Source: an optimization exercise on an open RTL-to-GDS flow (aim: small area and a short achievable clock period). Production flows keep margins and buffers that such runs may drop.
Only simulation tests tie the RTL to the original design; equivalence was not proved.
Not every run is shown, and edits may drop behaviour that the tests do not exercise.
Power and IR drop assume default switching activity.

### The metal 4 layer, run 1

Scale bar: 100 um.
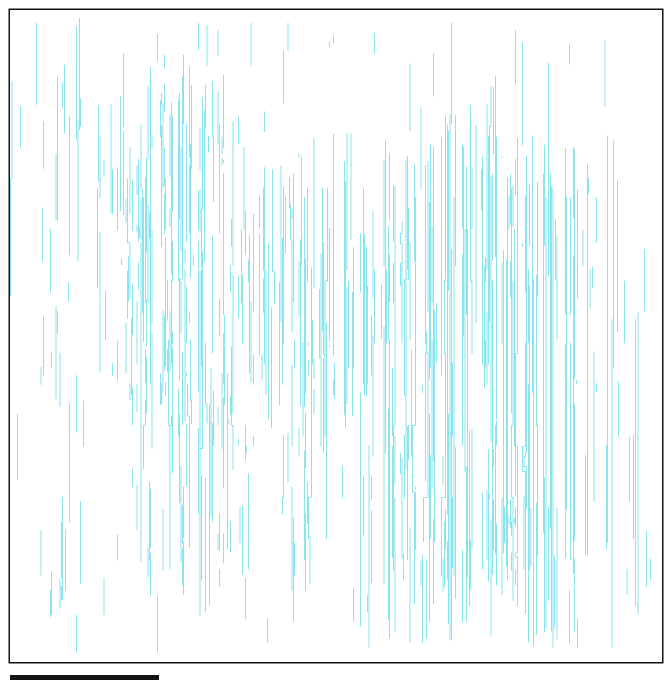
### Congestion heat map, run 1

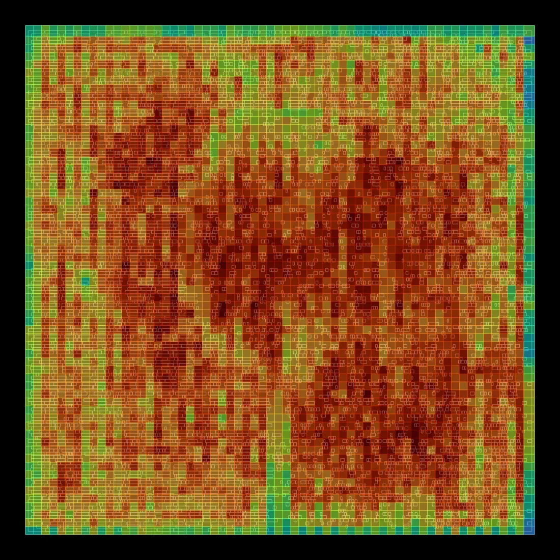
### Signal wires on met2, run 1

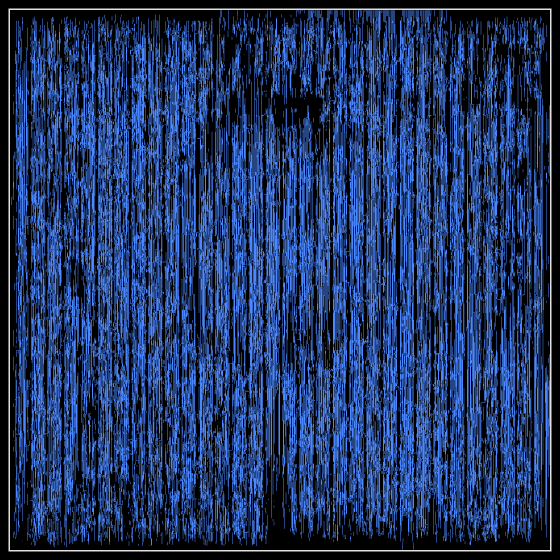
==> design/flow/design.v <==
module CPU(
	input sysclk,
	input cpu_resetn,
	output [31:0] imem_addr,
	input  [31:0] imem_rdata,
	output [31:0] dmem_addr,
	output [31:0] dmem_wdata,
	output [3:0]  dmem_wen_n,
	input  [31:0] dmem_rdata,
	output uart_tx
);
	wire [31:0] pc, ins, rreg1, rreg2, imm, ex_result, rmem, nextpc, hc_data;
	wire [6:0] opcode;
	wire [2:0] funct3;
	wire [4:0] srcregnum1, srcregnum2, dstregnum;
	wire rd_enablen, uart_write_enablen;
	wire [3:0] mem_enablen;
	wire [7:0] uart_data;
	assign imem_addr = pc;
	assign ins = imem_rdata;
	decode decode0(
		.ins(ins),
		.opcode(opcode),
		.funct3(funct3),
		.rs1(srcregnum1),
		.rs2(srcregnum2),
		.rd(dstregnum),
		.imm(imm)
	);
	reg_file reg_file0(
		.clk(sysclk),
		.resetn(cpu_resetn),
		.rs1(srcregnum1),
		.rs2(srcregnum2),
		.rd(dstregnum),
		.rd_enablen(rd_enablen),
		.wdata(
			(opcode != 7'b0000011)? ex_result : 
			(funct3 == 3'b000)? {{24{rmem[7]}}, rmem[7:0]} : 
			(funct3 == 3'b001)? {{16{rmem[15]}}, rmem[15:0]} : 
			(funct3 == 3'b010)? rmem : 
			(funct3 == 3'b100)? {24'b0, rmem[7:0]} : 
			(funct3 == 3'b101)? {16'b0, rmem[15:0]} : 
			ex_result
		),
		.rreg1(rreg1),
		.rreg2(rreg2)
	);
	execute execute0(
		.opcode(opcode),
		.funct3(funct3),
		.rs1(rreg1),
		.rs2(rreg2),
		.imm(imm),
		.pc(pc),
		.rd_enablen(rd_enablen),
		.mem_enablen(mem_enablen),
		.result(ex_result),
		.nextpc(nextpc)
	);
	assign dmem_addr = ex_result;
	assign dmem_wdata = rreg2;
	assign dmem_wen_n = mem_enablen;
	assign rmem = (ex_result == 32'hffffff00)? hc_data : dmem_rdata;
	assign uart_data = rreg2[7:0];
	assign uart_write_enablen = (ex_result == 32'hf6fff070)? mem_enablen[0] : 1'b1;
	program_counter program_counter0(
		.clk(sysclk),
		.resetn(cpu_resetn),
		.nextpc(nextpc),
		.pc(pc)
	);
	hardware_counter hardware_counter0(
		.clk(sysclk),
		.resetn(cpu_resetn),
		.counter(hc_data)
	);
	uart uart0(
		.clk(sysclk),
		.resetn(cpu_resetn),
		.uart_enablen(uart_write_enablen),
		.data(uart_data),
		.uart_busy(),
		.uart_tx(uart_tx)
	);
endmodule
module decode(
	input [31:0] ins,
	output [6:0] opcode,
	output [2:0] funct3,
	output [4:0] rs1, rs2, rd,
	output [31:0] imm
);
	wire [31:0] imm_i, imm_s, imm_b, imm_u, imm_j, funct7;
	assign opcode = ins[6:0];
	assign funct3 = ins[14:12];
	assign rs1 = ins[19:15];
	assign rs2 = ins[24:20];
	assign rd = ins[11:7];
	assign imm = select_imm(imm_i, imm_s, imm_b, imm_u, imm_j, funct7);
	assign imm_i = {{20{ins[31]}}, ins[31:20]};
    assign imm_s = {{20{ins[31]}}, ins[31:25], ins[11:7]};
    assign imm_b = {{20{ins[31]}}, ins[7], ins[30:25], ins[11:8], 1'b0};
    assign imm_u = {ins[31:12], 12'b0};
    assign imm_j = {{12{ins[31]}}, ins[19:12], ins[20], ins[30:21], 1'b0};
	assign funct7 = {{25{ins[31]}}, ins[31:25]};
	function [31:0] select_imm;
		input [31:0] imm_i, imm_s, imm_b, imm_u, imm_j, funct7;
		case (ins[6:0])
			7'b0110111:
				select_imm = imm_u;
			7'b0010111:
				select_imm = imm_u;
			7'b1101111:
				select_imm = imm_j;
			7'b1100111:
				select_imm = imm_j;
			7'b1100011:
				select_imm = imm_b;
			7'b0000011:
				select_imm = imm_i;
			7'b0100011:
				select_imm = imm_s;
			7'b0010011:
				select_imm = imm_i;
			7'b0110011:
				select_imm = funct7;
			default:
				select_imm = 32'b0;
		endcase
	endfunction
endmodule
module reg_file (
	input clk,
	input resetn,
	input [4:0] rs1, rs2, rd,
	input rd_enablen,
	input [31:0] wdata,
	output [31:0] rreg1, rreg2
);
	reg [31:0] regfile[1:31];
	reg [31:0] reg0;
	assign rreg1 = (rs1 == 5'd0)? reg0 : regfile[rs1];
	assign rreg2 = (rs2 == 5'd0)? reg0 : regfile[rs2];
	always @(negedge resetn or posedge clk) begin
		if(resetn == 0) reg0 <= 32'h00000000;
	end
	always @(posedge clk) begin
		if(|rd & ~rd_enablen) regfile[rd] <= wdata;
	end
endmodule
module execute (
	input [6:0] opcode,
	input [2:0] funct3,
	input [31:0] rs1, rs2,
	input [31:0] imm,
	input [31:0] pc,
	output rd_enablen,
	output [3:0] mem_enablen,
	output [31:0] result, nextpc
);
	wire [31:0] alu_result;
	wire branch_flag;
	assign result = calc_result(opcode, alu_result, pc + 32'd4);
	assign rd_enablen = calc_rd_enablen(opcode);
	assign mem_enablen = calc_mem_enablen(opcode, funct3);
	assign branch_flag = calc_branch_flag(opcode, |alu_result);
	assign nextpc = (branch_flag)? alu_result : pc + 32'd4;
	function [31:0] calc_result;
		input [6:0] opcode;
		input [31:0] alu_result, pc4;
		case (opcode)
			7'b1101111: calc_result = pc4;
			7'b1100111: calc_result = pc4;
			default: calc_result = alu_result;
		endcase
	endfunction
	function calc_rd_enablen;
		input [6:0] opcode;
		case (opcode)
			7'b1100011: calc_rd_enablen = 1'b1;
			7'b0100011: calc_rd_enablen = 1'b1;
			default: calc_rd_enablen = 1'b0;
		endcase
	endfunction
	function [3:0] calc_mem_enablen;
		input [6:0] opcode;
		input [2:0] funct3;
		if(opcode == 7'b0100011) begin
			case (funct3)
				3'b000: calc_mem_enablen = 4'b1110;
				3'b001: calc_mem_enablen = 4'b1100;
				3'b010: calc_mem_enablen = 4'b0000;
				default: calc_mem_enablen = 4'b1111;
			endcase
		end else begin
			calc_mem_enablen = 4'b1111;
		end
	endfunction
	function calc_branch_flag;
		input [6:0] opcode;
		input alu_result_or;
		case (opcode)
			7'b1101111: calc_branch_flag = 1'b1;
			7'b1100111: calc_branch_flag = 1'b1;
			7'b1100011: calc_branch_flag = alu_result_or;
			default: calc_branch_flag = 1'b0;
		endcase
	endfunction
	alu alu0(
		.opcode(opcode),
		.funct3(funct3),
		.rs1(rs1),
		.rs2(rs2),
		.imm(imm),
		.pc(pc),
		.alu_result(alu_result)
	);
endmodule
module alu (
	input [6:0] opcode,
	input [2:0] funct3,
	input [31:0] rs1,
	input [31:0] rs2,
	input [31:0] imm, 
	input [31:0] pc,
	output [31:0] alu_result
);
	assign alu_result = alu_calc(opcode, funct3, rs1, rs2, imm, pc);
	function [31:0] alu_calc;
		input [6:0] opcode;
		input [2:0] funct3;
		input [31:0] rs1, rs2, imm, pc;
		case (opcode)
			7'b0110111:
				alu_calc = imm;
			7'b0010111:
				alu_calc = pc + imm;
			7'b1101111:
				alu_calc = pc + imm;
			7'b1100111:
				alu_calc = rs1 + imm;
			7'b1100011:
				case (funct3)
					3'b000:	alu_calc = (rs1 == rs2)? pc + imm : 32'b0;
					3'b001:	alu_calc = (rs1 != rs2)? pc + imm : 32'b0;
					3'b100:	alu_calc = ($signed(rs1) < $signed(rs2))? pc + imm : 32'b0;
					3'b101:	alu_calc = ($signed(rs1) >= $signed(rs2))? pc + imm : 32'b0;
					3'b110:	alu_calc = (rs1 < rs2)? pc + imm : 32'b0;
					3'b111:	alu_calc = (rs1 >= rs2)? pc + imm : 32'b0;
					default: alu_calc = 32'b0;
				endcase
			7'b0000011:
				alu_calc = rs1 + imm;
			7'b0100011:
				alu_calc = rs1 + imm;
			7'b0010011:
				case (funct3)
					3'b000:	 
						alu_calc = rs1 + imm;
					3'b010:	 
						alu_calc = $signed(rs1) < $signed(imm);
					3'b011:	 
						alu_calc = rs1 < imm;
					3'b100:	 
						alu_calc = rs1 ^ imm;
					3'b110:	 
						alu_calc = rs1 | imm;
					3'b111:	 
						alu_calc = rs1 & imm;
					3'b001:	 
						alu_calc = rs1 << imm[4:0];
					3'b101:	 
						alu_calc = (imm[10])? $signed(rs1) >>> imm[4:0] : $signed(rs1) >> imm[4:0];
				endcase
			7'b0110011:
				case (funct3)
					3'b000:	 
						alu_calc = (imm[5])? $signed(rs1) - $signed(rs2) : rs1 + rs2;
					3'b010:	 
						alu_calc = $signed(rs1) < $signed(rs2);
					3'b011:	 
						alu_calc = rs1 < rs2;
					3'b100:	 
						alu_calc = rs1 ^ rs2;
					3'b110:	 
						alu_calc = rs1 | rs2;
					3'b111:	 
						alu_calc = rs1 & rs2;
					3'b001:	 
						alu_calc = rs1 << rs2[4:0];
					3'b101:	 
						alu_calc = (imm[5])? $signed(rs1) >>> rs2[4:0] : $signed(rs1) >> rs2[4:0];
				endcase
			default:
				alu_calc = 32'b0;
		endcase
	endfunction
endmodule
module program_counter (
	input clk, resetn,
	input [31:0] nextpc,
	output reg [31:0] pc
);
	always @(negedge resetn or posedge clk) begin
		if (resetn == 0) pc <= 32'h00008000;
		else pc <= nextpc;
	end
endmodule
module hardware_counter (
	input clk, resetn,
	output reg [31:0] counter
);
	always @(posedge clk or negedge resetn) begin
		if(resetn == 0) begin
			counter <= 32'd0;
		end else begin
			counter <= counter + 1;
		end
	end
endmodule
module uart (
	input clk,
	input resetn,
	input uart_enablen,
	input [7:0] data,
	output uart_busy,
	output reg uart_tx
);
	reg [3:0] bitcount;
	reg [8:0] shifter;
	wire sending = |bitcount;
	assign uart_busy = |bitcount[3:1];
	reg [28:0] d;
	wire [28:0] dInc = d[28] ? (115200) : (115200 - 30000000);
	wire [28:0] dNxt = d + dInc;
	always @(posedge clk or negedge resetn) begin
		if(!resetn) begin
			d <= 29'b0;
		end else begin
			d <= dNxt;
		end
	end
	wire ser_clk = ~d[28];
	always @(posedge clk or negedge resetn) begin
		if(!resetn) begin
			uart_tx <= 1;
			bitcount <= 0;
			shifter <= 0;
		end else begin
			if(~uart_enablen & ~uart_busy) begin
				shifter <= {data[7:0], 1'h0};
				bitcount <= (1 + 8 + 2);
			end
			if(sending & ser_clk) begin
				{shifter, uart_tx} <= {1'h1, shifter};
				bitcount <= bitcount - 1;
			end
		end
	end
endmodule
==> design/flow/run.sh <==
#!/bin/bash
# synth_recipe.tcl (not shown) runs the flow's synth.tcl, then flattens the netlist and writes it again
# the make line also repeats each setting of config.mk as NAME=value (left out here)
make -C /OpenROAD-flow-scripts/flow DESIGN_CONFIG=/design/flow/config.mk WORK_HOME=/design/flow/orfs CLKGATE_MAP_FILE= SYNTH_SCRIPT=/design/flow/synth_recipe.tcl finish
==> design/flow/config.mk <==
export PLATFORM = sky130hd
export DESIGN_NAME = CPU
export DESIGN_NICKNAME = CPU
export VERILOG_FILES = /design/flow/design.v
export SDC_FILE = /design/flow/constraint.sdc
export NUM_CORES = 4
export LEC_CHECK = 0
export CAP_MARGIN = 20
export CORE_MARGIN = 2
export CORE_UTILIZATION = 40
export PLACE_DENSITY = 0.6
export SETUP_SLACK_MARGIN = 0.5
export SLEW_MARGIN = 20
==> design/flow/constraint.sdc <==
create_clock -name core_clock -period 12.0 [get_ports {sysclk}]
set_input_delay 2.4000 -clock core_clock [delete_from_list [all_inputs] [get_ports {sysclk}]]
set_output_delay 2.4000 -clock core_clock [all_outputs]
set_load 0.01 [all_outputs]
==> notes.md, run 1 <==
- The run finished with no timing, DRC or antenna violations.
- The highest routed metal layer is met5.
- The number of cell rows is 158.
- The first TritonRoute pass finished after 6 iterations.
- The met2 wire length is 191 mm.
- The main flop type after synthesis is sky130_fd_sc_hd__edfxtp_1.
- The number of unique standard cell types used by synthesis is 111.
- Including well taps, the total number of placed cells is 9847.
- Relative to the synthesized area, the layout overhead comes to 21.3%.
- The register bit count reported by yosys is 1092.
- The total area inside the core boundary comes to 0.186 sq mm.
- For this run, asynchronously set or reset flops after synthesis account for 9.16%.
- Summing the sequential cell areas from Yosys gives 43.1% of the chip area.
- The total number of vias is 70400.
- The number of buffers inserted during clock tree synthesis is 112.
- The count of final setup violators is 0.
- The worst setup path is captured at an output pin.
- The post-detailed-route DRC marker count is 0.
- In this run the register-to-register setup slack is 3.04 ns.
- The standard cell with the maximum stage delay on the critical path is sky130_fd_sc_hd__a31oi_1.
- The mean routed wirelength per cell is 42.7 um.
- STA classifies the critical path startpoint as a primary input.
- The placed standard-cell area is 0.0855 sq mm.
- The CTS sink count is 1092.
- The hold-fix buffer count after cts is 0.
- Headroom to the max-slew limit came out at 12.3%.
- The multi-input combinational cells in the finished layout cover a total of 0.0407 sq mm.
- The biggest fanout along the worst timing path is 13.
- The kind of critical path is in2out.
- The layout has 16800 filler cells.
- The H-tree was split into 3 levels.
- The detailed placer's ending HPWL is 318 mm.
- The synthesized design contains 992 enable-type register cells.
- Together, buffers and inverters on the worst path number 11.
- The critical path data required time is 9.60 ns.
- The total power density per cell area is 129 mW/mm^2.
- The number of nets with antenna violations after detailed routing is 0.
-- 'The metal 4 layer' (at the start) --
main direction: vertical
share of all routed wire: 8.4%
wire length on this layer: 36.3 mm
nets with wire on the layer: 370
longest straight run: 308 um

-- 'Congestion heat map' (at the start) --
Overall Global Routing Usage: 43.5%
met2 track demand over resource: 66.5%

-- 'Signal wires on met2' (at the start) --
main direction: vertical
longest straight run: 194 um
nets with wire on the layer: 6710
share of all routed wire: 44%
wire length on this layer: 191 mm

[run 1: power breakdown]
part           internal, W  total, W  switching, W  leakage [nW]
sequential         0.00422   0.00434      0.000118          10.4
clock              0.00197   0.00353       0.00156          1.75
combinational      0.00132   0.00386       0.00253          21.6
total              0.00751    0.0117       0.00421          33.7
[run 1: logic make-up after synthesis]
kind of cell,Yosys count,share of synthesized area [%]
multiplexers,937,17.5
adder cells (fa/ha/maj),246,4.14
AO/OA/AOI/OAI,2081,18.8
flip-flops,1092,43.1
buffers and inverters,723,4.37
XOR/XNOR,165,1.93
AND/OR/NAND/NOR,1611,10.2
[run 1: tightest hold or removal path: cells and delay by family (launching register included)]
kind	cells	cell delay, ns
flops	1	0.35
simple gates	1	0.05
compound gates	1	0.07
[run 1: sequential cells by signal, summed over array words and instances (netlist names)]
| register | flops |
|---|---|
| uart0.d | 22 |
| uart0.bitcount | 4 |
| uart0.uart_tx | 1 |
| hardware_counter0.counter | 32 |
| program_counter0.pc | 32 |
| uart0.shifter | 9 |
| reg_file0.regfile | 992 |
[run 1: through the flow]
stage	setup WS, ns	TNS (ns)
floorplan	-0.130	-16.07
global placement	-1.22	-366.34
detailed placement	-0.517	-205.01
CTS	0.432	0
global route	0.403	0
finish	0.415	0
[run 1: synthesized netlist by cell type, drive strengths merged (51+ instances only)]
library cell,count,area (sq um)
edfxtp,992,29800
o22ai,152,951
nor2,469,1770
a21oi,509,2560
a21o,58,435
clkbuf,292,1100
o221ai,117,1020
ha,241,3020
mux2i,507,5090
mux4,279,6280
o21ai,386,1930
nand3,143,716
nand4,53,332
xnor2,117,1020
inv,186,698
o211ai,63,478
mux2,151,1730
a221oi,56,490
a31oi,60,375
nor3,142,746
a211oi,115,883
dfrtp,98,2450
a22o,51,447
a22oi,59,443
buf,243,1480
nand2,479,1800
[run 1: repair_timing]
item / 4_1_cts / 5_1_grt
buffers inserted: 5 / 43
gates cloned: 1 / 12
endpoints found under the setup margin: 277 / 25
gates resized for setup: 68 / 102
pin swaps: 5 / 27
[run 1: metal layers]
metal / GRT usage, % / vias up
met5: 0 / -
met4: 29.5 / 18
met3: 9.82 / 1183
met2: 66.5 / 4935
met1: 54.9 / 35800
li1: - / 28500
[run 1: final timing paths]
path	from	end	cells past startpoint
max reg2reg	reg_file0.regfile[31][9]$_DFFE_PP_	reg_file0.regfile[27][26]$_DFFE_PP_	32
max	imem_rdata[15]	dmem_addr[27]	22
min in group asynchronous	cpu_resetn	uart0.shifter[4]$_DFFE_PN0P_	1
max in group asynchronous	cpu_resetn	hardware_counter0.counter[4]$_DFF_PN0_	2
min	uart0.shifter[5]$_DFFE_PN0P_	uart0.shifter[4]$_DFFE_PN0P_	2
min reg2reg	uart0.shifter[5]$_DFFE_PN0P_	uart0.shifter[4]$_DFFE_PN0P_	2
[run 1: layout make-up]
class	count	area share (%)
clock buffer	141	3.20
antenna	18	0.0495
clock inverter	64	0.828
timing repair buffer	1109	11.5
multi-input combinational	5040	44.7
tap	2480	3.41
sequential	1092	35.5
inverter	188	0.783
### Signal wires on met1, run 1

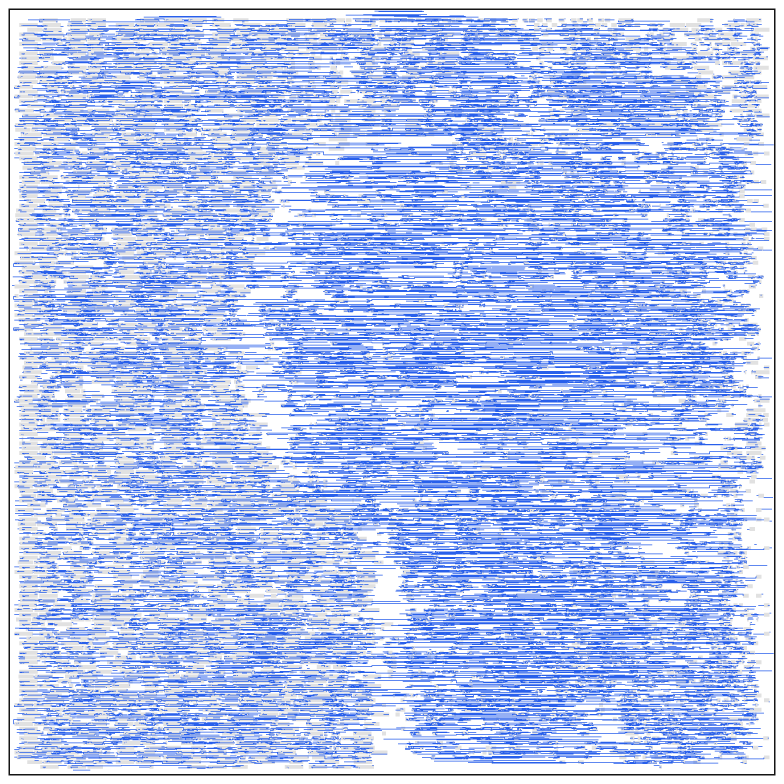

--- run 2 (changed files replaced; the others as in run 1) ---
==> design/flow/design.v <==
module CPU(
	input sysclk,
	input cpu_resetn,
	output [31:0] imem_addr,
	input  [31:0] imem_rdata,
	output [31:0] dmem_addr,
	output [31:0] dmem_wdata,
	output [3:0]  dmem_wen_n,
	input  [31:0] dmem_rdata,
	output uart_tx
);
	wire [31:0] ins = imem_rdata;
	wire [6:0] op = ins[6:0];
	wire [2:0] f3 = ins[14:12];
	wire [4:0] ra = ins[19:15];
	wire [4:0] rb = ins[24:20];
	wire [4:0] rd = ins[11:7];
	wire alt = ins[30];
	wire is_lui    = (op == 7'b0110111);
	wire is_auipc  = (op == 7'b0010111);
	wire is_jal    = (op == 7'b1101111);
	wire is_jalr   = (op == 7'b1100111);
	wire is_branch = (op == 7'b1100011);
	wire is_load   = (op == 7'b0000011);
	wire is_store  = (op == 7'b0100011);
	wire is_opimm  = (op == 7'b0010011);
	wire is_op     = (op == 7'b0110011);
	wire [31:0] imm_i = {{20{ins[31]}}, ins[31:20]};
	wire [31:0] imm_s = {{20{ins[31]}}, ins[31:25], ins[11:7]};
	wire [31:0] imm_b = {{20{ins[31]}}, ins[7], ins[30:25], ins[11:8], 1'b0};
	wire [31:0] imm_u = {ins[31:12], 12'b0};
	wire [31:0] imm_j = {{12{ins[31]}}, ins[19:12], ins[20], ins[30:21], 1'b0};
	reg  [31:0] pc;
	wire [31:0] a, b, wd;
	wire we = ~(is_branch | is_store);
	reg_file reg_file0(
		.clk(sysclk),
		.ra(ra), .rb(rb), .rd(rd),
		.we(we), .wd(wd),
		.a(a), .b(b)
	);
	wire [31:0] addr = a + (is_store ? imm_s : imm_i);
	assign dmem_addr = addr;
	assign dmem_wdata = b;
	assign dmem_wen_n = ~({4{is_store}} & ((f3 == 3'b000) ? 4'b0001 :
	                                       (f3 == 3'b001) ? 4'b0011 :
	                                       (f3 == 3'b010) ? 4'b1111 : 4'b0000));
	wire use_b = is_op | is_branch;
	wire [31:0] bsel = use_b ? b : (is_jalr ? imm_j : imm_i);
	wire slt_op = (f3 == 3'b010) | (f3 == 3'b011);
	wire sub = is_branch | ((is_op | is_opimm) & slt_op) | (is_op & (f3 == 3'b000) & alt);
	wire [32:0] sum = {1'b0, a} + {1'b0, bsel ^ {32{sub}}} + {32'b0, sub};
	wire ltu = ~sum[32];
	wire lt = (a[31] ^ bsel[31]) ? a[31] : ltu;
	wire eq = (a == bsel);
	wire shl = ~f3[2];
	wire [4:0] shamt = is_op ? b[4:0] : rb;
	reg  [31:0] a_rev, sr_rev;
	integer k;
	always @(*) for (k = 0; k < 32; k = k + 1) a_rev[k] = a[31-k];
	wire [31:0] sin = shl ? a_rev : a;
	wire fill = ~shl & alt & a[31];
	wire [63:0] sr64 = {{32{fill}}, sin} >> shamt;
	wire [31:0] sr = sr64[31:0];
	always @(*) for (k = 0; k < 32; k = k + 1) sr_rev[k] = sr[31-k];
	wire [31:0] shres = shl ? sr_rev : sr;
	reg [31:0] alu;
	always @(*) begin
		case (f3)
			3'b000: alu = sum[31:0];
			3'b010: alu = {31'b0, lt};
			3'b011: alu = {31'b0, ltu};
			3'b100: alu = a ^ bsel;
			3'b110: alu = a | bsel;
			3'b111: alu = a & bsel;
			default: alu = shres;
		endcase
	end
	reg [31:0] hc;
	wire [31:0] rmem = (addr == 32'hffffff00) ? hc : dmem_rdata;
	wire ld_mem = (f3 == 3'b000) | (f3 == 3'b001) | (f3 == 3'b010) | (f3 == 3'b100) | (f3 == 3'b101);
	wire [31:0] ldv = (f3[1:0] == 2'b00) ? {{24{rmem[7] & ~f3[2]}}, rmem[7:0]} :
	                  (f3[1:0] == 2'b01) ? {{16{rmem[15] & ~f3[2]}}, rmem[15:0]} : rmem;
	wire [31:0] pc4 = pc + 32'd4;
	wire [31:0] pcimm = pc + (is_branch ? imm_b : is_jal ? imm_j : imm_u);
	assign wd = (is_lui) ? imm_u :
	            (is_auipc) ? pcimm :
	            (is_jal | is_jalr) ? pc4 :
	            (is_load) ? (ld_mem ? ldv : addr) :
	            (is_op | is_opimm) ? alu : 32'b0;
	reg cond;
	always @(*) begin
		case (f3)
			3'b000: cond = eq;
			3'b001: cond = ~eq;
			3'b100: cond = lt;
			3'b101: cond = ~lt;
			3'b110: cond = ltu;
			3'b111: cond = ~ltu;
			default: cond = 1'b0;
		endcase
	end
	wire taken = is_branch & cond & (pcimm != 32'b0);
	wire [31:0] nextpc = (is_jal | taken) ? pcimm : is_jalr ? sum[31:0] : pc4;
	always @(posedge sysclk or negedge cpu_resetn) begin
		if (!cpu_resetn) pc <= 32'h00008000;
		else pc <= nextpc;
	end
	assign imem_addr = pc;
	always @(posedge sysclk or negedge cpu_resetn) begin
		if (!cpu_resetn) hc <= 32'd0;
		else hc <= hc + 32'd1;
	end
	wire uart_we = is_store & (f3 == 3'b000 | f3 == 3'b001 | f3 == 3'b010) & (addr == 32'hf6fff070);
	uart uart0(
		.clk(sysclk),
		.resetn(cpu_resetn),
		.we(uart_we),
		.data(b[7:0]),
		.uart_tx(uart_tx)
	);
endmodule
module reg_file (
	input clk,
	input [4:0] ra, rb, rd,
	input we,
	input [31:0] wd,
	output reg [31:0] a, b
);
	reg [31:0] regs [1:31];
	integer i;
	always @(*) begin
		a = 32'b0;
		b = 32'b0;
		for (i = 1; i < 32; i = i + 1) begin
			a = a | ({32{ra == i}} & regs[i]);
			b = b | ({32{rb == i}} & regs[i]);
		end
	end
	genvar g;
	generate for (g = 1; g < 32; g = g + 1) begin : w
		always @(posedge clk)
			if (we & (rd == g)) regs[g] <= wd;
	end endgenerate
endmodule
module uart (
	input clk,
	input resetn,
	input we,
	input [7:0] data,
	output reg uart_tx
);
	reg [3:0] bitcount;
	reg [8:0] shifter;
	wire sending = |bitcount;
	wire busy = |bitcount[3:1];
	reg [12:0] d;
	wire ser_clk = ~d[12];
	always @(posedge clk or negedge resetn) begin
		if (!resetn) d <= 13'd0;
		else d <= d + (ser_clk ? -13'd3113 : 13'd12);
	end
	always @(posedge clk or negedge resetn) begin
		if (!resetn) begin
			uart_tx <= 1'b1;
			bitcount <= 4'd0;
		end else begin
			if (sending & ser_clk) begin
				uart_tx <= shifter[0];
				bitcount <= bitcount - 4'd1;
			end else if (we & ~busy) begin
				bitcount <= 4'd11;
			end
		end
	end
	always @(posedge clk) begin
		if (sending & ser_clk) shifter <= {1'b1, shifter[8:1]};
		else if (we & ~busy) shifter <= {data, 1'b0};
	end
endmodule
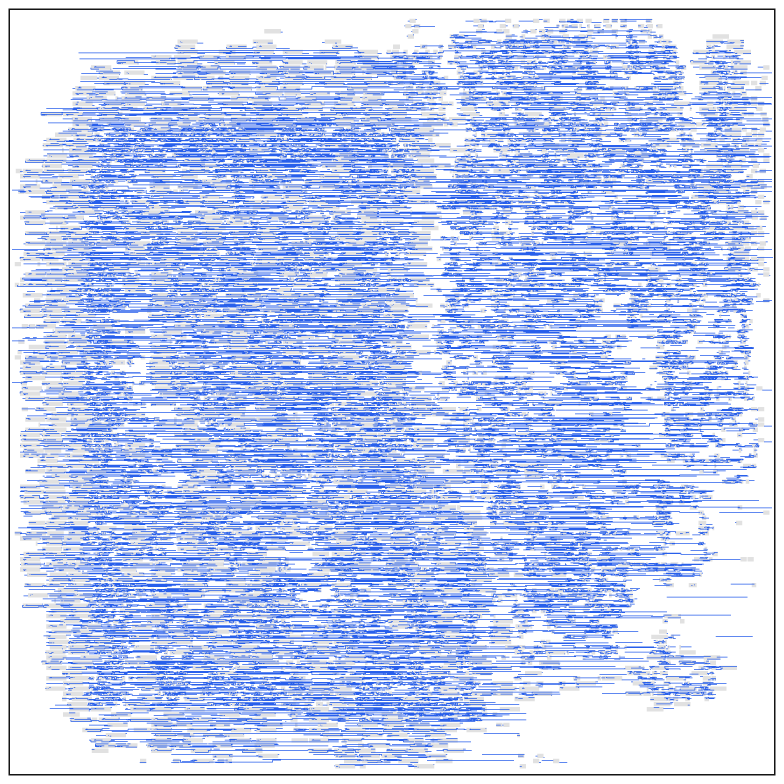
*Signal wires on met1, run 2*
wire length on this layer: 121 mm
nets with wire on the layer: 5784
longest straight run: 150 um

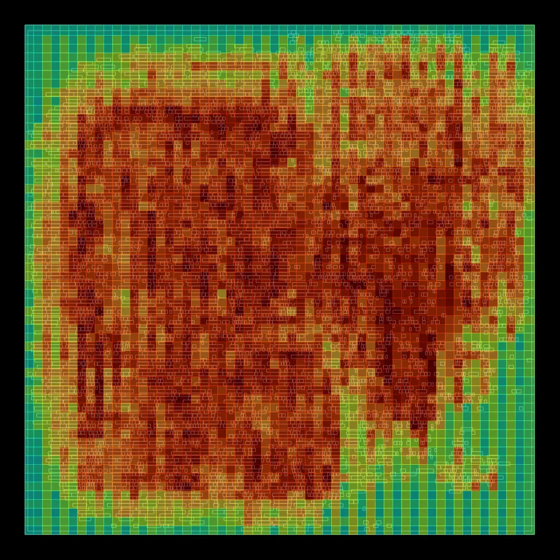
*Congestion heat map, run 2*
met2 track demand over resource: 63.0%
final routed wire length divided by cell count: 44.9 um
global routing usage on met1: 50.7%

==> notes.md, run 2 <==
- The count of flip-flops with a built-in enable after synthesis is 1000 (was 992).
- The main flop type after synthesis is sky130_fd_sc_hd__edfxtp_1 (unchanged).
- The number of H-tree levels is 3 (unchanged).
- The flip-flop count of the largest register, all copies and words added is 992 (unchanged).
- The area inside the core boundary is 0.157 sq mm (was 0.186 sq mm).
- The setup TNS came to 0 ns (unchanged).
- The startpoint kind of the worst setup timing path was a primary input (unchanged).
- The number of cell rows came to 145 (was 158).
- The number of buffers and inverters on the critical path is 3 (was 11).
- The sequential share of power is 39.0% (was 37.0%).
- The area growth from synthesis to final layout is 15.1% (was 21.3%).
- The worst-case headroom to the max-slew limit is 9.98% (was 12.3%).
- The number of buffers inserted during clock tree synthesis came to 115 (was 112).
- The register with the most flip-flops is reg_file0.regs (was reg_file0.regfile).
- The die footprint is 0.161 sq mm (was 0.191 sq mm).
- The share of total power consumed by net switching came to 34.0% (was 35.9%).
- The total power density per cell area is 153 mW/mm^2 (was 129 mW/mm^2).
- The maximum resistive drop on vdd came to 140 uV (was 180 uV).
- The length of the first detailed-routing pass in iterations came to 10 (was 6).
- Cells taking the most area after synthesis: sky130_fd_sc_hd__edfxtp_1 48%, sky130_fd_sc_hd__a22oi_1 5.0%, sky130_fd_sc_hd__and3_1 3.5% (was sky130_fd_sc_hd__edfxtp_1 40%, sky130_fd_sc_hd__mux4_2 8.4%, sky130_fd_sc_hd__mux2i_1 6.7%).
- The total number of vias came to 61700 (was 70400).
- The buffer count from post-CTS setup fixing is 0 (was 5).
- The critical path data required time was 9.60 ns (about the same).
- The post-detailed-route DRC marker count was 0 (unchanged).
- The measured slew at the worst slew-check pin is 1.35 ns (was 1.31 ns).
- The proportion of register bits with asynchronous set or reset after synthesis was 7.57% (was 9.16%).
- The slack of the critical path came to 0.496 ns (was 0.415 ns).
- The number of unique standard cell types used by synthesis is 128 (was 111).
- The number of nets in the layout came to 6137 (was 7854).
- The total net switching power was 0.00377 W (was 0.00421 W).
- Outcome: complete, no violations (unchanged).
- The synthesized cell area is 0.0632 sq mm (was 0.0750 sq mm).
- The clock share of power was 34.1% (was 30.1%).
- The CTS sink count came to 1083 (was 1092).
- The share of synthesized area occupied by flip-flops and latches is 50.8% (was 43.1%).
- The standard cell with the maximum stage delay on the critical path is sky130_fd_sc_hd__nand4_1 (was sky130_fd_sc_hd__a31oi_1).
- The count of final setup violators came to 0 (unchanged).
- The type of element capturing the critical path is an output pin (unchanged).
- The register bit count reported by yosys came to 1083 (was 1092).
- The detailed placer's ending HPWL was 242 mm (was 318 mm).
- Registers with the most flip-flops: reg_file0.regs (992), hc (32), pc (32) (was reg_file0.regfile (992), hardware_counter0.counter (32), program_counter0.pc (32)).
- The most numerous cell in the Yosys netlist is sky130_fd_sc_hd__edfxtp_1 (unchanged).
- The overall routing resource usage came to 43.4% (was 43.5%).
- The number of nets with antenna violations after detailed routing is 0 (unchanged).
- The share of total power in combinational logic is 26.9% (was 32.9%).
- The biggest fanout along the worst timing path is 43 (was 13).
- Synth top cells by count: 1000 x sky130_fd_sc_hd__edfxtp_1, 420 x sky130_fd_sc_hd__a22oi_1, 354 x sky130_fd_sc_hd__and3_1 (was 992 x sky130_fd_sc_hd__edfxtp_1, 507 x sky130_fd_sc_hd__a21oi_1, 504 x sky130_fd_sc_hd__mux2i_1).
- The kind of critical path is in2out (unchanged).
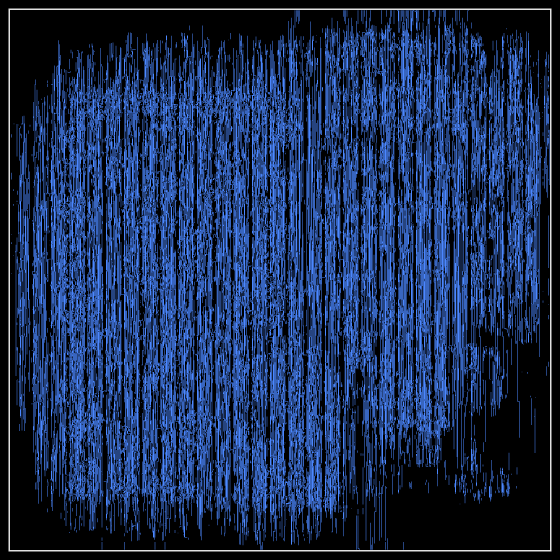
*Signal wires on met2, run 2*
main direction: vertical
longest straight run: 182 um
wire length on this layer: 149 mm

## run 2: changes by cell type after synthesis, moves of 93 or more
cell                       delta
sky130_fd_sc_hd__o221ai_1    -93
sky130_fd_sc_hd__a21oi_1    -301
sky130_fd_sc_hd__nor2_1     -140
sky130_fd_sc_hd__mux2i_1    -404
sky130_fd_sc_hd__and3_1     +309
sky130_fd_sc_hd__o22ai_1    -117
sky130_fd_sc_hd__nand2_1    -148
sky130_fd_sc_hd__nand4_1    +108
sky130_fd_sc_hd__mux2_2     -116
sky130_fd_sc_hd__nand3_1    +142
sky130_fd_sc_hd__o21ai_0    -246
sky130_fd_sc_hd__a22oi_1    +361
sky130_fd_sc_hd__mux4_2     -264
## run 2: timing repair
| action | in CTS | in global routing |
|---|---|---|
| hold buffers | 0 | 0 |
| setup endpoints to repair | 0 | 2 |
| resized for setup | 0 | 3 |
## run 2: logic make-up (layout without fill, tap and decap cells)
logic type | after synthesis | count (layout) | synth area share [%]
buffers and inverters | 550 | 834 | 3.96
AOI/OAI and AO/OA | 1678 | 1678 | 20.1
xor gates and xnor gates | 156 | 156 | 2.16
adders and majority gates | 172 | 172 | 3.45
and+or+nand+nor | 1929 | 1929 | 16.7
muxes | 148 | 148 | 2.85
other | 0 | 24 | 0
DFF | 1083 | 1083 | 50.8
## run 2: worst register-to-register path, cell delays in order (launching register included)
cell and delay [ns]:
sky130_fd_sc_hd__edfxtp_1 0.50, sky130_fd_sc_hd__mux2i_1 0.23, sky130_fd_sc_hd__nor3_1 0.06, sky130_fd_sc_hd__a2111oi_0 0.58, sky130_fd_sc_hd__nand4_1 0.25, sky130_fd_sc_hd__nor3_4 0.51, sky130_fd_sc_hd__inv_1 0.32, sky130_fd_sc_hd__ha_1 0.45
sky130_fd_sc_hd__o211ai_1 0.12, sky130_fd_sc_hd__o21ai_1 0.45, sky130_fd_sc_hd__o21ai_1 0.30, sky130_fd_sc_hd__a22oi_1 0.42, sky130_fd_sc_hd__o31a_1 0.22, sky130_fd_sc_hd__xor2_1 0.46, sky130_fd_sc_hd__and4_1 0.27, sky130_fd_sc_hd__nand4_1 0.28
sky130_fd_sc_hd__mux2_2 0.41, sky130_fd_sc_hd__nand3_1 0.40, sky130_fd_sc_hd__o221ai_1 0.78, sky130_fd_sc_hd__o211ai_1 0.38, sky130_fd_sc_hd__buf_4 0.35
## run 2: layout make-up
cell class,count,area [sq um]
fill,14300,83800
antenna,24,60.1
multi-input combinational,4083,29400
inverter,126,473
clock buffer,138,2980
tap,2058,2570
clock inverter,80,983
sequential,1083,32100
timing repair buffer,490,4220
## run 2: power by group through the flow
stage / registers, W / logic, W / clock network (W)
floorplan: 0.00438 / 0.00152 / 0
global placement: 0.00441 / 0.00285 / 0
detailed placement: 0.00441 / 0.00285 / 0
CTS: 0.00433 / 0.00286 / 0.00378
global route: 0.00434 / 0.00307 / 0.00392
finish: 0.00433 / 0.00298 / 0.00378
## run 2: worst paths after layout
check                                               start                                to  slack, ns  depth (start not counted)
setup / recovery                           imem_rdata[19]                     dmem_addr[31]       0.50                         16
setup reg to reg           reg_file0.regs[3][3]$_DFFE_PP_  reg_file0.regs[18][17]$_DFFE_PP_       3.94                         20
max in group asynchronous                      cpu_resetn                  pc[21]$_DFF_PN0_       9.20                          2
hold reg to reg                      uart0.d[0]$_DFF_PN0_              uart0.d[0]$_DFF_PN0_       0.48                          1
hold / removal                       uart0.d[0]$_DFF_PN0_              uart0.d[0]$_DFF_PN0_       0.48                          1
min in group asynchronous                      cpu_resetn     uart0.bitcount[2]$_DFFE_PN0P_       1.54                          1
## run 2: per-layer routing
layer  wire length [um]  track usage [%]  vias to the layer above
li1                   -                -                    23400
met3              53500             16.8                     2131
met5                487            0.387                        -
met4              39400             35.6                       36
met2             149000             63.0                     6431
met1             121000             50.7                    29800
## run 2: metrics by stage
| stage | cell area (sq um) | utilization (%) | instances | power (W) |
|---|---|---|---|---|
| 2_1_floorplan | 63200 | - | 5716 | 0.00590 |
| 3_3_place_gp | 68700 | 43.9 | 7838 | 0.00726 |
| 3_5_place_dp | 68700 | 43.9 | 7838 | 0.00726 |
| 4_1_cts | 72600 | 46.4 | 8056 | 0.0110 |
| 5_1_grt | 72700 | 46.4 | 8060 | 0.0113 |
| 6_report | 72800 | 46.5 | 8082 | 0.0111 |
### M3 wires, run 2

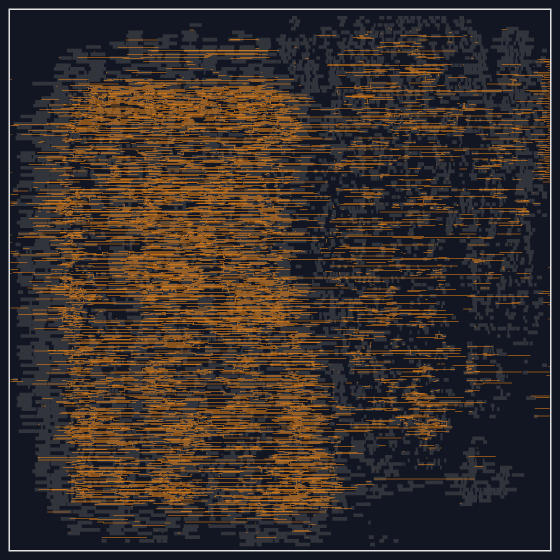

==> run 3: a larger rewrite; changed files in full <==
removed: design/flow/run.sh
==> design/flow/design.v <==
module CPU(
	input sysclk,
	input cpu_resetn,
	output [31:0] imem_addr,
	input  [31:0] imem_rdata,
	output [31:0] dmem_addr,
	output [31:0] dmem_wdata,
	output [3:0]  dmem_wen_n,
	input  [31:0] dmem_rdata,
	output uart_tx
);
	wire [31:0] ins = imem_rdata;
	wire [6:0] op = ins[6:0];
	wire [2:0] f3 = ins[14:12];
	wire [4:0] ra = ins[19:15];
	wire [4:0] rb = ins[24:20];
	wire [4:0] rd = ins[11:7];
	wire alt = ins[30];
	wire is_lui    = (op == 7'b0110111);
	wire is_auipc  = (op == 7'b0010111);
	wire is_jal    = (op == 7'b1101111);
	wire is_jalr   = (op == 7'b1100111);
	wire is_branch = (op == 7'b1100011);
	wire is_load   = (op == 7'b0000011);
	wire is_store  = (op == 7'b0100011);
	wire is_opimm  = (op == 7'b0010011);
	wire is_op     = (op == 7'b0110011);
	wire [31:0] imm_i = {{20{ins[31]}}, ins[31:20]};
	wire [31:0] imm_s = {{20{ins[31]}}, ins[31:25], ins[11:7]};
	wire [31:0] imm_b = {{20{ins[31]}}, ins[7], ins[30:25], ins[11:8], 1'b0};
	wire [31:0] imm_u = {ins[31:12], 12'b0};
	wire [31:0] imm_j = {{12{ins[31]}}, ins[19:12], ins[20], ins[30:21], 1'b0};
	reg  [31:0] pc;
	wire [31:0] an, bn, wd;
	wire [31:0] a = ~an;
	wire [31:0] b = ~bn;
	wire we = ~(is_branch | is_store);
	wire [31:1] sa, sb, en;
	wire [31:0] q [1:31];
	genvar g, j;
	generate for (g = 1; g < 32; g = g + 1) begin : x
		assign sa[g] = (ra == g);
		assign sb[g] = (rb == g);
		assign en[g] = we & (rd == g);
		wire [31:0] dn;
		reg [31:0] r;
		wsel ws(.en(en[g]), .en_n(~en[g]), .w(wd), .q(r), .d(dn));
		always @(posedge sysclk) r <= dn;
		assign q[g] = r;
	end endgenerate
	generate for (j = 0; j < 32; j = j + 1) begin : col
		wire [31:1] c;
		for (g = 1; g < 32; g = g + 1) begin : rw
			assign c[g] = q[g][j];
		end
		rdbit pa(.s(sa), .d(c), .yn(an[j]));
		rdbit pb(.s(sb), .d(c), .yn(bn[j]));
	end endgenerate
	wire [31:0] addr;
	wire [11:0] imm12 = is_store ? {ins[31:25], ins[11:7]} : ins[31:20];
	addr_add addr_add0(.an(an), .b({{20{imm12[11]}}, imm12}), .y(addr));
	wire hc_hit, uart_hit;
	hc_eq hc_eq0(.an(an), .imm(imm12), .hit(hc_hit));
	assign uart_hit = (addr == 32'hf6fff070);
	assign dmem_addr = addr;
	assign dmem_wdata = b;
	assign dmem_wen_n = ~({4{is_store}} & ((f3 == 3'b000) ? 4'b0001 :
	                                       (f3 == 3'b001) ? 4'b0011 :
	                                       (f3 == 3'b010) ? 4'b1111 : 4'b0000));
	wire use_b = is_op | is_branch;
	wire [31:0] bsel = use_b ? b : (is_jalr ? imm_j : imm_i);
	wire slt_op = (f3 == 3'b010) | (f3 == 3'b011);
	wire sub = is_branch | ((is_op | is_opimm) & slt_op) | (is_op & (f3 == 3'b000) & alt);
	wire [31:0] bx = bsel ^ {32{sub}};
	wire [32:0] sum = {1'b0, a} + {1'b0, bx} + {32'b0, sub};
	wire ltu = ~sum[32];
	wire lt = (a[31] ^ bsel[31]) ? a[31] : ltu;
	wire eq = (a == bsel);
	wire shl = ~f3[2];
	wire [4:0] shamt = is_op ? b[4:0] : rb;
	reg  [31:0] a_rev, sr_rev;
	integer k;
	always @(*) for (k = 0; k < 32; k = k + 1) a_rev[k] = a[31-k];
	wire [31:0] sin = shl ? a_rev : a;
	wire fill = ~shl & alt & a[31];
	wire [63:0] sr64 = {{32{fill}}, sin} >> shamt;
	wire [31:0] sr = sr64[31:0];
	always @(*) for (k = 0; k < 32; k = k + 1) sr_rev[k] = sr[31-k];
	reg [31:0] hc;
	wire ld_mem = (f3 == 3'b000) | (f3 == 3'b001) | (f3 == 3'b010) | (f3 == 3'b100) | (f3 == 3'b101);
	wire [31:0] ldv_mem = (f3[1:0] == 2'b00) ? {{24{dmem_rdata[7] & ~f3[2]}}, dmem_rdata[7:0]} :
	                      (f3[1:0] == 2'b01) ? {{16{dmem_rdata[15] & ~f3[2]}}, dmem_rdata[15:0]} : dmem_rdata;
	wire [31:0] ldv_hc = (f3[1:0] == 2'b00) ? {{24{hc[7] & ~f3[2]}}, hc[7:0]} :
	                     (f3[1:0] == 2'b01) ? {{16{hc[15] & ~f3[2]}}, hc[15:0]} : hc;
	wire [31:0] ldv = hc_hit ? ldv_hc : ldv_mem;
	wire [31:0] pc4 = pc + 32'd4;
	wire [31:0] pcimm = pc + (is_branch ? imm_b : is_jal ? imm_j : imm_u);
	wire alu_op = is_op | is_opimm;
	wire s_lui  = is_lui;
	wire s_pci  = is_auipc;
	wire s_link = is_jal | is_jalr;
	wire s_ldm  = is_load & ld_mem;
	wire s_addr = (is_load & ~ld_mem) | (is_opimm & (f3 == 3'b000));
	wire s_add  = is_op & (f3 == 3'b000);
	wire s_slt  = alu_op & (f3 == 3'b010);
	wire s_sltu = alu_op & (f3 == 3'b011);
	wire s_xor  = alu_op & (f3 == 3'b100);
	wire s_or   = alu_op & (f3 == 3'b110);
	wire s_and  = alu_op & (f3 == 3'b111);
	wire s_srl  = alu_op & (f3 == 3'b101);
	wire s_sll  = alu_op & (f3 == 3'b001);
	assign wd = ({32{s_lui}} & imm_u) | ({32{s_pci}} & pcimm) | ({32{s_link}} & pc4) |
	            ({32{s_ldm}} & ldv) | ({32{s_addr}} & addr) | ({32{s_add}} & sum[31:0]) |
	            {31'b0, (s_slt & lt) | (s_sltu & ltu)} |
	            ({32{s_xor}} & (a ^ bx)) | ({32{s_or}} & (a | bx)) | ({32{s_and}} & (a & bx)) |
	            ({32{s_srl}} & sr) | ({32{s_sll}} & sr_rev);
	reg cond;
	always @(*) begin
		case (f3)
			3'b000: cond = eq;
			3'b001: cond = ~eq;
			3'b100: cond = lt;
			3'b101: cond = ~lt;
			3'b110: cond = ltu;
			3'b111: cond = ~ltu;
			default: cond = 1'b0;
		endcase
	end
	wire taken = is_branch & cond & (pcimm != 32'b0);
	wire [31:0] nextpc = (is_jal | taken) ? pcimm : is_jalr ? sum[31:0] : pc4;
	always @(posedge sysclk or negedge cpu_resetn) begin
		if (!cpu_resetn) pc <= 32'h00008000;
		else pc <= nextpc;
	end
	assign imem_addr = pc;
	always @(posedge sysclk or negedge cpu_resetn) begin
		if (!cpu_resetn) hc <= 32'd0;
		else hc <= hc + 32'd1;
	end
	wire uart_we = is_store & (f3 == 3'b000 | f3 == 3'b001 | f3 == 3'b010) & uart_hit;
	uart uart0(
		.clk(sysclk),
		.resetn(cpu_resetn),
		.we(uart_we),
		.data(b[7:0]),
		.uart_tx(uart_tx)
	);
endmodule
module rd3 (
	input [2:0] s,
	input [2:0] d,
	output yn
);
	assign yn = ~|(s & d);
endmodule
module rd1 (
	input s,
	input d,
	output yn
);
	assign yn = ~(s & d);
endmodule
module nand4m (
	input [3:0] n,
	output y
);
	assign y = ~&n;
endmodule
module nand3m (
	input [2:0] n,
	output y
);
	assign y = ~&n;
endmodule
module nor3m (
	input [2:0] m,
	output yn
);
	assign yn = ~|m;
endmodule
module rdbit (
	input [31:1] s,
	input [31:1] d,
	output yn
);
	wire [10:0] n;
	wire [2:0] m;
	genvar g;
	generate for (g = 0; g < 10; g = g + 1) begin : t
		rd3 u(.s(s[3*g+3:3*g+1]), .d(d[3*g+3:3*g+1]), .yn(n[g]));
	end endgenerate
	rd1 u31(.s(s[31]), .d(d[31]), .yn(n[10]));
	nand4m m0(.n(n[3:0]), .y(m[0]));
	nand4m m1(.n(n[7:4]), .y(m[1]));
	nand3m m2(.n(n[10:8]), .y(m[2]));
	nor3m f(.m(m), .yn(yn));
endmodule
module wsel (
	input en,
	input en_n,
	input [31:0] w,
	input [31:0] q,
	output [31:0] d
);
	assign d = (w & {32{en}}) | (q & {32{en_n}});
endmodule
module ks_add32n (
	input [31:0] an,
	input [31:0] b,
	output [31:0] y
);
	wire [31:0] a = ~an;
	reg [31:0] G, P, Gn, Pn;
	integer i, l;
	always @(*) begin
		G = a & b;
		P = a ^ b;
		for (l = 1; l < 32; l = l * 2) begin
			Gn = G;
			Pn = P;
			for (i = l; i < 32; i = i + 1) begin
				Gn[i] = G[i] | (P[i] & G[i-l]);
				Pn[i] = P[i] & P[i-l];
			end
			G = Gn;
			P = Pn;
		end
	end
	assign y = (a ^ b) ^ {G[30:0], 1'b0};
endmodule
module g_inv (input a, output y); assign y = ~a; endmodule
module g_nand2 (input a, input b, output y); assign y = ~(a & b); endmodule
module g_nor2 (input a, input b, output y); assign y = ~(a | b); endmodule
module g_a21oi (input a1, input a2, input b1, output y); assign y = ~((a1 & a2) | b1); endmodule
module g_o21ai (input a1, input a2, input b1, output y); assign y = ~((a1 | a2) & b1); endmodule
module g_xnor2 (input a, input b, output y); assign y = ~(a ^ b); endmodule
module g_nor2b (input a, input bn, output y); assign y = ~(a | ~bn); endmodule
module addr_add (
	input [31:0] an,
	input [31:0] b,
	output [31:0] y
);
	wire [31:0] p0, g0;
	wire [31:0] g1, g2, g3, g4, g5, p1, p2, p3, p4;
	genvar i;
	generate for (i = 0; i < 32; i = i + 1) begin : l0
		g_nor2b ug(.a(an[i]), .bn(b[i]), .y(g0[i]));
		g_xnor2 up(.a(an[i]), .b(b[i]), .y(p0[i]));
	end endgenerate
	generate for (i = 0; i < 32; i = i + 1) begin : l1
		if (i < 1) begin : pass
			g_inv ug(.a(g0[i]), .y(g1[i]));
		end else begin : bc
			g_a21oi ug(.a1(p0[i]), .a2(g0[i-1]), .b1(g0[i]), .y(g1[i]));
			g_nand2 up(.a(p0[i]), .b(p0[i-1]), .y(p1[i]));
		end
	end endgenerate
	generate for (i = 0; i < 32; i = i + 1) begin : l2
		if (i < 2) begin : pass
			g_inv ug(.a(g1[i]), .y(g2[i]));
		end else begin : bc
			g_o21ai ug(.a1(p1[i]), .a2(g1[i-2]), .b1(g1[i]), .y(g2[i]));
			if (i >= 4) begin : pp
				g_nor2 up(.a(p1[i]), .b(p1[i-2]), .y(p2[i]));
			end
		end
	end endgenerate
	generate for (i = 0; i < 32; i = i + 1) begin : l3
		if (i < 4) begin : pass
			g_inv ug(.a(g2[i]), .y(g3[i]));
		end else begin : bc
			g_a21oi ug(.a1(p2[i]), .a2(g2[i-4]), .b1(g2[i]), .y(g3[i]));
			if (i >= 8) begin : pp
				g_nand2 up(.a(p2[i]), .b(p2[i-4]), .y(p3[i]));
			end
		end
	end endgenerate
	generate for (i = 0; i < 32; i = i + 1) begin : l4
		if (i < 8) begin : pass
			g_inv ug(.a(g3[i]), .y(g4[i]));
		end else begin : bc
			g_o21ai ug(.a1(p3[i]), .a2(g3[i-8]), .b1(g3[i]), .y(g4[i]));
			if (i >= 16) begin : pp
				g_nor2 up(.a(p3[i]), .b(p3[i-8]), .y(p4[i]));
			end
		end
	end endgenerate
	generate for (i = 0; i < 32; i = i + 1) begin : l5
		if (i < 16) begin : pass
			g_inv ug(.a(g4[i]), .y(g5[i]));
		end else begin : bc
			g_a21oi ug(.a1(p4[i]), .a2(g4[i-16]), .b1(g4[i]), .y(g5[i]));
		end
	end endgenerate
	assign y[0] = p0[0];
	generate for (i = 1; i < 32; i = i + 1) begin : s
		g_xnor2 u(.a(p0[i]), .b(g5[i-1]), .y(y[i]));
	end endgenerate
endmodule
module hc_eq (
	input [31:0] an,
	input [11:0] imm,
	output hit
);
	localparam [31:0] K = 32'hffffff00;
	wire [31:0] a = ~an;
	wire [31:0] b = {{20{imm[11]}}, imm};
	wire [31:0] r = {(K[30:0] & a[30:0] & b[30:0]) | (~K[30:0] & (a[30:0] | b[30:0])), 1'b0};
	assign hit = ~|(a ^ b ^ K ^ r);
endmodule
module uart (
	input clk,
	input resetn,
	input we,
	input [7:0] data,
	output reg uart_tx
);
	reg [3:0] bitcount;
	reg [8:0] shifter;
	wire sending = |bitcount;
	wire busy = |bitcount[3:1];
	reg [12:0] d;
	wire ser_clk = ~d[12];
	always @(posedge clk or negedge resetn) begin
		if (!resetn) d <= 13'd0;
		else d <= d + (ser_clk ? -13'd3113 : 13'd12);
	end
	always @(posedge clk or negedge resetn) begin
		if (!resetn) begin
			uart_tx <= 1'b1;
			bitcount <= 4'd0;
		end else begin
			if (sending & ser_clk) begin
				uart_tx <= shifter[0];
				bitcount <= bitcount - 4'd1;
			end else if (we & ~busy) begin
				bitcount <= 4'd11;
			end
		end
	end
	always @(posedge clk) begin
		if (sending & ser_clk) shifter <= {1'b1, shifter[8:1]};
		else if (we & ~busy) shifter <= {data, 1'b0};
	end
endmodule
==> design/flow/flow/run.sh <==
#!/bin/bash
# Layout: the standard ORFS flow (standard.sh) with two sizing changes:
# cells may be resized across footprints, and ports get sky130 buf_4
# buffers instead of the delay buffers buffer_ports picks by default.
# Each step's full output is in orfs/logs; make's own output is in layout.log.
set -o pipefail
bash standard.sh synth > synth.log 2>&1 || exit 1
bash standard.sh MATCH_CELL_FOOTPRINT=0 \
	"BUFFER_PORTS_ARGS=-buffer_cell sky130_fd_sc_hd__buf_4" \
	finish > layout.log 2>&1
==> design/flow/standard.sh <==
#!/bin/bash
# synth_recipe.tcl (not shown) runs the flow's synth.tcl, then flattens the netlist and writes it again
# the make line also repeats each setting of config.mk as NAME=value (left out here)
make -C /OpenROAD-flow-scripts/flow DESIGN_CONFIG=/design/flow/config.mk WORK_HOME=/design/flow/orfs CLKGATE_MAP_FILE= SYNTH_SCRIPT=/design/flow/synth_recipe.tcl "${@:-finish}"
==> design/flow/config.mk <==
export PLATFORM = sky130hd
export DESIGN_NAME = CPU
export DESIGN_NICKNAME = CPU
export VERILOG_FILES = /design/flow/design.v
export SDC_FILE = /design/flow/constraint.sdc
export NUM_CORES = 4
export LEC_CHECK = 0
export CAP_MARGIN = 20
export CORE_MARGIN = 2
export CORE_UTILIZATION = 40
export PLACE_DENSITY = 0.6
export SETUP_SLACK_MARGIN = 5
export SLEW_MARGIN = 20
export SYNTH_HIERARCHICAL = 1
export TNS_END_PERCENT = 5
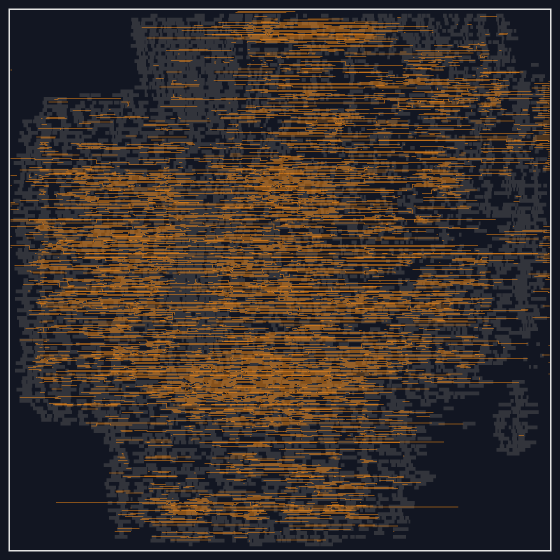
*M3 wires, run 3*
main direction: horizontal
share of all routed wire: 16%
nets with wire on the layer: 1425

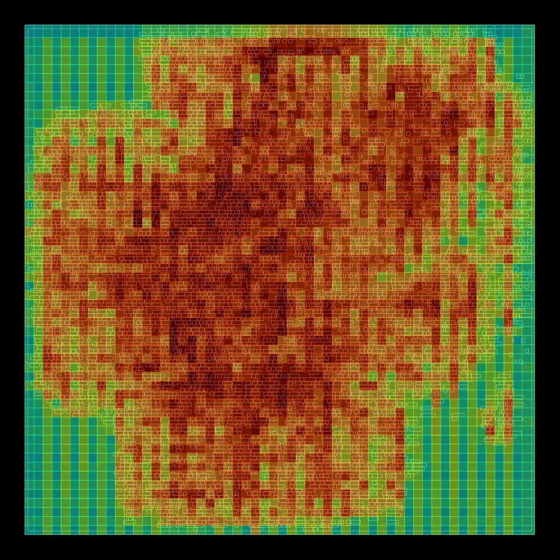
*Congestion heat map, run 3*
final routed wire length divided by cell count: 38.5 um
most congested layer reported by global routing: met2
post-layout util: 50.2%
grt met3 use: 17.8%
met2 track demand over resource: 55.3%

==> notes.md, run 3 <==
- Outcome: finished with violations (was complete, no violations).
- The reasons given for failing layout checks are max-capacitance violations, max-slew violations.
- The total number of vias was 63700 (was 61700).
- The worst-case headroom to the max-slew limit is -2.48% (was 9.98%).
- The main flop type after synthesis is sky130_fd_sc_hd__dfxtp_1 (was sky130_fd_sc_hd__edfxtp_1).
- The clock share of power is 38.6% (was 34.1%).
- The number of nets in the layout is 6695 (was 6137).
- The number of buffers inserted during clock tree synthesis is 117 (was 115).
- The overall routing resource usage is 40.5% (was 43.4%).
- The leading area contributor after synthesis is sky130_fd_sc_hd__dfxtp_1 (was sky130_fd_sc_hd__edfxtp_1).
- The total power density per cell area is 135 mW/mm^2 (was 153 mW/mm^2).
- The area occupied by registers is 0.0222 sq mm (was 0.0321 sq mm).
- The sequential share of power is 39.9% (was 39.0%).
- The count of final setup violators is 0 (unchanged).
- The setup TNS came to 0 ns (unchanged).
- The total number of cells along the worst setup path is 16 (unchanged).
- The measured slew at the worst slew-check pin is 1.53 ns (was 1.35 ns).
- The register with the most flip-flops was x.r (was reg_file0.regs).
- Cells taking the most area after synthesis: sky130_fd_sc_hd__dfxtp_1 34%, sky130_fd_sc_hd__a22o_1 14%, sky130_fd_sc_hd__a222oi_1 11% (was sky130_fd_sc_hd__edfxtp_1 48%, sky130_fd_sc_hd__a22oi_1 5.0%, sky130_fd_sc_hd__and3_1 3.5%).
- Registers with the most flip-flops: x.r (992), hc (32), pc (32) (was reg_file0.regs (992), hc (32), pc (32)).
- The number of nets with antenna violations after detailed routing is 0 (unchanged).
- The area used by multi-input combinational logic is 0.0374 sq mm (was 0.0294 sq mm).
- The met1 global-route usage is 52.5% (was 50.7%).
- The post-detailed-route DRC marker count is 0 (unchanged).
- The CTS sink count is 1083 (unchanged).
- The total net switching power is 0.00325 W (was 0.00377 W).
- The area inside the core boundary was 0.147 sq mm (was 0.157 sq mm).
- The critical path data required time came to 9.60 ns (about the same).
- The biggest fanout along the worst timing path was 10 (was 43).
- The length in cells of the worst reg-to-reg path is 23 (was 20).
- The most numerous cell in the Yosys netlist was sky130_fd_sc_hd__dfxtp_1 (was sky130_fd_sc_hd__edfxtp_1).
- The number of max-slew violations in the final report is 14 (was 0).
- The die footprint is 0.151 sq mm (was 0.161 sq mm).
- The reported max-cap violation count is 1 (was 0).
- The area growth from synthesis to final layout is 25.0% (was 15.1%).
- The maximum resistive drop on vdd is 143 uV (was 140 uV).
- The length of the first detailed-routing pass in iterations is 14 (was 10).
- The flip-flop count of the largest register, all copies and words added is 992 (unchanged).
- The total internal power is 0.00672 W (was 0.00733 W).
- The startpoint kind of the worst setup timing path is a primary input (unchanged).
- The number of cell rows is 141 (was 145).
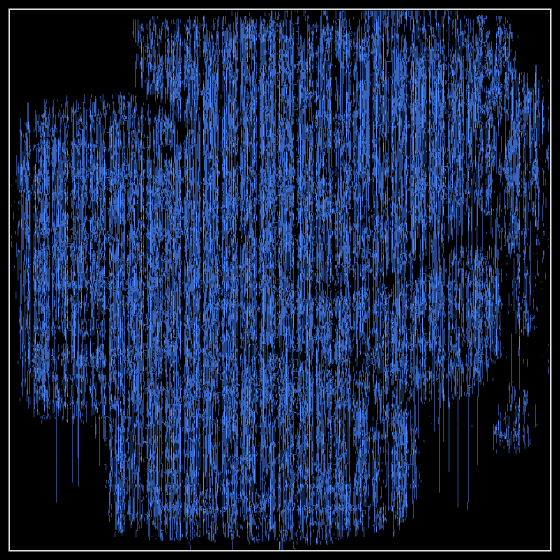
*Signal wires on met2, run 3*
longest straight run: 165 um
main direction: vertical
wire length on this layer: 127 mm

[run 3: cell types whose count changed after synthesis, moves of 147 or more]
cell / change
sky130_fd_sc_hd__a222oi_1: +602
sky130_fd_sc_hd__a22o_1: +845
sky130_fd_sc_hd__a22oi_1: -396
sky130_fd_sc_hd__and3_1: -317
sky130_fd_sc_hd__buf_6: +173
sky130_fd_sc_hd__dfxtp_1: +992
sky130_fd_sc_hd__edfxtp_1: -992
sky130_fd_sc_hd__nand3_1: -147
[run 3: cells by family (layout without fill, tap and decap cells)]
kind of cell	Yosys count	after routing	synth area share, %
AOI/OAI and AO/OA	2506	2511	35.7
and+or+nand+nor	1230	1245	11.1
DFF	1083	1083	37.4
buffers and inverters	580	1206	6.23
xor gates and xnor gates	273	273	4.04
adders and majority gates	140	140	2.99
muxes	129	129	2.61
other	0	10	0
[run 3: worst paths after layout]
check | slack [ns] | to | start
hold reg to reg | 0.48 | uart0.uart_tx$_DFFE_PN1P_ | uart0.shifter[0]$_SDFFCE_PN0P_
hold / removal | 0.48 | uart0.uart_tx$_DFFE_PN1P_ | uart0.shifter[0]$_SDFFCE_PN0P_
min in group asynchronous | 1.60 | pc[23]$_DFF_PN0_ | cpu_resetn
setup reg to reg | 5.49 | x[20].r[25]$_DFF_P_ | x[1].r[14]$_DFF_P_
max in group asynchronous | 9.24 | uart0.d[7]$_DFF_PN0_ | cpu_resetn
setup / recovery | 3.06 | dmem_addr[26] | imem_rdata[19]
[run 3: cell type report]
cell class / instances / share of cell area, %
diodes: 10 / 0.0338
clock buffers: 165 / 4.50
clock inverters: 52 / 1.00
inverters: 235 / 1.20
multi-input cells: 4298 / 50.5
flip-flops and latches: 1083 / 29.9
well taps: 1930 / 3.26
repair buffers: 754 / 9.59
[run 3: per-layer routing]
layer | part of all wire (%) | up-vias | routed length (um)
met3 | 16 | 1274 | 54000
met5 | 0.21 | - | 679
met2 | 39 | 5644 | 127000
met4 | 7.8 | 28 | 25600
met1 | 37 | 31200 | 122000
li1 | - | 25600 | -
[run 3: timing repair]
item,4_1_cts,5_1_grt
pin swaps,248,159
endpoints found under the setup margin,1100,1100
setup buffers,231,95
hold buffers,0,0
gates cloned,23,14
gates resized for setup,425,183
[run 3: power by group through the flow]
stage | Sequential [W] | Combinational [W] | Clock [W]
floorplan | 0.00399 | 0.00107 | 0
detailed placement | 0.00404 | 0.00177 | 0
CTS | 0.00396 | 0.00195 | 0.00386
global placement | 0.00404 | 0.00176 | 0
global route | 0.00399 | 0.00220 | 0.00400
finish | 0.00397 | 0.00215 | 0.00385
[run 3: through the flow]
stage / cell area (sq um) / cells / utilization [%] / setup WS (ns) / power, W
floorplan: 60600 / 5941 / - / 4.35 / 0.00506
global placement: 63500 / 7933 / 43.1 / 1.54 / 0.00580
detailed placement: 63600 / 7935 / 43.1 / 1.52 / 0.00581
CTS: 72000 / 8406 / 48.8 / 3.47 / 0.00977
global route: 74100 / 8518 / 50.2 / 3.16 / 0.0102
finish: 74100 / 8527 / 50.2 / 3.06 / 0.00997
[run 3: Yosys stat by module, one instance, submodules excluded, a selection]
module	cells inside	flops+latches
addr_add	1	0
g_a21oi	1	0
g_nand2	1	0
g_nor2	1	0
g_nor2b	1	0
g_o21ai	1	0
g_xnor2	1	0
hc_eq	105	0
nand3m	1	0
nand4m	1	0
rd1	1	0
rd3	1	0
uart	117	27
wsel	38	0
### The metal 4 layer, run 3

Scale bar: 100 um.
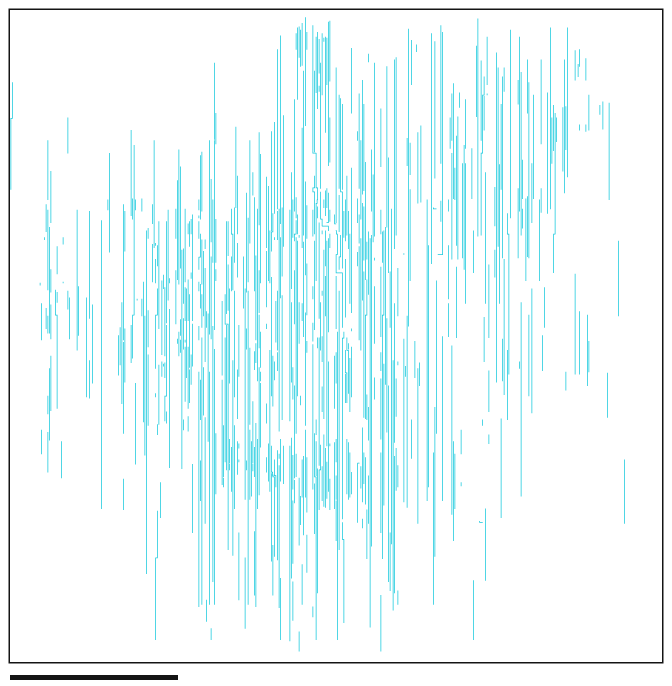

==> run 3 -> run 4 <==
--- a/design/flow/design.v
+++ b/design/flow/design.v
@@ -43,8 +43,6 @@
 		assign sb[g] = (rb == g);
 		assign en[g] = we & (rd == g);
-		wire [31:0] dn;
 		reg [31:0] r;
-		wsel ws(.en(en[g]), .en_n(~en[g]), .w(wd), .q(r), .d(dn));
-		always @(posedge sysclk) r <= dn;
+		always @(posedge sysclk) if (en[g]) r <= wd;
 		assign q[g] = r;
 	end endgenerate
@@ -59,5 +57,5 @@
 	wire [31:0] addr;
 	wire [11:0] imm12 = is_store ? {ins[31:25], ins[11:7]} : ins[31:20];
-	addr_add addr_add0(.an(an), .b({{20{imm12[11]}}, imm12}), .y(addr));
+	ks32 #(.CIN(0)) addr_add0(.an(an), .b({{20{imm12[11]}}, imm12}), .cin(1'b0), .y(addr), .coutn());
 	wire hc_hit, uart_hit;
 	hc_eq hc_eq0(.an(an), .imm(imm12), .hit(hc_hit));
@@ -72,7 +70,9 @@
 	wire slt_op = (f3 == 3'b010) | (f3 == 3'b011);
 	wire sub = is_branch | ((is_op | is_opimm) & slt_op) | (is_op & (f3 == 3'b000) & alt);
-	wire [31:0] bx = bsel ^ {32{sub}};
-	wire [32:0] sum = {1'b0, a} + {1'b0, bx} + {32'b0, sub};
-	wire ltu = ~sum[32];
+	wire [31:0] immx = is_jalr ? imm_j : imm_i;
+	wire [31:0] bx = use_b ? (b ^ {32{sub}}) : (immx ^ {32{sub}});
+	wire [31:0] sum;
+	wire ltu;
+	ks32 #(.CIN(1)) alu_add0(.an(an), .b(bx), .cin(sub), .y(sum), .coutn(ltu));
 	wire lt = (a[31] ^ bsel[31]) ? a[31] : ltu;
 	wire eq = (a == bsel);
@@ -111,5 +111,5 @@
 	wire s_sll  = alu_op & (f3 == 3'b001);
 	assign wd = ({32{s_lui}} & imm_u) | ({32{s_pci}} & pcimm) | ({32{s_link}} & pc4) |
-	            ({32{s_ldm}} & ldv) | ({32{s_addr}} & addr) | ({32{s_add}} & sum[31:0]) |
+	            ({32{s_ldm}} & ldv) | ({32{s_addr}} & addr) | ({32{s_add}} & sum) |
 	            {31'b0, (s_slt & lt) | (s_sltu & ltu)} |
 	            ({32{s_xor}} & (a ^ bx)) | ({32{s_or}} & (a | bx)) | ({32{s_and}} & (a & bx)) |
@@ -128,5 +128,10 @@
 	end
 	wire taken = is_branch & cond & (pcimm != 32'b0);
-	wire [31:0] nextpc = (is_jal | taken) ? pcimm : is_jalr ? sum[31:0] : pc4;
+	wire [31:0] np_other = is_jal ? pcimm : is_jalr ? sum : pc4;
+	wire [31:0] nextpc;
+	genvar m;
+	generate for (m = 0; m < 32; m = m + 1) begin : npm
+		g_mux2 u(.a0(np_other[m]), .a1(pcimm[m]), .s(taken), .y(nextpc[m]));
+	end endgenerate
 	always @(posedge sysclk or negedge cpu_resetn) begin
 		if (!cpu_resetn) pc <= 32'h00008000;
@@ -196,37 +201,4 @@
 	nor3m f(.m(m), .yn(yn));
 endmodule
-module wsel (
-	input en,
-	input en_n,
-	input [31:0] w,
-	input [31:0] q,
-	output [31:0] d
-);
-	assign d = (w & {32{en}}) | (q & {32{en_n}});
-endmodule
-module ks_add32n (
-	input [31:0] an,
-	input [31:0] b,
-	output [31:0] y
-);
-	wire [31:0] a = ~an;
-	reg [31:0] G, P, Gn, Pn;
-	integer i, l;
-	always @(*) begin
-		G = a & b;
-		P = a ^ b;
-		for (l = 1; l < 32; l = l * 2) begin
-			Gn = G;
-			Pn = P;
-			for (i = l; i < 32; i = i + 1) begin
-				Gn[i] = G[i] | (P[i] & G[i-l]);
-				Pn[i] = P[i] & P[i-l];
-			end
-			G = Gn;
-			P = Pn;
-		end
-	end
-	assign y = (a ^ b) ^ {G[30:0], 1'b0};
-endmodule
 module g_inv (input a, output y); assign y = ~a; endmodule
 module g_nand2 (input a, input b, output y); assign y = ~(a & b); endmodule
@@ -236,8 +208,12 @@
 module g_xnor2 (input a, input b, output y); assign y = ~(a ^ b); endmodule
 module g_nor2b (input a, input bn, output y); assign y = ~(a | ~bn); endmodule
-module addr_add (
+module g_maj3n (input an, input b, input c, output y); assign y = (~an & b) | (~an & c) | (b & c); endmodule
+module g_mux2 (input a0, input a1, input s, output y); assign y = s ? a1 : a0; endmodule
+module ks32 #(parameter CIN = 0) (
 	input [31:0] an,
 	input [31:0] b,
-	output [31:0] y
+	input cin,
+	output [31:0] y,
+	output coutn
 );
 	wire [31:0] p0, g0;
@@ -245,5 +221,9 @@
 	genvar i;
 	generate for (i = 0; i < 32; i = i + 1) begin : l0
-		g_nor2b ug(.a(an[i]), .bn(b[i]), .y(g0[i]));
+		if (i == 0 && CIN) begin : c
+			g_maj3n ug(.an(an[i]), .b(b[i]), .c(cin), .y(g0[i]));
+		end else begin : n
+			g_nor2b ug(.a(an[i]), .bn(b[i]), .y(g0[i]));
+		end
 		g_xnor2 up(.a(an[i]), .b(b[i]), .y(p0[i]));
 	end endgenerate
@@ -293,8 +273,13 @@
 		end
 	end endgenerate
-	assign y[0] = p0[0];
+	generate if (CIN) begin : s0c
+		g_xnor2 u(.a(p0[0]), .b(~cin), .y(y[0]));
+	end else begin : s0n
+		assign y[0] = p0[0];
+	end endgenerate
 	generate for (i = 1; i < 32; i = i + 1) begin : s
 		g_xnor2 u(.a(p0[i]), .b(g5[i-1]), .y(y[i]));
 	end endgenerate
+	assign coutn = g5[31];
 endmodule
 module hc_eq (
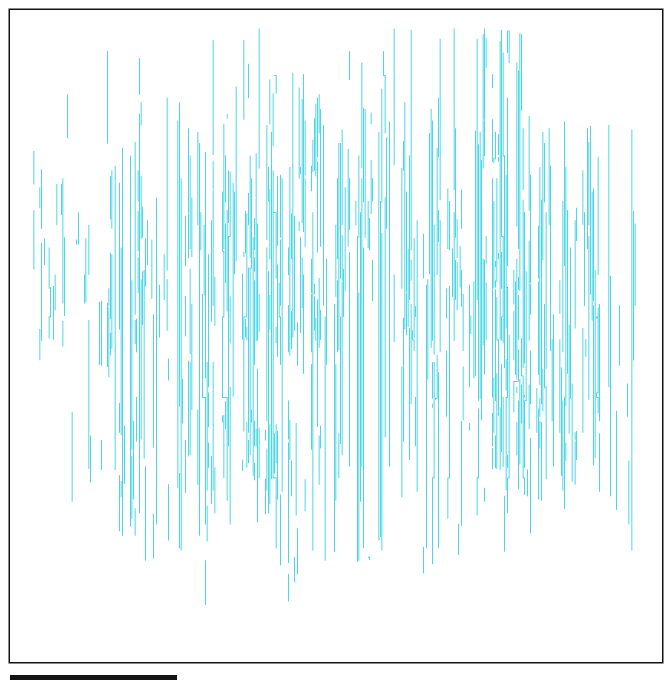
*The metal 4 layer, run 4*
Scale bar: 100 um.
longest straight run: 252 um
nets with wire on the layer: 352
wire length on this layer: 28.4 mm
main direction: vertical

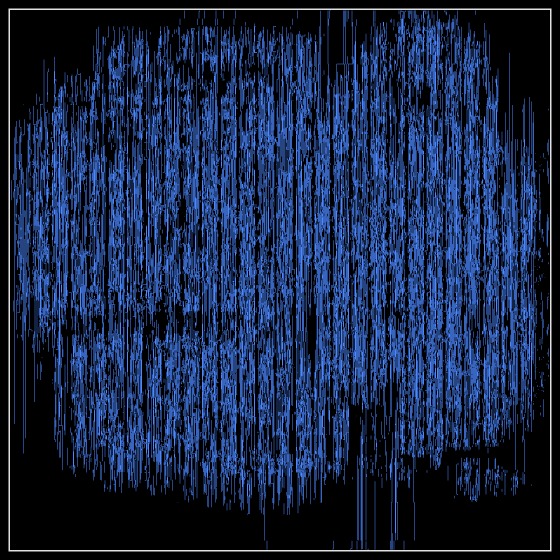
*Signal wires on met2, run 4*
longest straight run: 207 um
nets with wire on the layer: 5088

==> notes.md, run 4 <==
- The via count normalized by instance count is 7.13 (was 7.48).
- The count of final setup violators came to 0 (unchanged).
- The area occupied by registers is 0.0321 sq mm (was 0.0222 sq mm).
- The placed standard-cell area is 0.0665 sq mm (was 0.0636 sq mm).
- The CTS sink count was 1083 (unchanged).
- The hold-fix buffer count after cts is 0 (unchanged).
- The area of all placed cells without fillers is 0.0745 sq mm (was 0.0741 sq mm).
- The arrival time at the worst endpoint was 9.30 ns (was 6.54 ns).
- The area inside the core boundary came to 0.149 sq mm (was 0.147 sq mm).
- The number of cell rows is 142 (was 141).
- The worst-case headroom to the max-slew limit is 22.2% (was -2.48%).
- The register with the most flip-flops is x.r (unchanged).
- The number of max-slew violations in the final report was 0 (was 14).
- The length of the first detailed-routing pass in iterations is 11 (was 14).
- The area used by multi-input combinational logic is 0.0297 sq mm (was 0.0374 sq mm).
- The peak-usage layer in the global routing report is met2 (unchanged).
- The ratio of final minimum period to clock period is 73.6% (was 74.5%).
- The final-layout fill cell count is 12900 (was 13400).
- The die footprint is 0.153 sq mm (was 0.151 sq mm).
- The length in cells of the worst reg-to-reg path is 19 (was 23).
- The fraction of layout instances using a drive strength above 1 is 27.0% (was 25.6%).
- The area growth from synthesis to final layout came to 24.3% (was 25.0%).
- The overall routing resource usage is 36.4% (was 40.5%).
- The number of nets with antenna violations after detailed routing is 0 (unchanged).
- The number of H-tree levels is 3 (unchanged).
- The type of element capturing the critical path is a register (was output pin).
- The startpoint kind of the worst setup timing path is a primary input (unchanged).
- The number of port buffers is 166 (unchanged).
- The setup TNS is 0 ns (unchanged).
- The synthesized cell area is 0.0599 sq mm (was 0.0593 sq mm).
- The startpoint of the worst setup timing path was imem_rdata[22] (was imem_rdata[19]).
- The maximum resistive drop on vdd is 130 uV (was 143 uV).
- The endpoint of the lowest-slack register-to-register path is x[13].r[7]$_DFFE_PP_ (was x[20].r[25]$_DFF_P_).
- The global-route wire length before repair is 392 mm (was 447 mm).
- The measured slew at the worst slew-check pin is 1.16 ns (was 1.53 ns).
- Registers with the most flip-flops: x.r (992), hc (32), pc (32) (unchanged).
- The kind of critical path is in2reg (was in2out).
- The number of nets in the layout is 5744 (was 6695).
- The timing endpoint of the critical path is x[13].r[7]$_DFFE_PP_ (was dmem_addr[26]).
- The reg-to-reg startpoint is x[13].r[6]$_DFFE_PP_ (was x[1].r[14]$_DFF_P_).
- The reg2reg setup slack is 5.52 ns (was 5.49 ns).
- The number of buffers inserted during clock tree synthesis is 114 (was 117).
- The flip-flop count of the largest register, all copies and words added is 992 (unchanged).
- The critical path data required time is 12.47 ns (was 9.60 ns).
- The post-detailed-route DRC marker count came to 0 (unchanged).
- The biggest fanout along the worst timing path is 32 (was 10).
- The total power density per cell area is 154 mW/mm^2 (was 135 mW/mm^2).
- Outcome: complete, no violations (was finished with violations).
- The slack of the critical path is 3.17 ns (was 3.06 ns).
- The total number of vias is 54000 (was 63700).
- The detailed placer's ending HPWL is 187 mm (was 213 mm).
- The reported max-cap violation count was 0 (was 1).
- The startpoint of the most critical hold path was uart0.bitcount[0]$_DFFE_PN0P_ (was uart0.shifter[0]$_SDFFCE_PN0P_).
- The placement-stage worst setup slack came to 1.50 ns (was 1.52 ns).
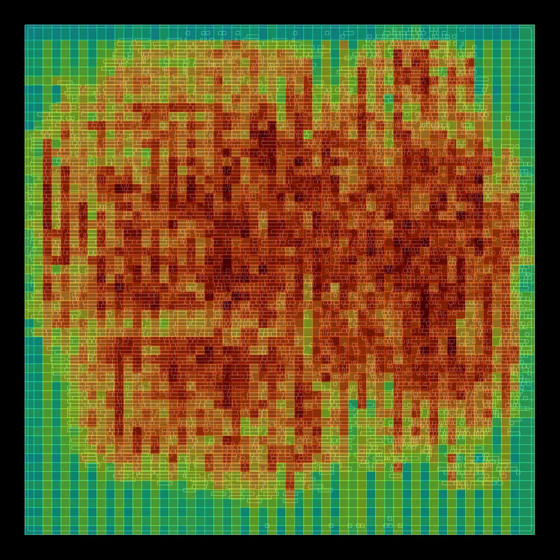
*Congestion heat map, run 4*
post-layout util: 49.9%
grt met3 use: 11.6%
final routed wire length divided by cell count: 37.7 um
met2 track demand over resource: 53.2%
global routing usage on met1: 44.2%

## run 4: per-layer routing
metal	share of wire, %	up-vias
li1	-	21800
met1	34	26400
met2	42	4655
met3	14	1076
met4	9.9	4
met5	0.0074	-
## run 4: final cells by class
cell class	count	share of cell area, %
diodes	3	0.0101
clock inverters	69	1.05
flip-flops and latches	1083	43.1
clock buffers	135	3.93
repair buffers	617	7.65
multi-input cells	3486	39.8
inverters	237	1.22
well taps	1944	3.26
## run 4: worst max-delay path, cell delays in order
cell                       delay [ns]
sky130_fd_sc_hd__buf_6           0.16
sky130_fd_sc_hd__nand2_2         0.34
sky130_fd_sc_hd__nor3_4          0.07
sky130_fd_sc_hd__buf_4           0.38
sky130_fd_sc_hd__a222oi_1        0.51
sky130_fd_sc_hd__nand4_1         0.60
sky130_fd_sc_hd__nor3_4          0.51
sky130_fd_sc_hd__nand4_1         0.20
sky130_fd_sc_hd__o21ai_0         0.27
sky130_fd_sc_hd__xor2_1          0.13
sky130_fd_sc_hd__buf_4           0.19
sky130_fd_sc_hd__xnor2_2         0.28
sky130_fd_sc_hd__nand2_1         0.14
sky130_fd_sc_hd__o21ai_1         0.27
sky130_fd_sc_hd__a21oi_2         0.07
sky130_fd_sc_hd__inv_1           0.11
sky130_fd_sc_hd__inv_1           0.07
sky130_fd_sc_hd__xnor2_1         0.27
sky130_fd_sc_hd__a221oi_1        0.75
sky130_fd_sc_hd__o21ai_0         0.19
sky130_fd_sc_hd__a21oi_1         0.40
sky130_fd_sc_hd__nand3_1         0.53
sky130_fd_sc_hd__buf_6           0.36
## run 4: where the power goes
group          leakage, nW  switching (W)  internal (W)  total (W)
Combinational         14.2        0.00229       0.00129    0.00358
Sequential            10.5       0.000140       0.00420    0.00434
Clock                 1.79        0.00157       0.00199    0.00356
Total                 26.5        0.00400       0.00748     0.0115
## run 4: worst min-delay path by stage
stage	to	slack [ns]	cells past startpoint
global placement	uart0.bitcount[0]$_DFFE_PN0P_	0.46	1
CTS	uart0.bitcount[0]$_DFFE_PN0P_	0.47	1
global route	uart0.d[0]$_DFF_PN0_	0.50	1
floorplan	uart0.bitcount[0]$_DFFE_PN0P_	0.44	1
detailed placement	uart0.bitcount[0]$_DFFE_PN0P_	0.47	1
finish	uart0.bitcount[0]$_DFFE_PN0P_	0.47	1
## run 4: metrics by stage
step           std cells  power (W)
2_1_floorplan       4953    0.00619
4_1_cts             7547     0.0113
3_3_place_gp        7113    0.00748
6_report            7574     0.0115
3_5_place_dp        7115    0.00749
5_1_grt             7571     0.0118
## run 4: repair_timing
action / CTS / global route
buffers inserted: 209 / 21
gates cloned: 19 / 0
setup endpoints to repair: 1101 / 1101
hold endpoints to repair: 0 / 0
resized for setup: 335 / 31
pin swaps: 188 / 40
### M3 wires, run 4

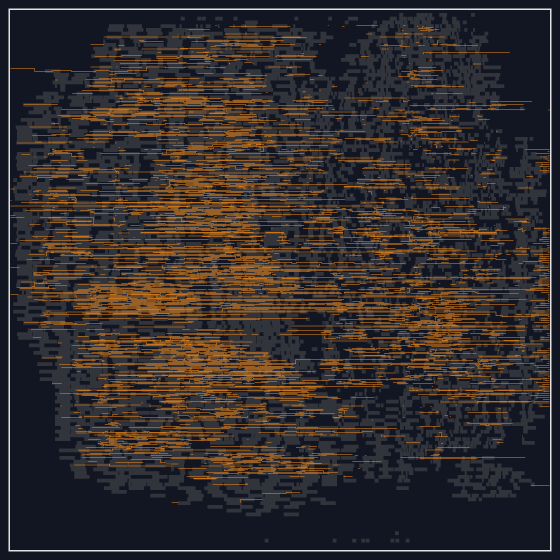

==> run 4 -> run 5 <==
--- a/design/flow/design.v
+++ b/design/flow/design.v
@@ -37,9 +37,9 @@
 	wire we = ~(is_branch | is_store);
 	wire [31:1] sa, sb, en;
+	dec5 deca(.r(ra), .s(sa));
+	dec5 decb(.r(rb), .s(sb));
 	wire [31:0] q [1:31];
 	genvar g, j;
 	generate for (g = 1; g < 32; g = g + 1) begin : x
-		assign sa[g] = (ra == g);
-		assign sb[g] = (rb == g);
 		assign en[g] = we & (rd == g);
 		reg [31:0] r;
@@ -110,6 +110,11 @@
 	wire s_srl  = alu_op & (f3 == 3'b101);
 	wire s_sll  = alu_op & (f3 == 3'b001);
-	assign wd = ({32{s_lui}} & imm_u) | ({32{s_pci}} & pcimm) | ({32{s_link}} & pc4) |
-	            ({32{s_ldm}} & ldv) | ({32{s_addr}} & addr) | ({32{s_add}} & sum) |
+	wire [31:0] wd_rest;
+	genvar w;
+	generate for (w = 0; w < 32; w = w + 1) begin : wdm
+		g_a21o u(.a1(s_add), .a2(sum[w]), .b1(wd_rest[w]), .y(wd[w]));
+	end endgenerate
+	assign wd_rest = ({32{s_lui}} & imm_u) | ({32{s_pci}} & pcimm) | ({32{s_link}} & pc4) |
+	            ({32{s_ldm}} & ldv) | ({32{s_addr}} & addr) |
 	            {31'b0, (s_slt & lt) | (s_sltu & ltu)} |
 	            ({32{s_xor}} & (a ^ bx)) | ({32{s_or}} & (a | bx)) | ({32{s_and}} & (a & bx)) |
@@ -209,4 +214,6 @@
 module g_nor2b (input a, input bn, output y); assign y = ~(a | ~bn); endmodule
 module g_maj3n (input an, input b, input c, output y); assign y = (~an & b) | (~an & c) | (b & c); endmodule
+module g_nand3 (input a, input b, input c, output y); assign y = ~(a & b & c); endmodule
+module g_a21o (input a1, input a2, input b1, output y); assign y = (a1 & a2) | b1; endmodule
 module g_mux2 (input a0, input a1, input s, output y); assign y = s ? a1 : a0; endmodule
 module ks32 #(parameter CIN = 0) (
@@ -294,4 +301,25 @@
 	assign hit = ~|(a ^ b ^ K ^ r);
 endmodule
+module dec5 (
+	input [4:0] r,
+	output [31:1] s
+);
+	wire [4:0] rn;
+	wire [3:0] lo_n;
+	wire [7:0] hi_n;
+	genvar i;
+	generate for (i = 0; i < 5; i = i + 1) begin : iv
+		g_inv u(.a(r[i]), .y(rn[i]));
+	end endgenerate
+	generate for (i = 0; i < 4; i = i + 1) begin : lo
+		g_nand2 u(.a(i[0] ? r[0] : rn[0]), .b(i[1] ? r[1] : rn[1]), .y(lo_n[i]));
+	end endgenerate
+	generate for (i = 0; i < 8; i = i + 1) begin : hi
+		g_nand3 u(.a(i[0] ? r[2] : rn[2]), .b(i[1] ? r[3] : rn[3]), .c(i[2] ? r[4] : rn[4]), .y(hi_n[i]));
+	end endgenerate
+	generate for (i = 1; i < 32; i = i + 1) begin : o
+		g_nor2 u(.a(hi_n[i >> 2]), .b(lo_n[i & 3]), .y(s[i]));
+	end endgenerate
+endmodule
 module uart (
 	input clk,
==> design/flow/flow/run.sh (replaced) <==
#!/bin/bash
# Layout: the standard ORFS flow (standard.sh) with two sizing changes:
# cells may be resized across footprints, and ports get sky130 buf_4
# buffers instead of the delay buffers buffer_ports picks by default; the
# floorplan step removes synthesis buffers instead of sizing without wires.
# Each step's full output is in orfs/logs; make's own output is in layout.log.
set -o pipefail
bash standard.sh synth > synth.log 2>&1 || exit 1
bash standard.sh MATCH_CELL_FOOTPRINT=0 \
	"BUFFER_PORTS_ARGS=-buffer_cell sky130_fd_sc_hd__buf_4" REMOVE_ABC_BUFFERS=1 \
	finish > layout.log 2>&1
--- a/design/flow/config.mk
+++ b/design/flow/config.mk
@@ -10,5 +10,5 @@
 export CORE_UTILIZATION = 40
 export PLACE_DENSITY = 0.6
-export SETUP_SLACK_MARGIN = 5
+export SETUP_SLACK_MARGIN = 3.4
 export SLEW_MARGIN = 20
 export SYNTH_HIERARCHICAL = 1
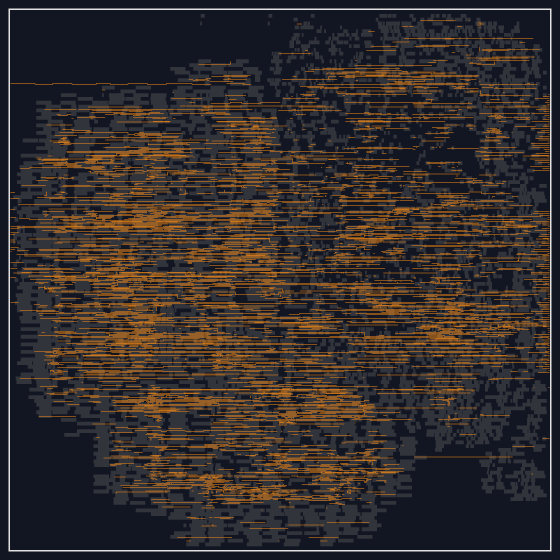
*M3 wires, run 5*
wire length on this layer: 41.4 mm
share of all routed wire: 14%
main direction: horizontal

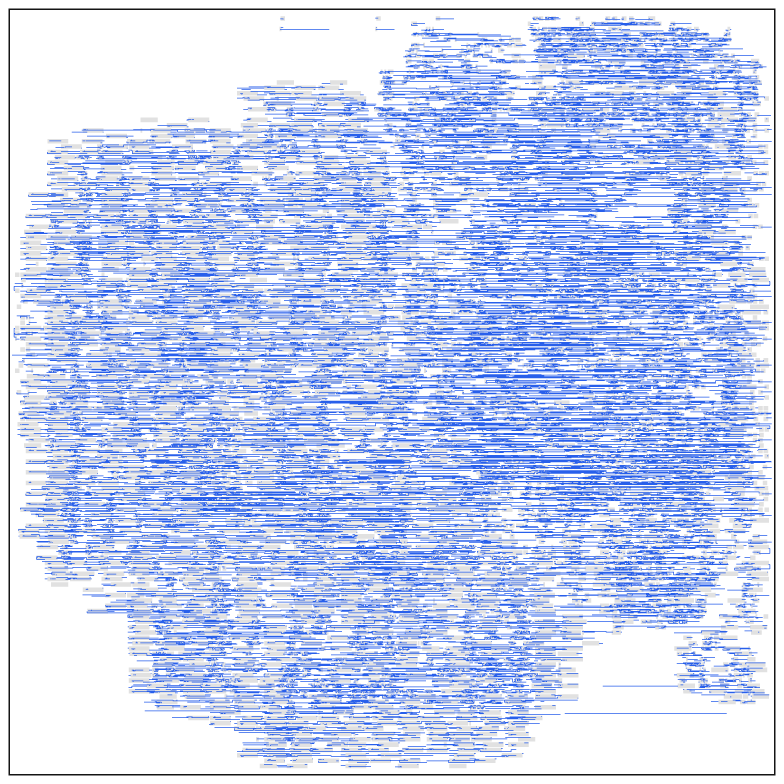
*Signal wires on met1, run 5*
share of all routed wire: 35%
wire length on this layer: 102 mm

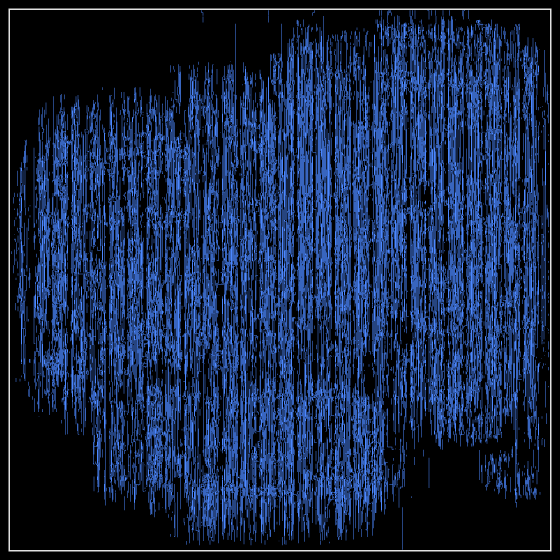
*Signal wires on met2, run 5*
nets with wire on the layer: 4965
longest straight run: 149 um
share of all routed wire: 42%

==> notes.md, run 5 <==
- The number of nets with antenna violations after detailed routing is 0 (unchanged).
- The type of element capturing the critical path is an output pin (was register).
- The number of port buffers was 166 (unchanged).
- The area growth from synthesis to final layout is 21.9% (was 24.3%).
- The total net switching power came to 0.00398 W (was 0.00400 W).
- The CTS sink count is 1083 (unchanged).
- The total number of vias is 53400 (was 54000).
- The flip-flop count of the largest register, all copies and words added came to 992 (unchanged).
- The critical path data required time is 9.60 ns (was 12.47 ns).
- The count of final setup violators is 0 (unchanged).
- The share of total power consumed by net switching is 34.9% (about the same).
- The total internal power was 0.00743 W (was 0.00748 W).
- The biggest fanout along the worst timing path is 15 (was 32).
- The setup TNS was 0 ns (unchanged).
- The number of max-slew violations in the final report is 0 (unchanged).
- The global-route wire length before repair came to 395 mm (was 392 mm).
- Outcome: complete, no violations (unchanged).
- Registers with the most flip-flops: x.r (992), hc (32), pc (32) (unchanged).
- The area inside the core boundary came to 0.147 sq mm (was 0.149 sq mm).
- The non-filler instance count after layout came to 7439 (was 7574).
- The measured slew at the worst slew-check pin is 1.18 ns (was 1.16 ns).
- CP cell instances: buf_16 > clkinvlp_4 > buf_4 > nand3_4 > nor2_4 > buf_6 > a222oi_1 > nand4_1 > nor3_4 > buf_6 > xnor2_4 > nand2_2 > nor2_4 > nand2_1 > nor2_1 > a21oi_4 > xnor2_2 > buf_4 > buf_6 (was buf_6 > nand2_2 > nor3_4 > buf_4 > a222oi_1 > nand4_1 > nor3_4 > nand4_1 > o21ai_0 > xor2_1 > buf_4 > xnor2_2 > nand2_1 > o21ai_1 > a21oi_2 > inv_1 > inv_1 > xnor2_1 > a221oi_1 > o21ai_0 > a21oi_1 > nand3_1 > buf_6).
- The share of total power in combinational logic is 31.0% (was 31.2%).
- The mean routed wirelength per cell is 38.8 um (was 37.7 um).
- The number of buffers inserted during clock tree synthesis is 112 (was 114).
- The clock share of power was 31.1% (was 31.0%).
- The via count normalized by instance count is 7.18 (was 7.13).
- The overall routing resource usage is 36.9% (was 36.4%).
- The register with the most flip-flops is x.r (unchanged).
- The delay contributed by the slowest stage of the critical path is 0.74 ns (was 0.75 ns).
- The length of the first detailed-routing pass in iterations is 14 (was 11).
[run 5: metrics by stage]
step	cell area (sq um)	util (%)	setup slack, ns	total power [W]	hold slack [ns]
after floorplan	58800	-	1.64	0.00605	0.445
after global placement	65000	44.0	1.27	0.00745	0.464
after detailed placement	65000	44.1	1.16	0.00744	0.468
after CTS	71300	48.4	3.32	0.0112	0.480
after global routing	72300	49.0	3.07	0.0117	0.493
final	72300	49.0	3.05	0.0114	0.478
[run 5: power groups by stage]
stage	Combinational, W	Sequential, W	Clock [W]
after floorplan	0.00167	0.00438	0
after global placement	0.00304	0.00440	0
after detailed placement	0.00304	0.00440	0
after CTS	0.00332	0.00433	0.00357
after global routing	0.00363	0.00434	0.00372
final	0.00353	0.00433	0.00355
[run 5: cell type report]
type | instances | area, sq um
well taps | 1930 | 2410
inverters | 241 | 935
diodes | 5 | 12.5
fillers | 13100 | 75200
multi-input cells | 3400 | 28400
clock buffers | 138 | 2920
repair buffers | 578 | 4790
clock inverters | 64 | 761
flip-flops and latches | 1083 | 32100
[run 5: path summary, 6_finish.rpt]
check | to | start | cells after the start
max | dmem_addr[30] | imem_rdata[19] | 19
min | uart0.bitcount[0]$_DFFE_PN0P_ | uart0.bitcount[0]$_DFFE_PN0P_ | 1
max reg2reg | x[17].r[12]$_DFFE_PP_ | x[7].r[18]$_DFFE_PP_ | 21
min reg2reg | uart0.bitcount[0]$_DFFE_PN0P_ | uart0.bitcount[0]$_DFFE_PN0P_ | 1
max in group asynchronous | pc[31]$_DFF_PN0_ | cpu_resetn | 2
min in group asynchronous | hc[0]$_DFF_PN0_ | cpu_resetn | 1
[run 5: routing by layer]
| metal | part of all wire [%] | track usage [%] | vias to the layer above |
|---|---|---|---|
| met3 | 14 | 10.8 | 980 |
| li1 | - | - | 21400 |
| met1 | 35 | 47.3 | 26200 |
| met4 | 8.6 | 24.3 | 6 |
| met5 | 0.012 | 0 | - |
| met2 | 42 | 54.1 | 4780 |
[run 5: repair_timing]
| item | in CTS | in global routing |
|---|---|---|
| endpoints found under the hold margin | 0 | 0 |
| pin swaps | 111 | 71 |
| resized for setup | 259 | 97 |
| endpoints found under the setup margin | 1033 | 912 |
| buffers inserted | 132 | 45 |
| cloned | 9 | 2 |
[run 5: critical path, delay by kind of cell]
family / cells / cell delay [ns]
XOR/XNOR: 2 / 0.38
AO/OA/AOI/OAI: 2 / 0.51
AND/OR/NAND/NOR: 8 / 2.05
buffers and inverters: 7 / 1.17
### The metal 4 layer, run 5

Scale bar: 100 um.
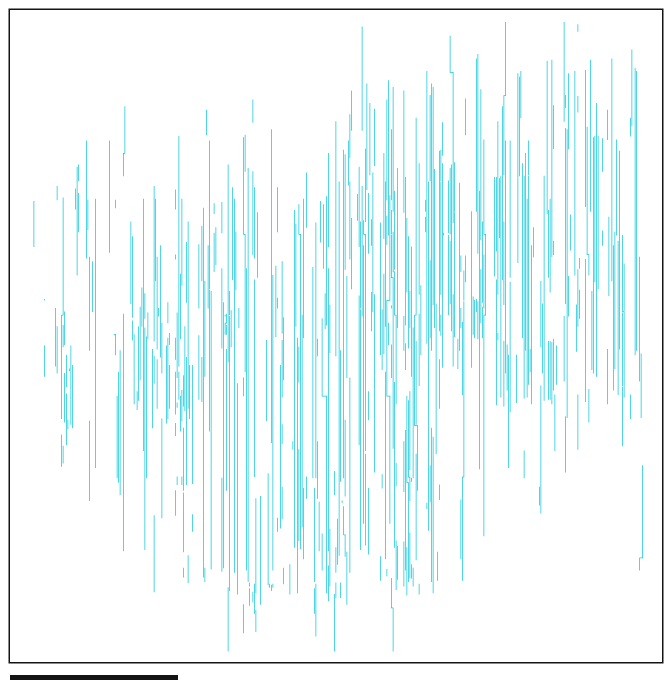

==> run 5 -> run 6 <==
--- a/design/flow/config.mk
+++ b/design/flow/config.mk
@@ -9,4 +9,5 @@
 export CORE_MARGIN = 2
 export CORE_UTILIZATION = 40
+export CTS_BUF_LIST = sky130_fd_sc_hd__clkbuf_8
 export PLACE_DENSITY = 0.6
 export SETUP_SLACK_MARGIN = 3.4
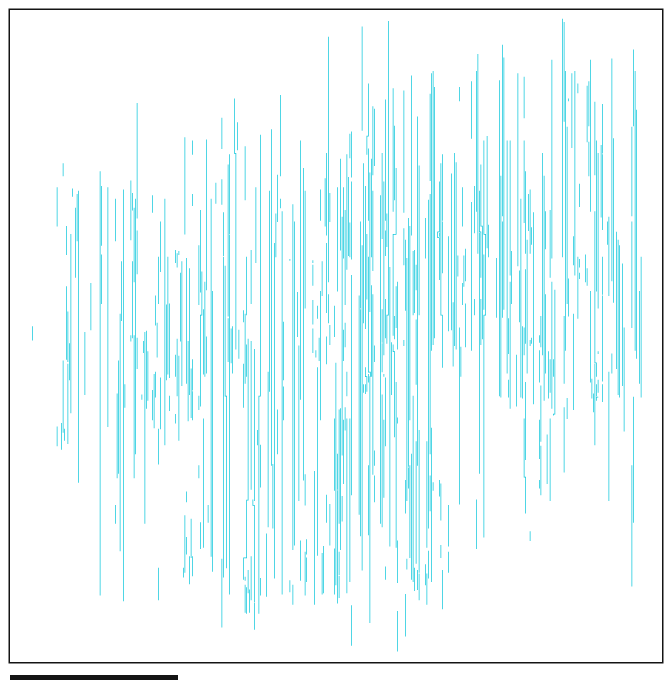
*The metal 4 layer, run 6*
Scale bar: 100 um.
wire length on this layer: 25.3 mm
share of all routed wire: 8.7%
nets with wire on the layer: 358

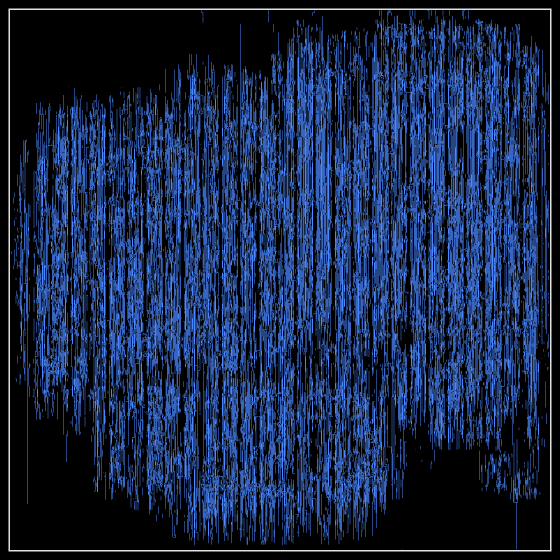
*Signal wires on met2, run 6*
nets with wire on the layer: 5080
main direction: vertical
wire length on this layer: 122 mm
longest straight run: 194 um

==> notes.md, run 6 <==
- The overall routing resource usage was 37.1% (was 36.9%).
- The register with the most flip-flops was x.r (unchanged).
- The number of H-tree levels came to 4 (was 3).
- The CTS sink count is 1083 (unchanged).
- The placed standard-cell area is 0.0650 sq mm (unchanged).
- The placement-stage worst setup slack is 1.16 ns (unchanged).
- The worst hold margin is 0.483 ns (was 0.478 ns).
- The slack of the critical path is 3.00 ns (was 3.05 ns).
- The number of cell rows is 141 (unchanged).
- The via count normalized by instance count is 7.15 (was 7.18).
- The ratio of final minimum period to clock period is 75.0% (was 74.6%).
- The synthesized cell area was 0.0593 sq mm (unchanged).
- The measured slew at the worst slew-check pin is 1.17 ns (was 1.18 ns).
- The number of max-slew violations in the final report is 0 (unchanged).
- Outcome: complete, no violations (unchanged).
- The type of element capturing the critical path was an output pin (unchanged).
- Registers with the most flip-flops: x.r (992), hc (32), pc (32) (unchanged).
- The setup TNS is 0 ns (unchanged).
- The startpoint of the most critical hold path is uart0.bitcount[0]$_DFFE_PN0P_ (unchanged).
- The critical path data required time is 9.60 ns (about the same).
- The fraction of layout instances using a drive strength above 1 was 26.9% (was 25.7%).
- The number of buffers inserted during clock tree synthesis is 180 (was 112).
- The flip-flop count of the largest register, all copies and words added is 992 (unchanged).
- The final-layout fill cell count came to 13100 (about the same).
- The area of all placed cells without fillers is 0.0724 sq mm (was 0.0723 sq mm).
- The number of nets with antenna violations after detailed routing is 0 (unchanged).
- The biggest fanout along the worst timing path was 14 (was 15).
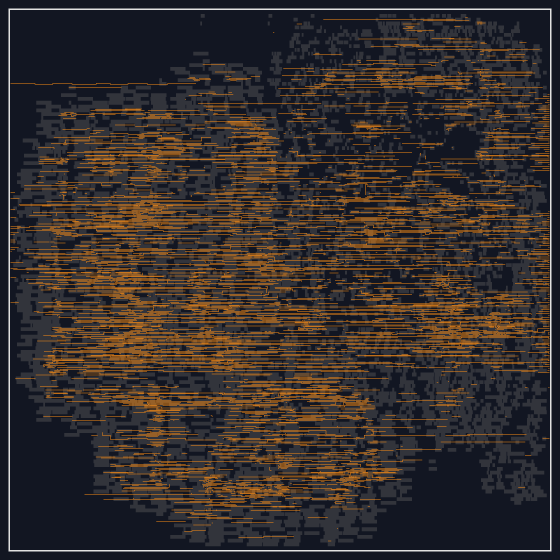
*M3 wires, run 6*
nets with wire on the layer: 1312
longest straight run: 219 um
share of all routed wire: 14%

-- run 6: where the power goes --
group	internal (W)	switching (W)
registers	0.00420	0.000127
clock network	0.00148	0.00156
logic	0.00126	0.00232
-- run 6: critical path, cell delays in order --
cell and delay (ns):
sky130_fd_sc_hd__buf_12 0.15, sky130_fd_sc_hd__clkinvlp_4 0.19, sky130_fd_sc_hd__buf_6 0.16, sky130_fd_sc_hd__nand3_4 0.13
sky130_fd_sc_hd__buf_4 0.14, sky130_fd_sc_hd__nor2_4 0.08, sky130_fd_sc_hd__buf_12 0.17, sky130_fd_sc_hd__a222oi_1 0.37
sky130_fd_sc_hd__nand4_1 0.78, sky130_fd_sc_hd__nor3_4 0.41, sky130_fd_sc_hd__buf_6 0.18, sky130_fd_sc_hd__xnor2_4 0.18
sky130_fd_sc_hd__nand2_2 0.15, sky130_fd_sc_hd__nor2_2 0.21, sky130_fd_sc_hd__a21oi_2 0.10, sky130_fd_sc_hd__o21ai_2 0.19
sky130_fd_sc_hd__inv_1 0.10, sky130_fd_sc_hd__xnor2_2 0.30, sky130_fd_sc_hd__buf_4 0.19
-- run 6: timing repair --
action,4_1_cts,5_1_grt
pin swaps,115,92
endpoints found under the hold margin,0,0
hold buffers,0,0
setup buffers,138,68
resized for setup,282,154
endpoints found under the setup margin,924,931
cloned,10,3
-- run 6: worst paths after layout --
kind	end	slack (ns)	cells after the start
worst max register to register	x[17].r[19]$_DFFE_PP_	5.23	21
min in group asynchronous	uart0.bitcount[2]$_DFFE_PN0P_	1.41	1
worst min-delay path	uart0.bitcount[0]$_DFFE_PN0P_	0.48	1
worst max-delay path	dmem_addr[15]	3.00	19
worst min register to register	uart0.bitcount[0]$_DFFE_PN0P_	0.48	1
max in group asynchronous	pc[30]$_DFF_PN0_	9.43	2
-- run 6: final cells by class --
class                           instances  area share [%]
Multi-Input combinational cell       3401            39.3
Inverter                              241            1.28
Sequential cell                      1083            44.3
Clock buffer                          184            3.50
Clock inverter                        134            1.00
Antenna cell                            6          0.0207
Tap cell                             1930            3.33
Timing Repair Buffer                  608            7.26
-- run 6: stage by stage --
step           utilization (%)  power (W)
5_1_grt                   49.1     0.0112
2_1_floorplan                -    0.00605
4_1_cts                   48.1     0.0107
3_5_place_dp              44.1    0.00744
3_3_place_gp              44.0    0.00745
6_report                  49.1     0.0110
-- run 6: routing by layer --
layer / share of wire, % / global-route usage, % / wire, um / vias up
met1: 35 / 47.5 / 102000 / 26600
met5: 0.036 / 0 / 104 / -
li1: - / - / - / 21700
met4: 8.7 / 25.7 / 25300 / 16
met3: 14 / 10.8 / 42300 / 1040
met2: 42 / 54.1 / 122000 / 4931
### Congestion heat map, run 6

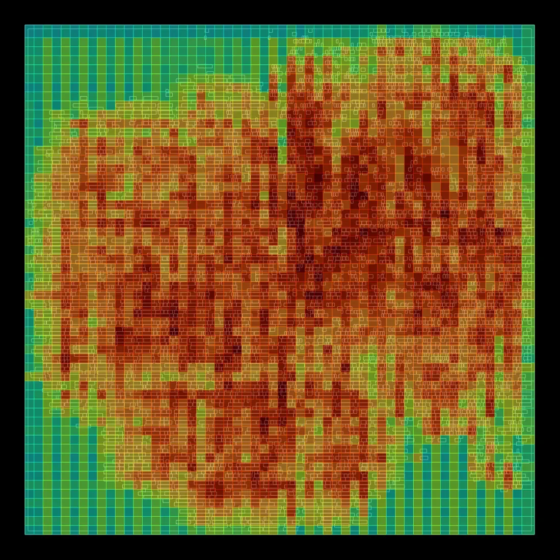

==> run 6 -> run 7 <==
--- a/design/flow/design.v
+++ b/design/flow/design.v
@@ -59,5 +59,5 @@
 	ks32 #(.CIN(0)) addr_add0(.an(an), .b({{20{imm12[11]}}, imm12}), .cin(1'b0), .y(addr), .coutn());
 	wire hc_hit, uart_hit;
-	hc_eq hc_eq0(.an(an), .imm(imm12), .hit(hc_hit));
+	assign hc_hit = (addr == 32'hffffff00);
 	assign uart_hit = (addr == 32'hf6fff070);
 	assign dmem_addr = addr;
@@ -290,15 +290,4 @@
 	assign coutn = g5[31];
 endmodule
-module hc_eq (
-	input [31:0] an,
-	input [11:0] imm,
-	output hit
-);
-	localparam [31:0] K = 32'hffffff00;
-	wire [31:0] a = ~an;
-	wire [31:0] b = {{20{imm[11]}}, imm};
-	wire [31:0] r = {(K[30:0] & a[30:0] & b[30:0]) | (~K[30:0] & (a[30:0] | b[30:0])), 1'b0};
-	assign hit = ~|(a ^ b ^ K ^ r);
-endmodule
 module dec5 (
 	input [4:0] r,
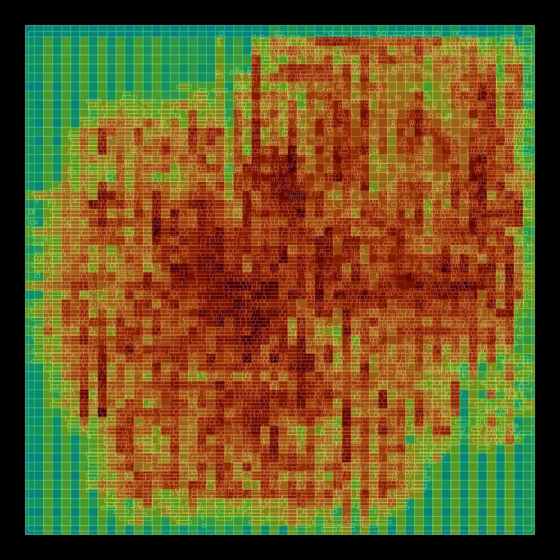
*Congestion heat map, run 7*
post-layout util: 49.7%
Overall Global Routing Usage: 38.3%

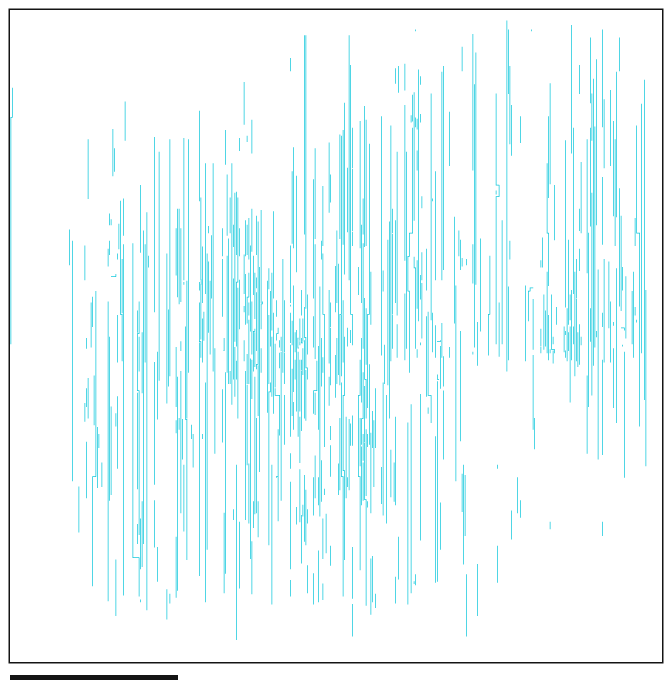
*The metal 4 layer, run 7*
Scale bar: 100 um.
longest straight run: 237 um
share of all routed wire: 7.9%
wire length on this layer: 23.7 mm

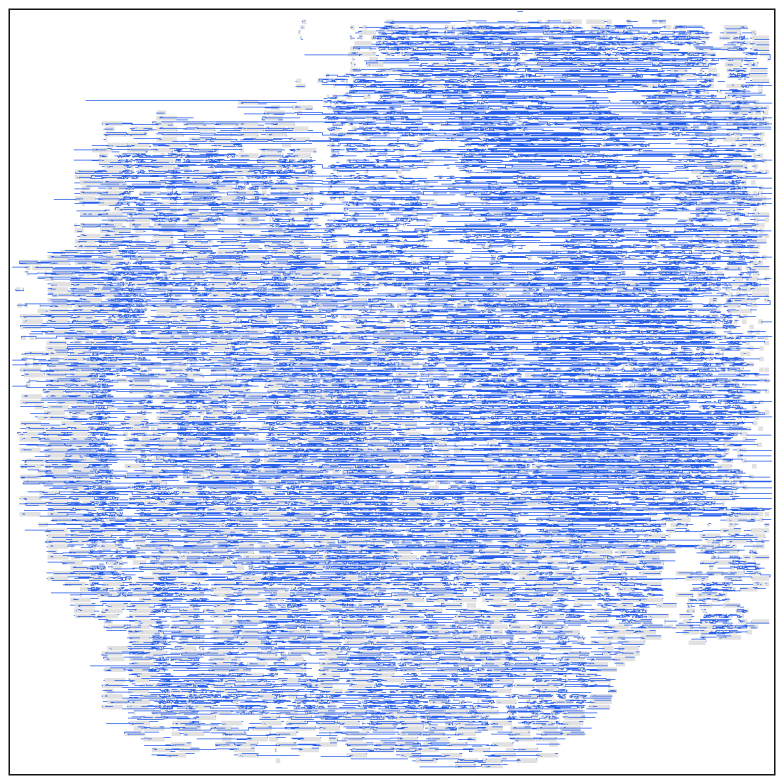
*Signal wires on met1, run 7*
wire length on this layer: 107 mm
nets with wire on the layer: 5386
longest straight run: 121 um
share of all routed wire: 36%

==> notes.md, run 7 <==
- The count of final setup violators is 0 (unchanged).
- The area growth from synthesis to final layout is 22.9% (was 22.1%).
- The maximum resistive drop on vdd came to 121 uV (was 104 uV).
- CP cell instances: buf_16 > clkinvlp_4 > buf_6 > nand3_4 > buf_4 > nor2_4 > buf_12 > a222oi_1 > nand4_1 > nor3_4 > buf_6 > nor2b_4 > a21oi_2 > o21ai_4 > a21oi_2 > o21ai_2 > a21oi_4 > xnor2_1 > buf_4 > buf_4 (was buf_12 > clkinvlp_4 > buf_6 > nand3_4 > buf_4 > nor2_4 > buf_12 > a222oi_1 > nand4_1 > nor3_4 > buf_6 > xnor2_4 > nand2_2 > nor2_2 > a21oi_2 > o21ai_2 > inv_1 > xnor2_2 > buf_4).
- The area inside the core boundary was 0.146 sq mm (was 0.147 sq mm).
- The worst-case headroom to the max-slew limit is 5.64% (was 20.3%).
- The global-route wire length before repair is 407 mm (was 397 mm).
- The total internal power is 0.00693 W (was 0.00694 W).
- The register with the most flip-flops is x.r (unchanged).
- The startpoint of the most critical hold path is uart0.bitcount[0]$_DFFE_PN0P_ (unchanged).
- The via count normalized by instance count is 7.23 (was 7.15).
- The measured slew at the worst slew-check pin is 1.42 ns (was 1.17 ns).
- The ratio of final minimum period to clock period is 75.1% (was 75.0%).
- The total number of vias came to 54800 (was 54200).
- The clock share of power is 28.9% (was 27.8%).
- The kind of critical path is in2out (unchanged).
- The total power density per cell area was 150 mW/mm^2 (was 151 mW/mm^2).
- The standard cell with the maximum stage delay on the critical path is sky130_fd_sc_hd__nand4_1 (unchanged).
- The number of cells traversed by the worst hold path is 1 (unchanged).
- The non-filler instance count after layout is 7575 (was 7587).
- Outcome: complete, no violations (unchanged).
- The number of H-tree levels is 4 (unchanged).
- The library cell appearing most often on the critical path is sky130_fd_sc_hd__buf_4.
- The worst hold margin came to 0.479 ns (was 0.483 ns).
- The reg2reg setup slack was 5.11 ns (was 5.23 ns).
- The mean routed wirelength per cell is 39.5 um (was 38.5 um).
- The endpoint of the worst hold path is uart0.bitcount[0]$_DFFE_PN0P_ (unchanged).
- The slack of the critical path was 2.99 ns (was 3.00 ns).
- The synthesized cell area is 0.0590 sq mm (was 0.0593 sq mm).
- The length in cells of the worst reg-to-reg path is 28 (was 21).
- The length of the first detailed-routing pass in iterations is 19 (was 15).
- The biggest fanout along the worst timing path is 16 (was 14).
- The number of cell rows came to 140 (was 141).
- The CTS sink count is 1083 (unchanged).
- The sequential share of power is 39.7% (was 39.5%).
- The share of total power in combinational logic is 31.4% (was 32.7%).
==> run 7: cell types whose count changed in the layout (fill, tap and decap cells not counted), moves of 12 or more <==
| cell | change |
|---|---|
| sky130_fd_sc_hd__inv_1 | -54 |
| sky130_fd_sc_hd__nand2_1 | +43 |
| sky130_fd_sc_hd__buf_4 | +42 |
| sky130_fd_sc_hd__ha_1 | -31 |
| sky130_fd_sc_hd__a221oi_1 | -22 |
| sky130_fd_sc_hd__xnor2_1 | -18 |
| sky130_fd_sc_hd__a22oi_1 | -14 |
| sky130_fd_sc_hd__o221ai_1 | -14 |
| sky130_fd_sc_hd__buf_12 | +13 |
| sky130_fd_sc_hd__o21ai_0 | +13 |
| sky130_fd_sc_hd__o22ai_1 | -13 |
| sky130_fd_sc_hd__nor2_1 | +12 |
| sky130_fd_sc_hd__nor3_1 | +12 |
==> run 7: worst max-delay path by stage <==
stage	to
floorplan	pc[0]$_DFF_PN0_
global placement	x[13].r[26]$_DFFE_PP_
detailed placement	x[13].r[26]$_DFFE_PP_
CTS	x[19].r[0]$_DFFE_PP_
global route	dmem_addr[21]
finish	dmem_addr[21]
==> run 7: power groups by stage <==
stage               logic [W]  clock network (W)  registers, W
floorplan             0.00155                  0       0.00437
CTS                   0.00310            0.00317       0.00432
detailed placement    0.00291                  0       0.00440
global route          0.00349            0.00332       0.00433
finish                0.00342            0.00314       0.00432
global placement      0.00291                  0       0.00440
==> run 7: metal layers <==
metal	global-route usage (%)	part of all wire (%)	vias to the layer above	wire length, um
met4	24.0	7.9	32	23700
met2	52.8	40	5348	119000
li1	-	-	21700	-
met1	49.7	36	26600	107000
met3	15.4	16	1154	48700
met5	1.91	0.31	-	940
==> run 7: layout make-up <==
| type | count | area (sq um) | share of cell area [%] |
|---|---|---|---|
| flip-flops and latches | 1083 | 32100 | 44.3 |
| multi-input cells | 3410 | 28300 | 39.0 |
| repair buffers | 648 | 5640 | 7.78 |
| clock buffers | 185 | 2550 | 3.51 |
| well taps | 1917 | 2400 | 3.31 |
| clock inverters | 131 | 813 | 1.12 |
| inverters | 192 | 739 | 1.02 |
| diodes | 9 | 22.5 | 0.0310 |
==> run 7: through the flow <==
stage	cell area [sq um]	total power, W
3_5_place_dp	65100	0.00730
4_1_cts	71000	0.0106
3_3_place_gp	65100	0.00731
5_1_grt	72500	0.0111
2_1_floorplan	58400	0.00592
6_report	72500	0.0109
==> run 7: what timing repair did <==
action,in CTS,in global routing
cloned,14,1
endpoints found under the setup margin,1056,1054
gates resized for setup,228,179
setup buffers,125,69
pin swaps,120,99
### Signal wires on met2, run 7

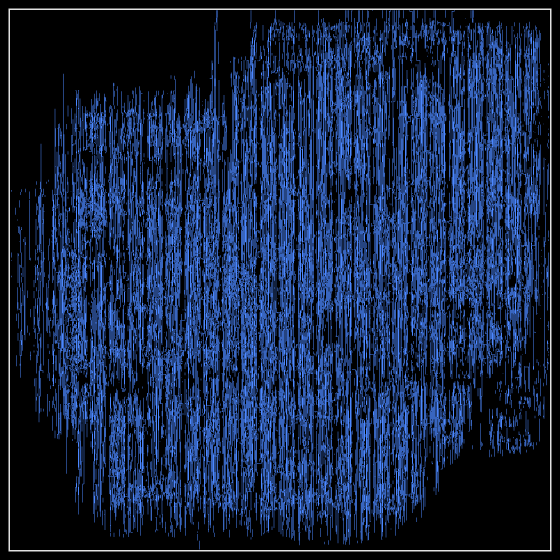

==> run 7 -> run 8 <==
--- a/design/flow/design.v
+++ b/design/flow/design.v
@@ -93,5 +93,4 @@
 	wire [31:0] ldv_hc = (f3[1:0] == 2'b00) ? {{24{hc[7] & ~f3[2]}}, hc[7:0]} :
 	                     (f3[1:0] == 2'b01) ? {{16{hc[15] & ~f3[2]}}, hc[15:0]} : hc;
-	wire [31:0] ldv = hc_hit ? ldv_hc : ldv_mem;
 	wire [31:0] pc4 = pc + 32'd4;
 	wire [31:0] pcimm = pc + (is_branch ? imm_b : is_jal ? imm_j : imm_u);
@@ -110,14 +109,17 @@
 	wire s_srl  = alu_op & (f3 == 3'b101);
 	wire s_sll  = alu_op & (f3 == 3'b001);
-	wire [31:0] wd_rest;
+	wire s_ldhc = s_ldm & hc_hit;
+	wire s_ldmem = s_ldm & ~hc_hit;
+	wire [31:0] wd_rest_n = ~(({32{s_lui}} & imm_u) | ({32{s_pci}} & pcimm) | ({32{s_link}} & pc4) |
+	            {31'b0, (s_slt & lt) | (s_sltu & ltu)} |
+	            ({32{s_xor}} & (a ^ bx)) | ({32{s_or}} & (a | bx)) | ({32{s_and}} & (a & bx)));
 	genvar w;
 	generate for (w = 0; w < 32; w = w + 1) begin : wdm
-		g_a21o u(.a1(s_add), .a2(sum[w]), .b1(wd_rest[w]), .y(wd[w]));
+		wire t1, t2, t3;
+		g_a22oi u1(.a1(s_add), .a2(sum[w]), .b1(s_addr), .b2(addr[w]), .y(t1));
+		g_a22oi u2(.a1(s_ldhc), .a2(ldv_hc[w]), .b1(s_ldmem), .b2(ldv_mem[w]), .y(t2));
+		g_a22oi u3(.a1(s_srl), .a2(sr[w]), .b1(s_sll), .b2(sr_rev[w]), .y(t3));
+		g_nand4 u4(.a(t1), .b(t2), .c(t3), .d(wd_rest_n[w]), .y(wd[w]));
 	end endgenerate
-	assign wd_rest = ({32{s_lui}} & imm_u) | ({32{s_pci}} & pcimm) | ({32{s_link}} & pc4) |
-	            ({32{s_ldm}} & ldv) | ({32{s_addr}} & addr) |
-	            {31'b0, (s_slt & lt) | (s_sltu & ltu)} |
-	            ({32{s_xor}} & (a ^ bx)) | ({32{s_or}} & (a | bx)) | ({32{s_and}} & (a & bx)) |
-	            ({32{s_srl}} & sr) | ({32{s_sll}} & sr_rev);
 	reg cond;
 	always @(*) begin
@@ -216,4 +218,6 @@
 module g_nand3 (input a, input b, input c, output y); assign y = ~(a & b & c); endmodule
 module g_a21o (input a1, input a2, input b1, output y); assign y = (a1 & a2) | b1; endmodule
+module g_a22oi (input a1, input a2, input b1, input b2, output y); assign y = ~((a1 & a2) | (b1 & b2)); endmodule
+module g_nand4 (input a, input b, input c, input d, output y); assign y = ~(a & b & c & d); endmodule
 module g_mux2 (input a0, input a1, input s, output y); assign y = s ? a1 : a0; endmodule
 module ks32 #(parameter CIN = 0) (
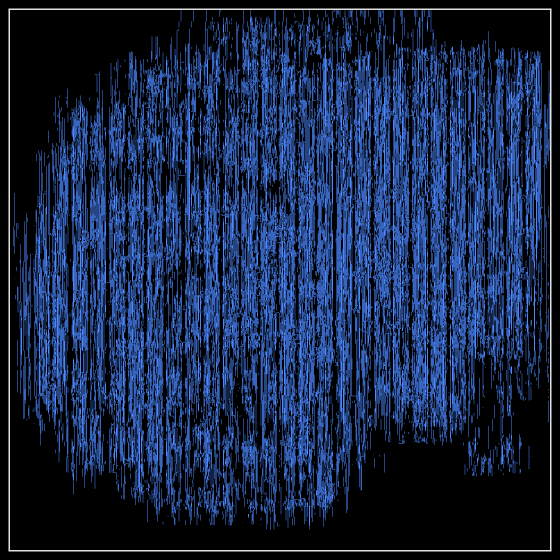
*Signal wires on met2, run 8*
longest straight run: 191 um
nets with wire on the layer: 4902
wire length on this layer: 120 mm
main direction: vertical

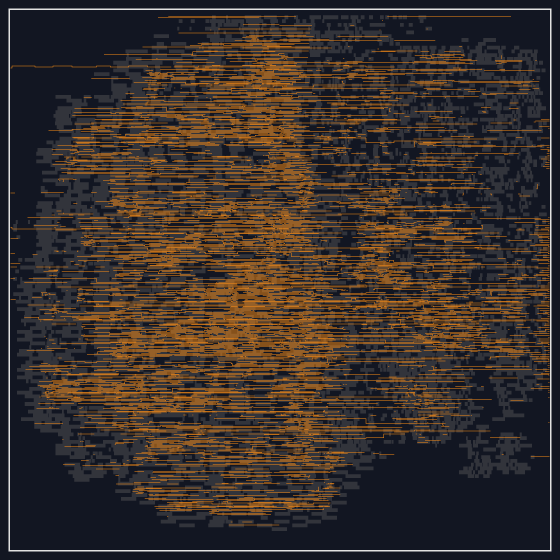
*M3 wires, run 8*
wire length on this layer: 52.6 mm
nets with wire on the layer: 1178
share of all routed wire: 17%

==> notes.md, run 8 <==
- Outcome: complete, no violations (unchanged).
- The standard cell with the maximum stage delay on the critical path was sky130_fd_sc_hd__a222oi_1 (was sky130_fd_sc_hd__nand4_1).
- The CTS sink count came to 1083 (unchanged).
- The setup TNS is 0 ns (unchanged).
- The sequential share of power is 39.6% (was 39.7%).
- The worst-case headroom to the max-slew limit was 17.2% (was 5.64%).
- The number of H-tree levels is 4 (unchanged).
- The fraction of layout instances using a drive strength above 1 is 26.8% (was 27.8%).
- The total power after layout is 0.0109 W (about the same).
- The biggest fanout along the worst timing path came to 10 (was 16).
- The maximum resistive drop on vdd was 98.5 uV (was 121 uV).
- The placement-stage worst setup slack is 1.56 ns (was 0.662 ns).
- The utilization after layout came to 48.3% (was 49.7%).
- The count of final setup violators came to 0 (unchanged).
- The area inside the core boundary came to 0.146 sq mm (about the same).
- The via count normalized by instance count was 7.33 (was 7.23).
- The type of element capturing the critical path is an output pin (unchanged).
- The worst hold margin was 0.475 ns (was 0.479 ns).
- The total number of vias is 54300 (was 54800).
- The post-detailed-route DRC marker count is 0 (unchanged).
- The startpoint kind of the worst setup timing path is a primary input (unchanged).
- The register with the most flip-flops is x.r (unchanged).
- The number of buffers inserted during clock tree synthesis was 179 (was 178).
- The area of all placed cells without fillers is 0.0704 sq mm (was 0.0725 sq mm).
- The number of nets with antenna violations after detailed routing was 0 (unchanged).
- The number of max-slew violations in the final report is 0 (unchanged).
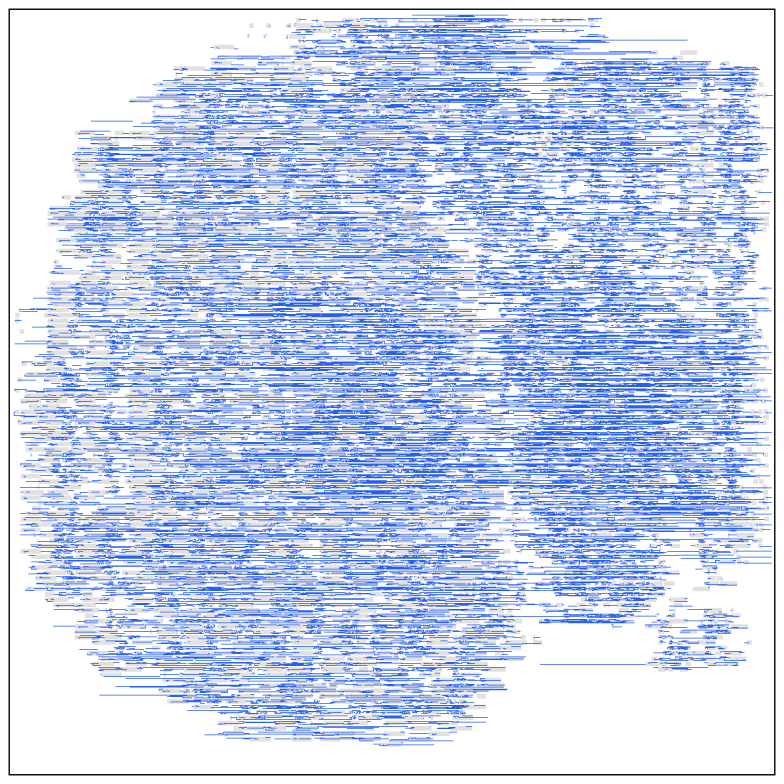
*Signal wires on met1, run 8*
main direction: horizontal
longest straight run: 210 um
share of all routed wire: 33%

-- run 8: cell type report --
class,instances,area share (%)
sequential,1083,45.6
multi-input combinational,3308,38.6
timing repair buffer,518,6.00
clock buffer,183,3.58
tap,1917,3.40
clock inverter,149,1.58
inverter,227,1.23
antenna,16,0.0568
-- run 8: power by group through the flow --
stage	combinational (W)	clock [W]	sequential [W]
final	0.00323	0.00335	0.00431
after global routing	0.00333	0.00353	0.00432
after CTS	0.00294	0.00337	0.00431
after detailed placement	0.00284	0	0.00438
after global placement	0.00284	0	0.00438
after floorplan	0.00160	0	0.00437
-- run 8: final timing paths --
kind	slack [ns]	cells after the start	start	end
worst max-delay path	3.09	19	imem_rdata[15]	dmem_addr[20]
worst min-delay path	0.48	1	uart0.shifter[0]$_SDFFCE_PN0P_	uart0.uart_tx$_DFFE_PN1P_
worst max register to register	5.06	23	x[13].r[10]$_DFFE_PP_	x[1].r[28]$_DFFE_PP_
worst min register to register	0.48	1	uart0.shifter[0]$_SDFFCE_PN0P_	uart0.uart_tx$_DFFE_PN1P_
max in group asynchronous	9.42	2	cpu_resetn	hc[0]$_DFF_PN0_
min in group asynchronous	1.40	1	cpu_resetn	pc[4]$_DFF_PN0_
-- run 8: metal layers --
| layer | global-route usage [%] | share of wire [%] |
|---|---|---|
| met1 | 45.1 | 33 |
| met2 | 54.0 | 40 |
| met3 | 19.5 | 17 |
| met4 | 30.6 | 9.8 |
| met5 | 0.861 | 0.17 |

==> screenshots <==
Signal wires on met1.
picture 1
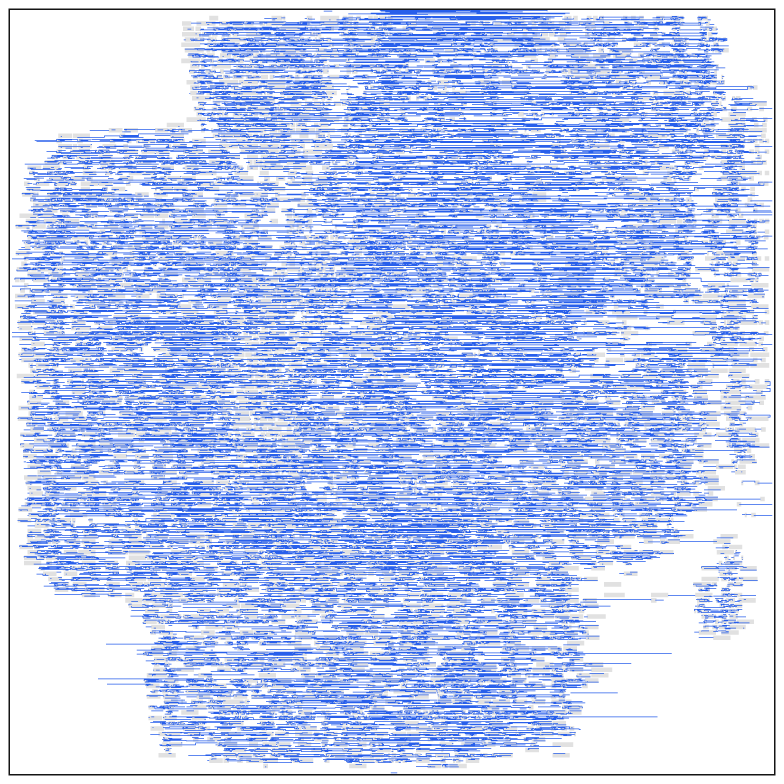
picture 2
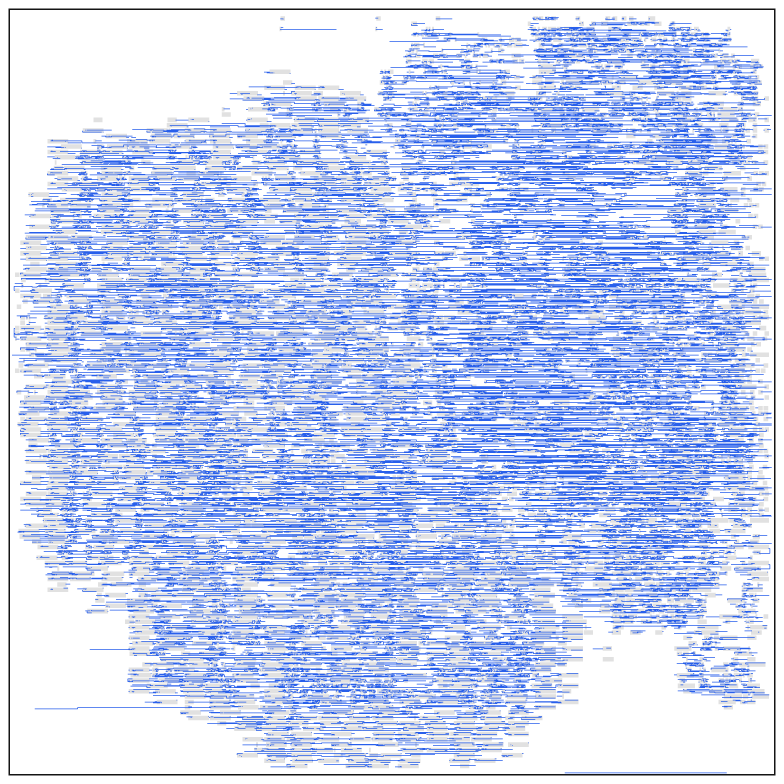
picture 3
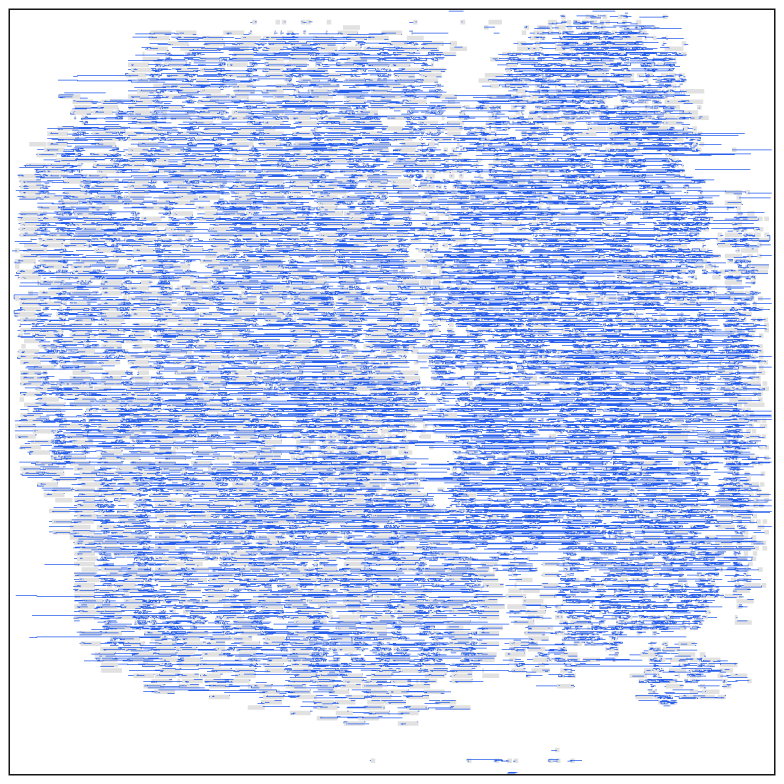
- picture 2 = run 6
- picture 3 = run 4
- picture 1 = run 3

Key to picture 2:
share of all routed wire: 35%
nets with wire on the layer: 5393
main direction: horizontal

static timing again, ports no longer ideal:
How much do the figures lean on ideal ports? The routed layouts below were timed once more, with nothing changed but the port constraints.
Step 1 (the two cells are an assumption about what drives the block):
set clk [get_ports {sysclk}]
set_driving_cell -lib_cell sky130_fd_sc_hd__clkbuf_16 $clk
set_driving_cell -lib_cell sky130_fd_sc_hd__buf_2 [delete_from_list [all_inputs] $clk]
Step 2 moves the port delays by t, midway between the first and last clock arrival at a register: inputs arrive t later, outputs are due t later. That takes back most of the time a late clock gives input paths.
Slacks: ideal ports / drivers / drivers and shift; pairs: ideal ports / drivers.
run	shift t [ns]	setup WS [ns]	latest minus earliest clock arrival (ns)	slew at the worst register clock pin (ns)	worst slew at a driven data input, ns
run 1	0.861	0.415 / 0.272 / 0.272	0.128 / 0.128	0.10 / 0.10	0.22
run 2	0.864	0.496 / 0.470 / 0.459	0.122 / 0.122	0.07 / 0.07	0.06
run 3	0.863	3.064 / 2.960 / 2.476	0.069 / 0.069	0.07 / 0.07	0.32
run 4	0.847	3.170 / 3.049 / 2.370	0.086 / 0.085	0.07 / 0.07	0.24
run 5	0.825	3.048 / 2.956 / 2.227	0.090 / 0.089	0.07 / 0.07	0.09
run 6	0.971	2.997 / 2.909 / 2.110	0.099 / 0.099	0.07 / 0.07	0.09
run 7	0.998	2.993 / 2.899 / 2.009	0.086 / 0.086	0.07 / 0.07	0.10
run 8	0.996	3.086 / 3.054 / 2.168	0.065 / 0.064	0.07 / 0.07	0.10
For run 7, which loses most, drivers alone change the setup slack by -0.094 ns; drivers and shift together by -0.984 ns.
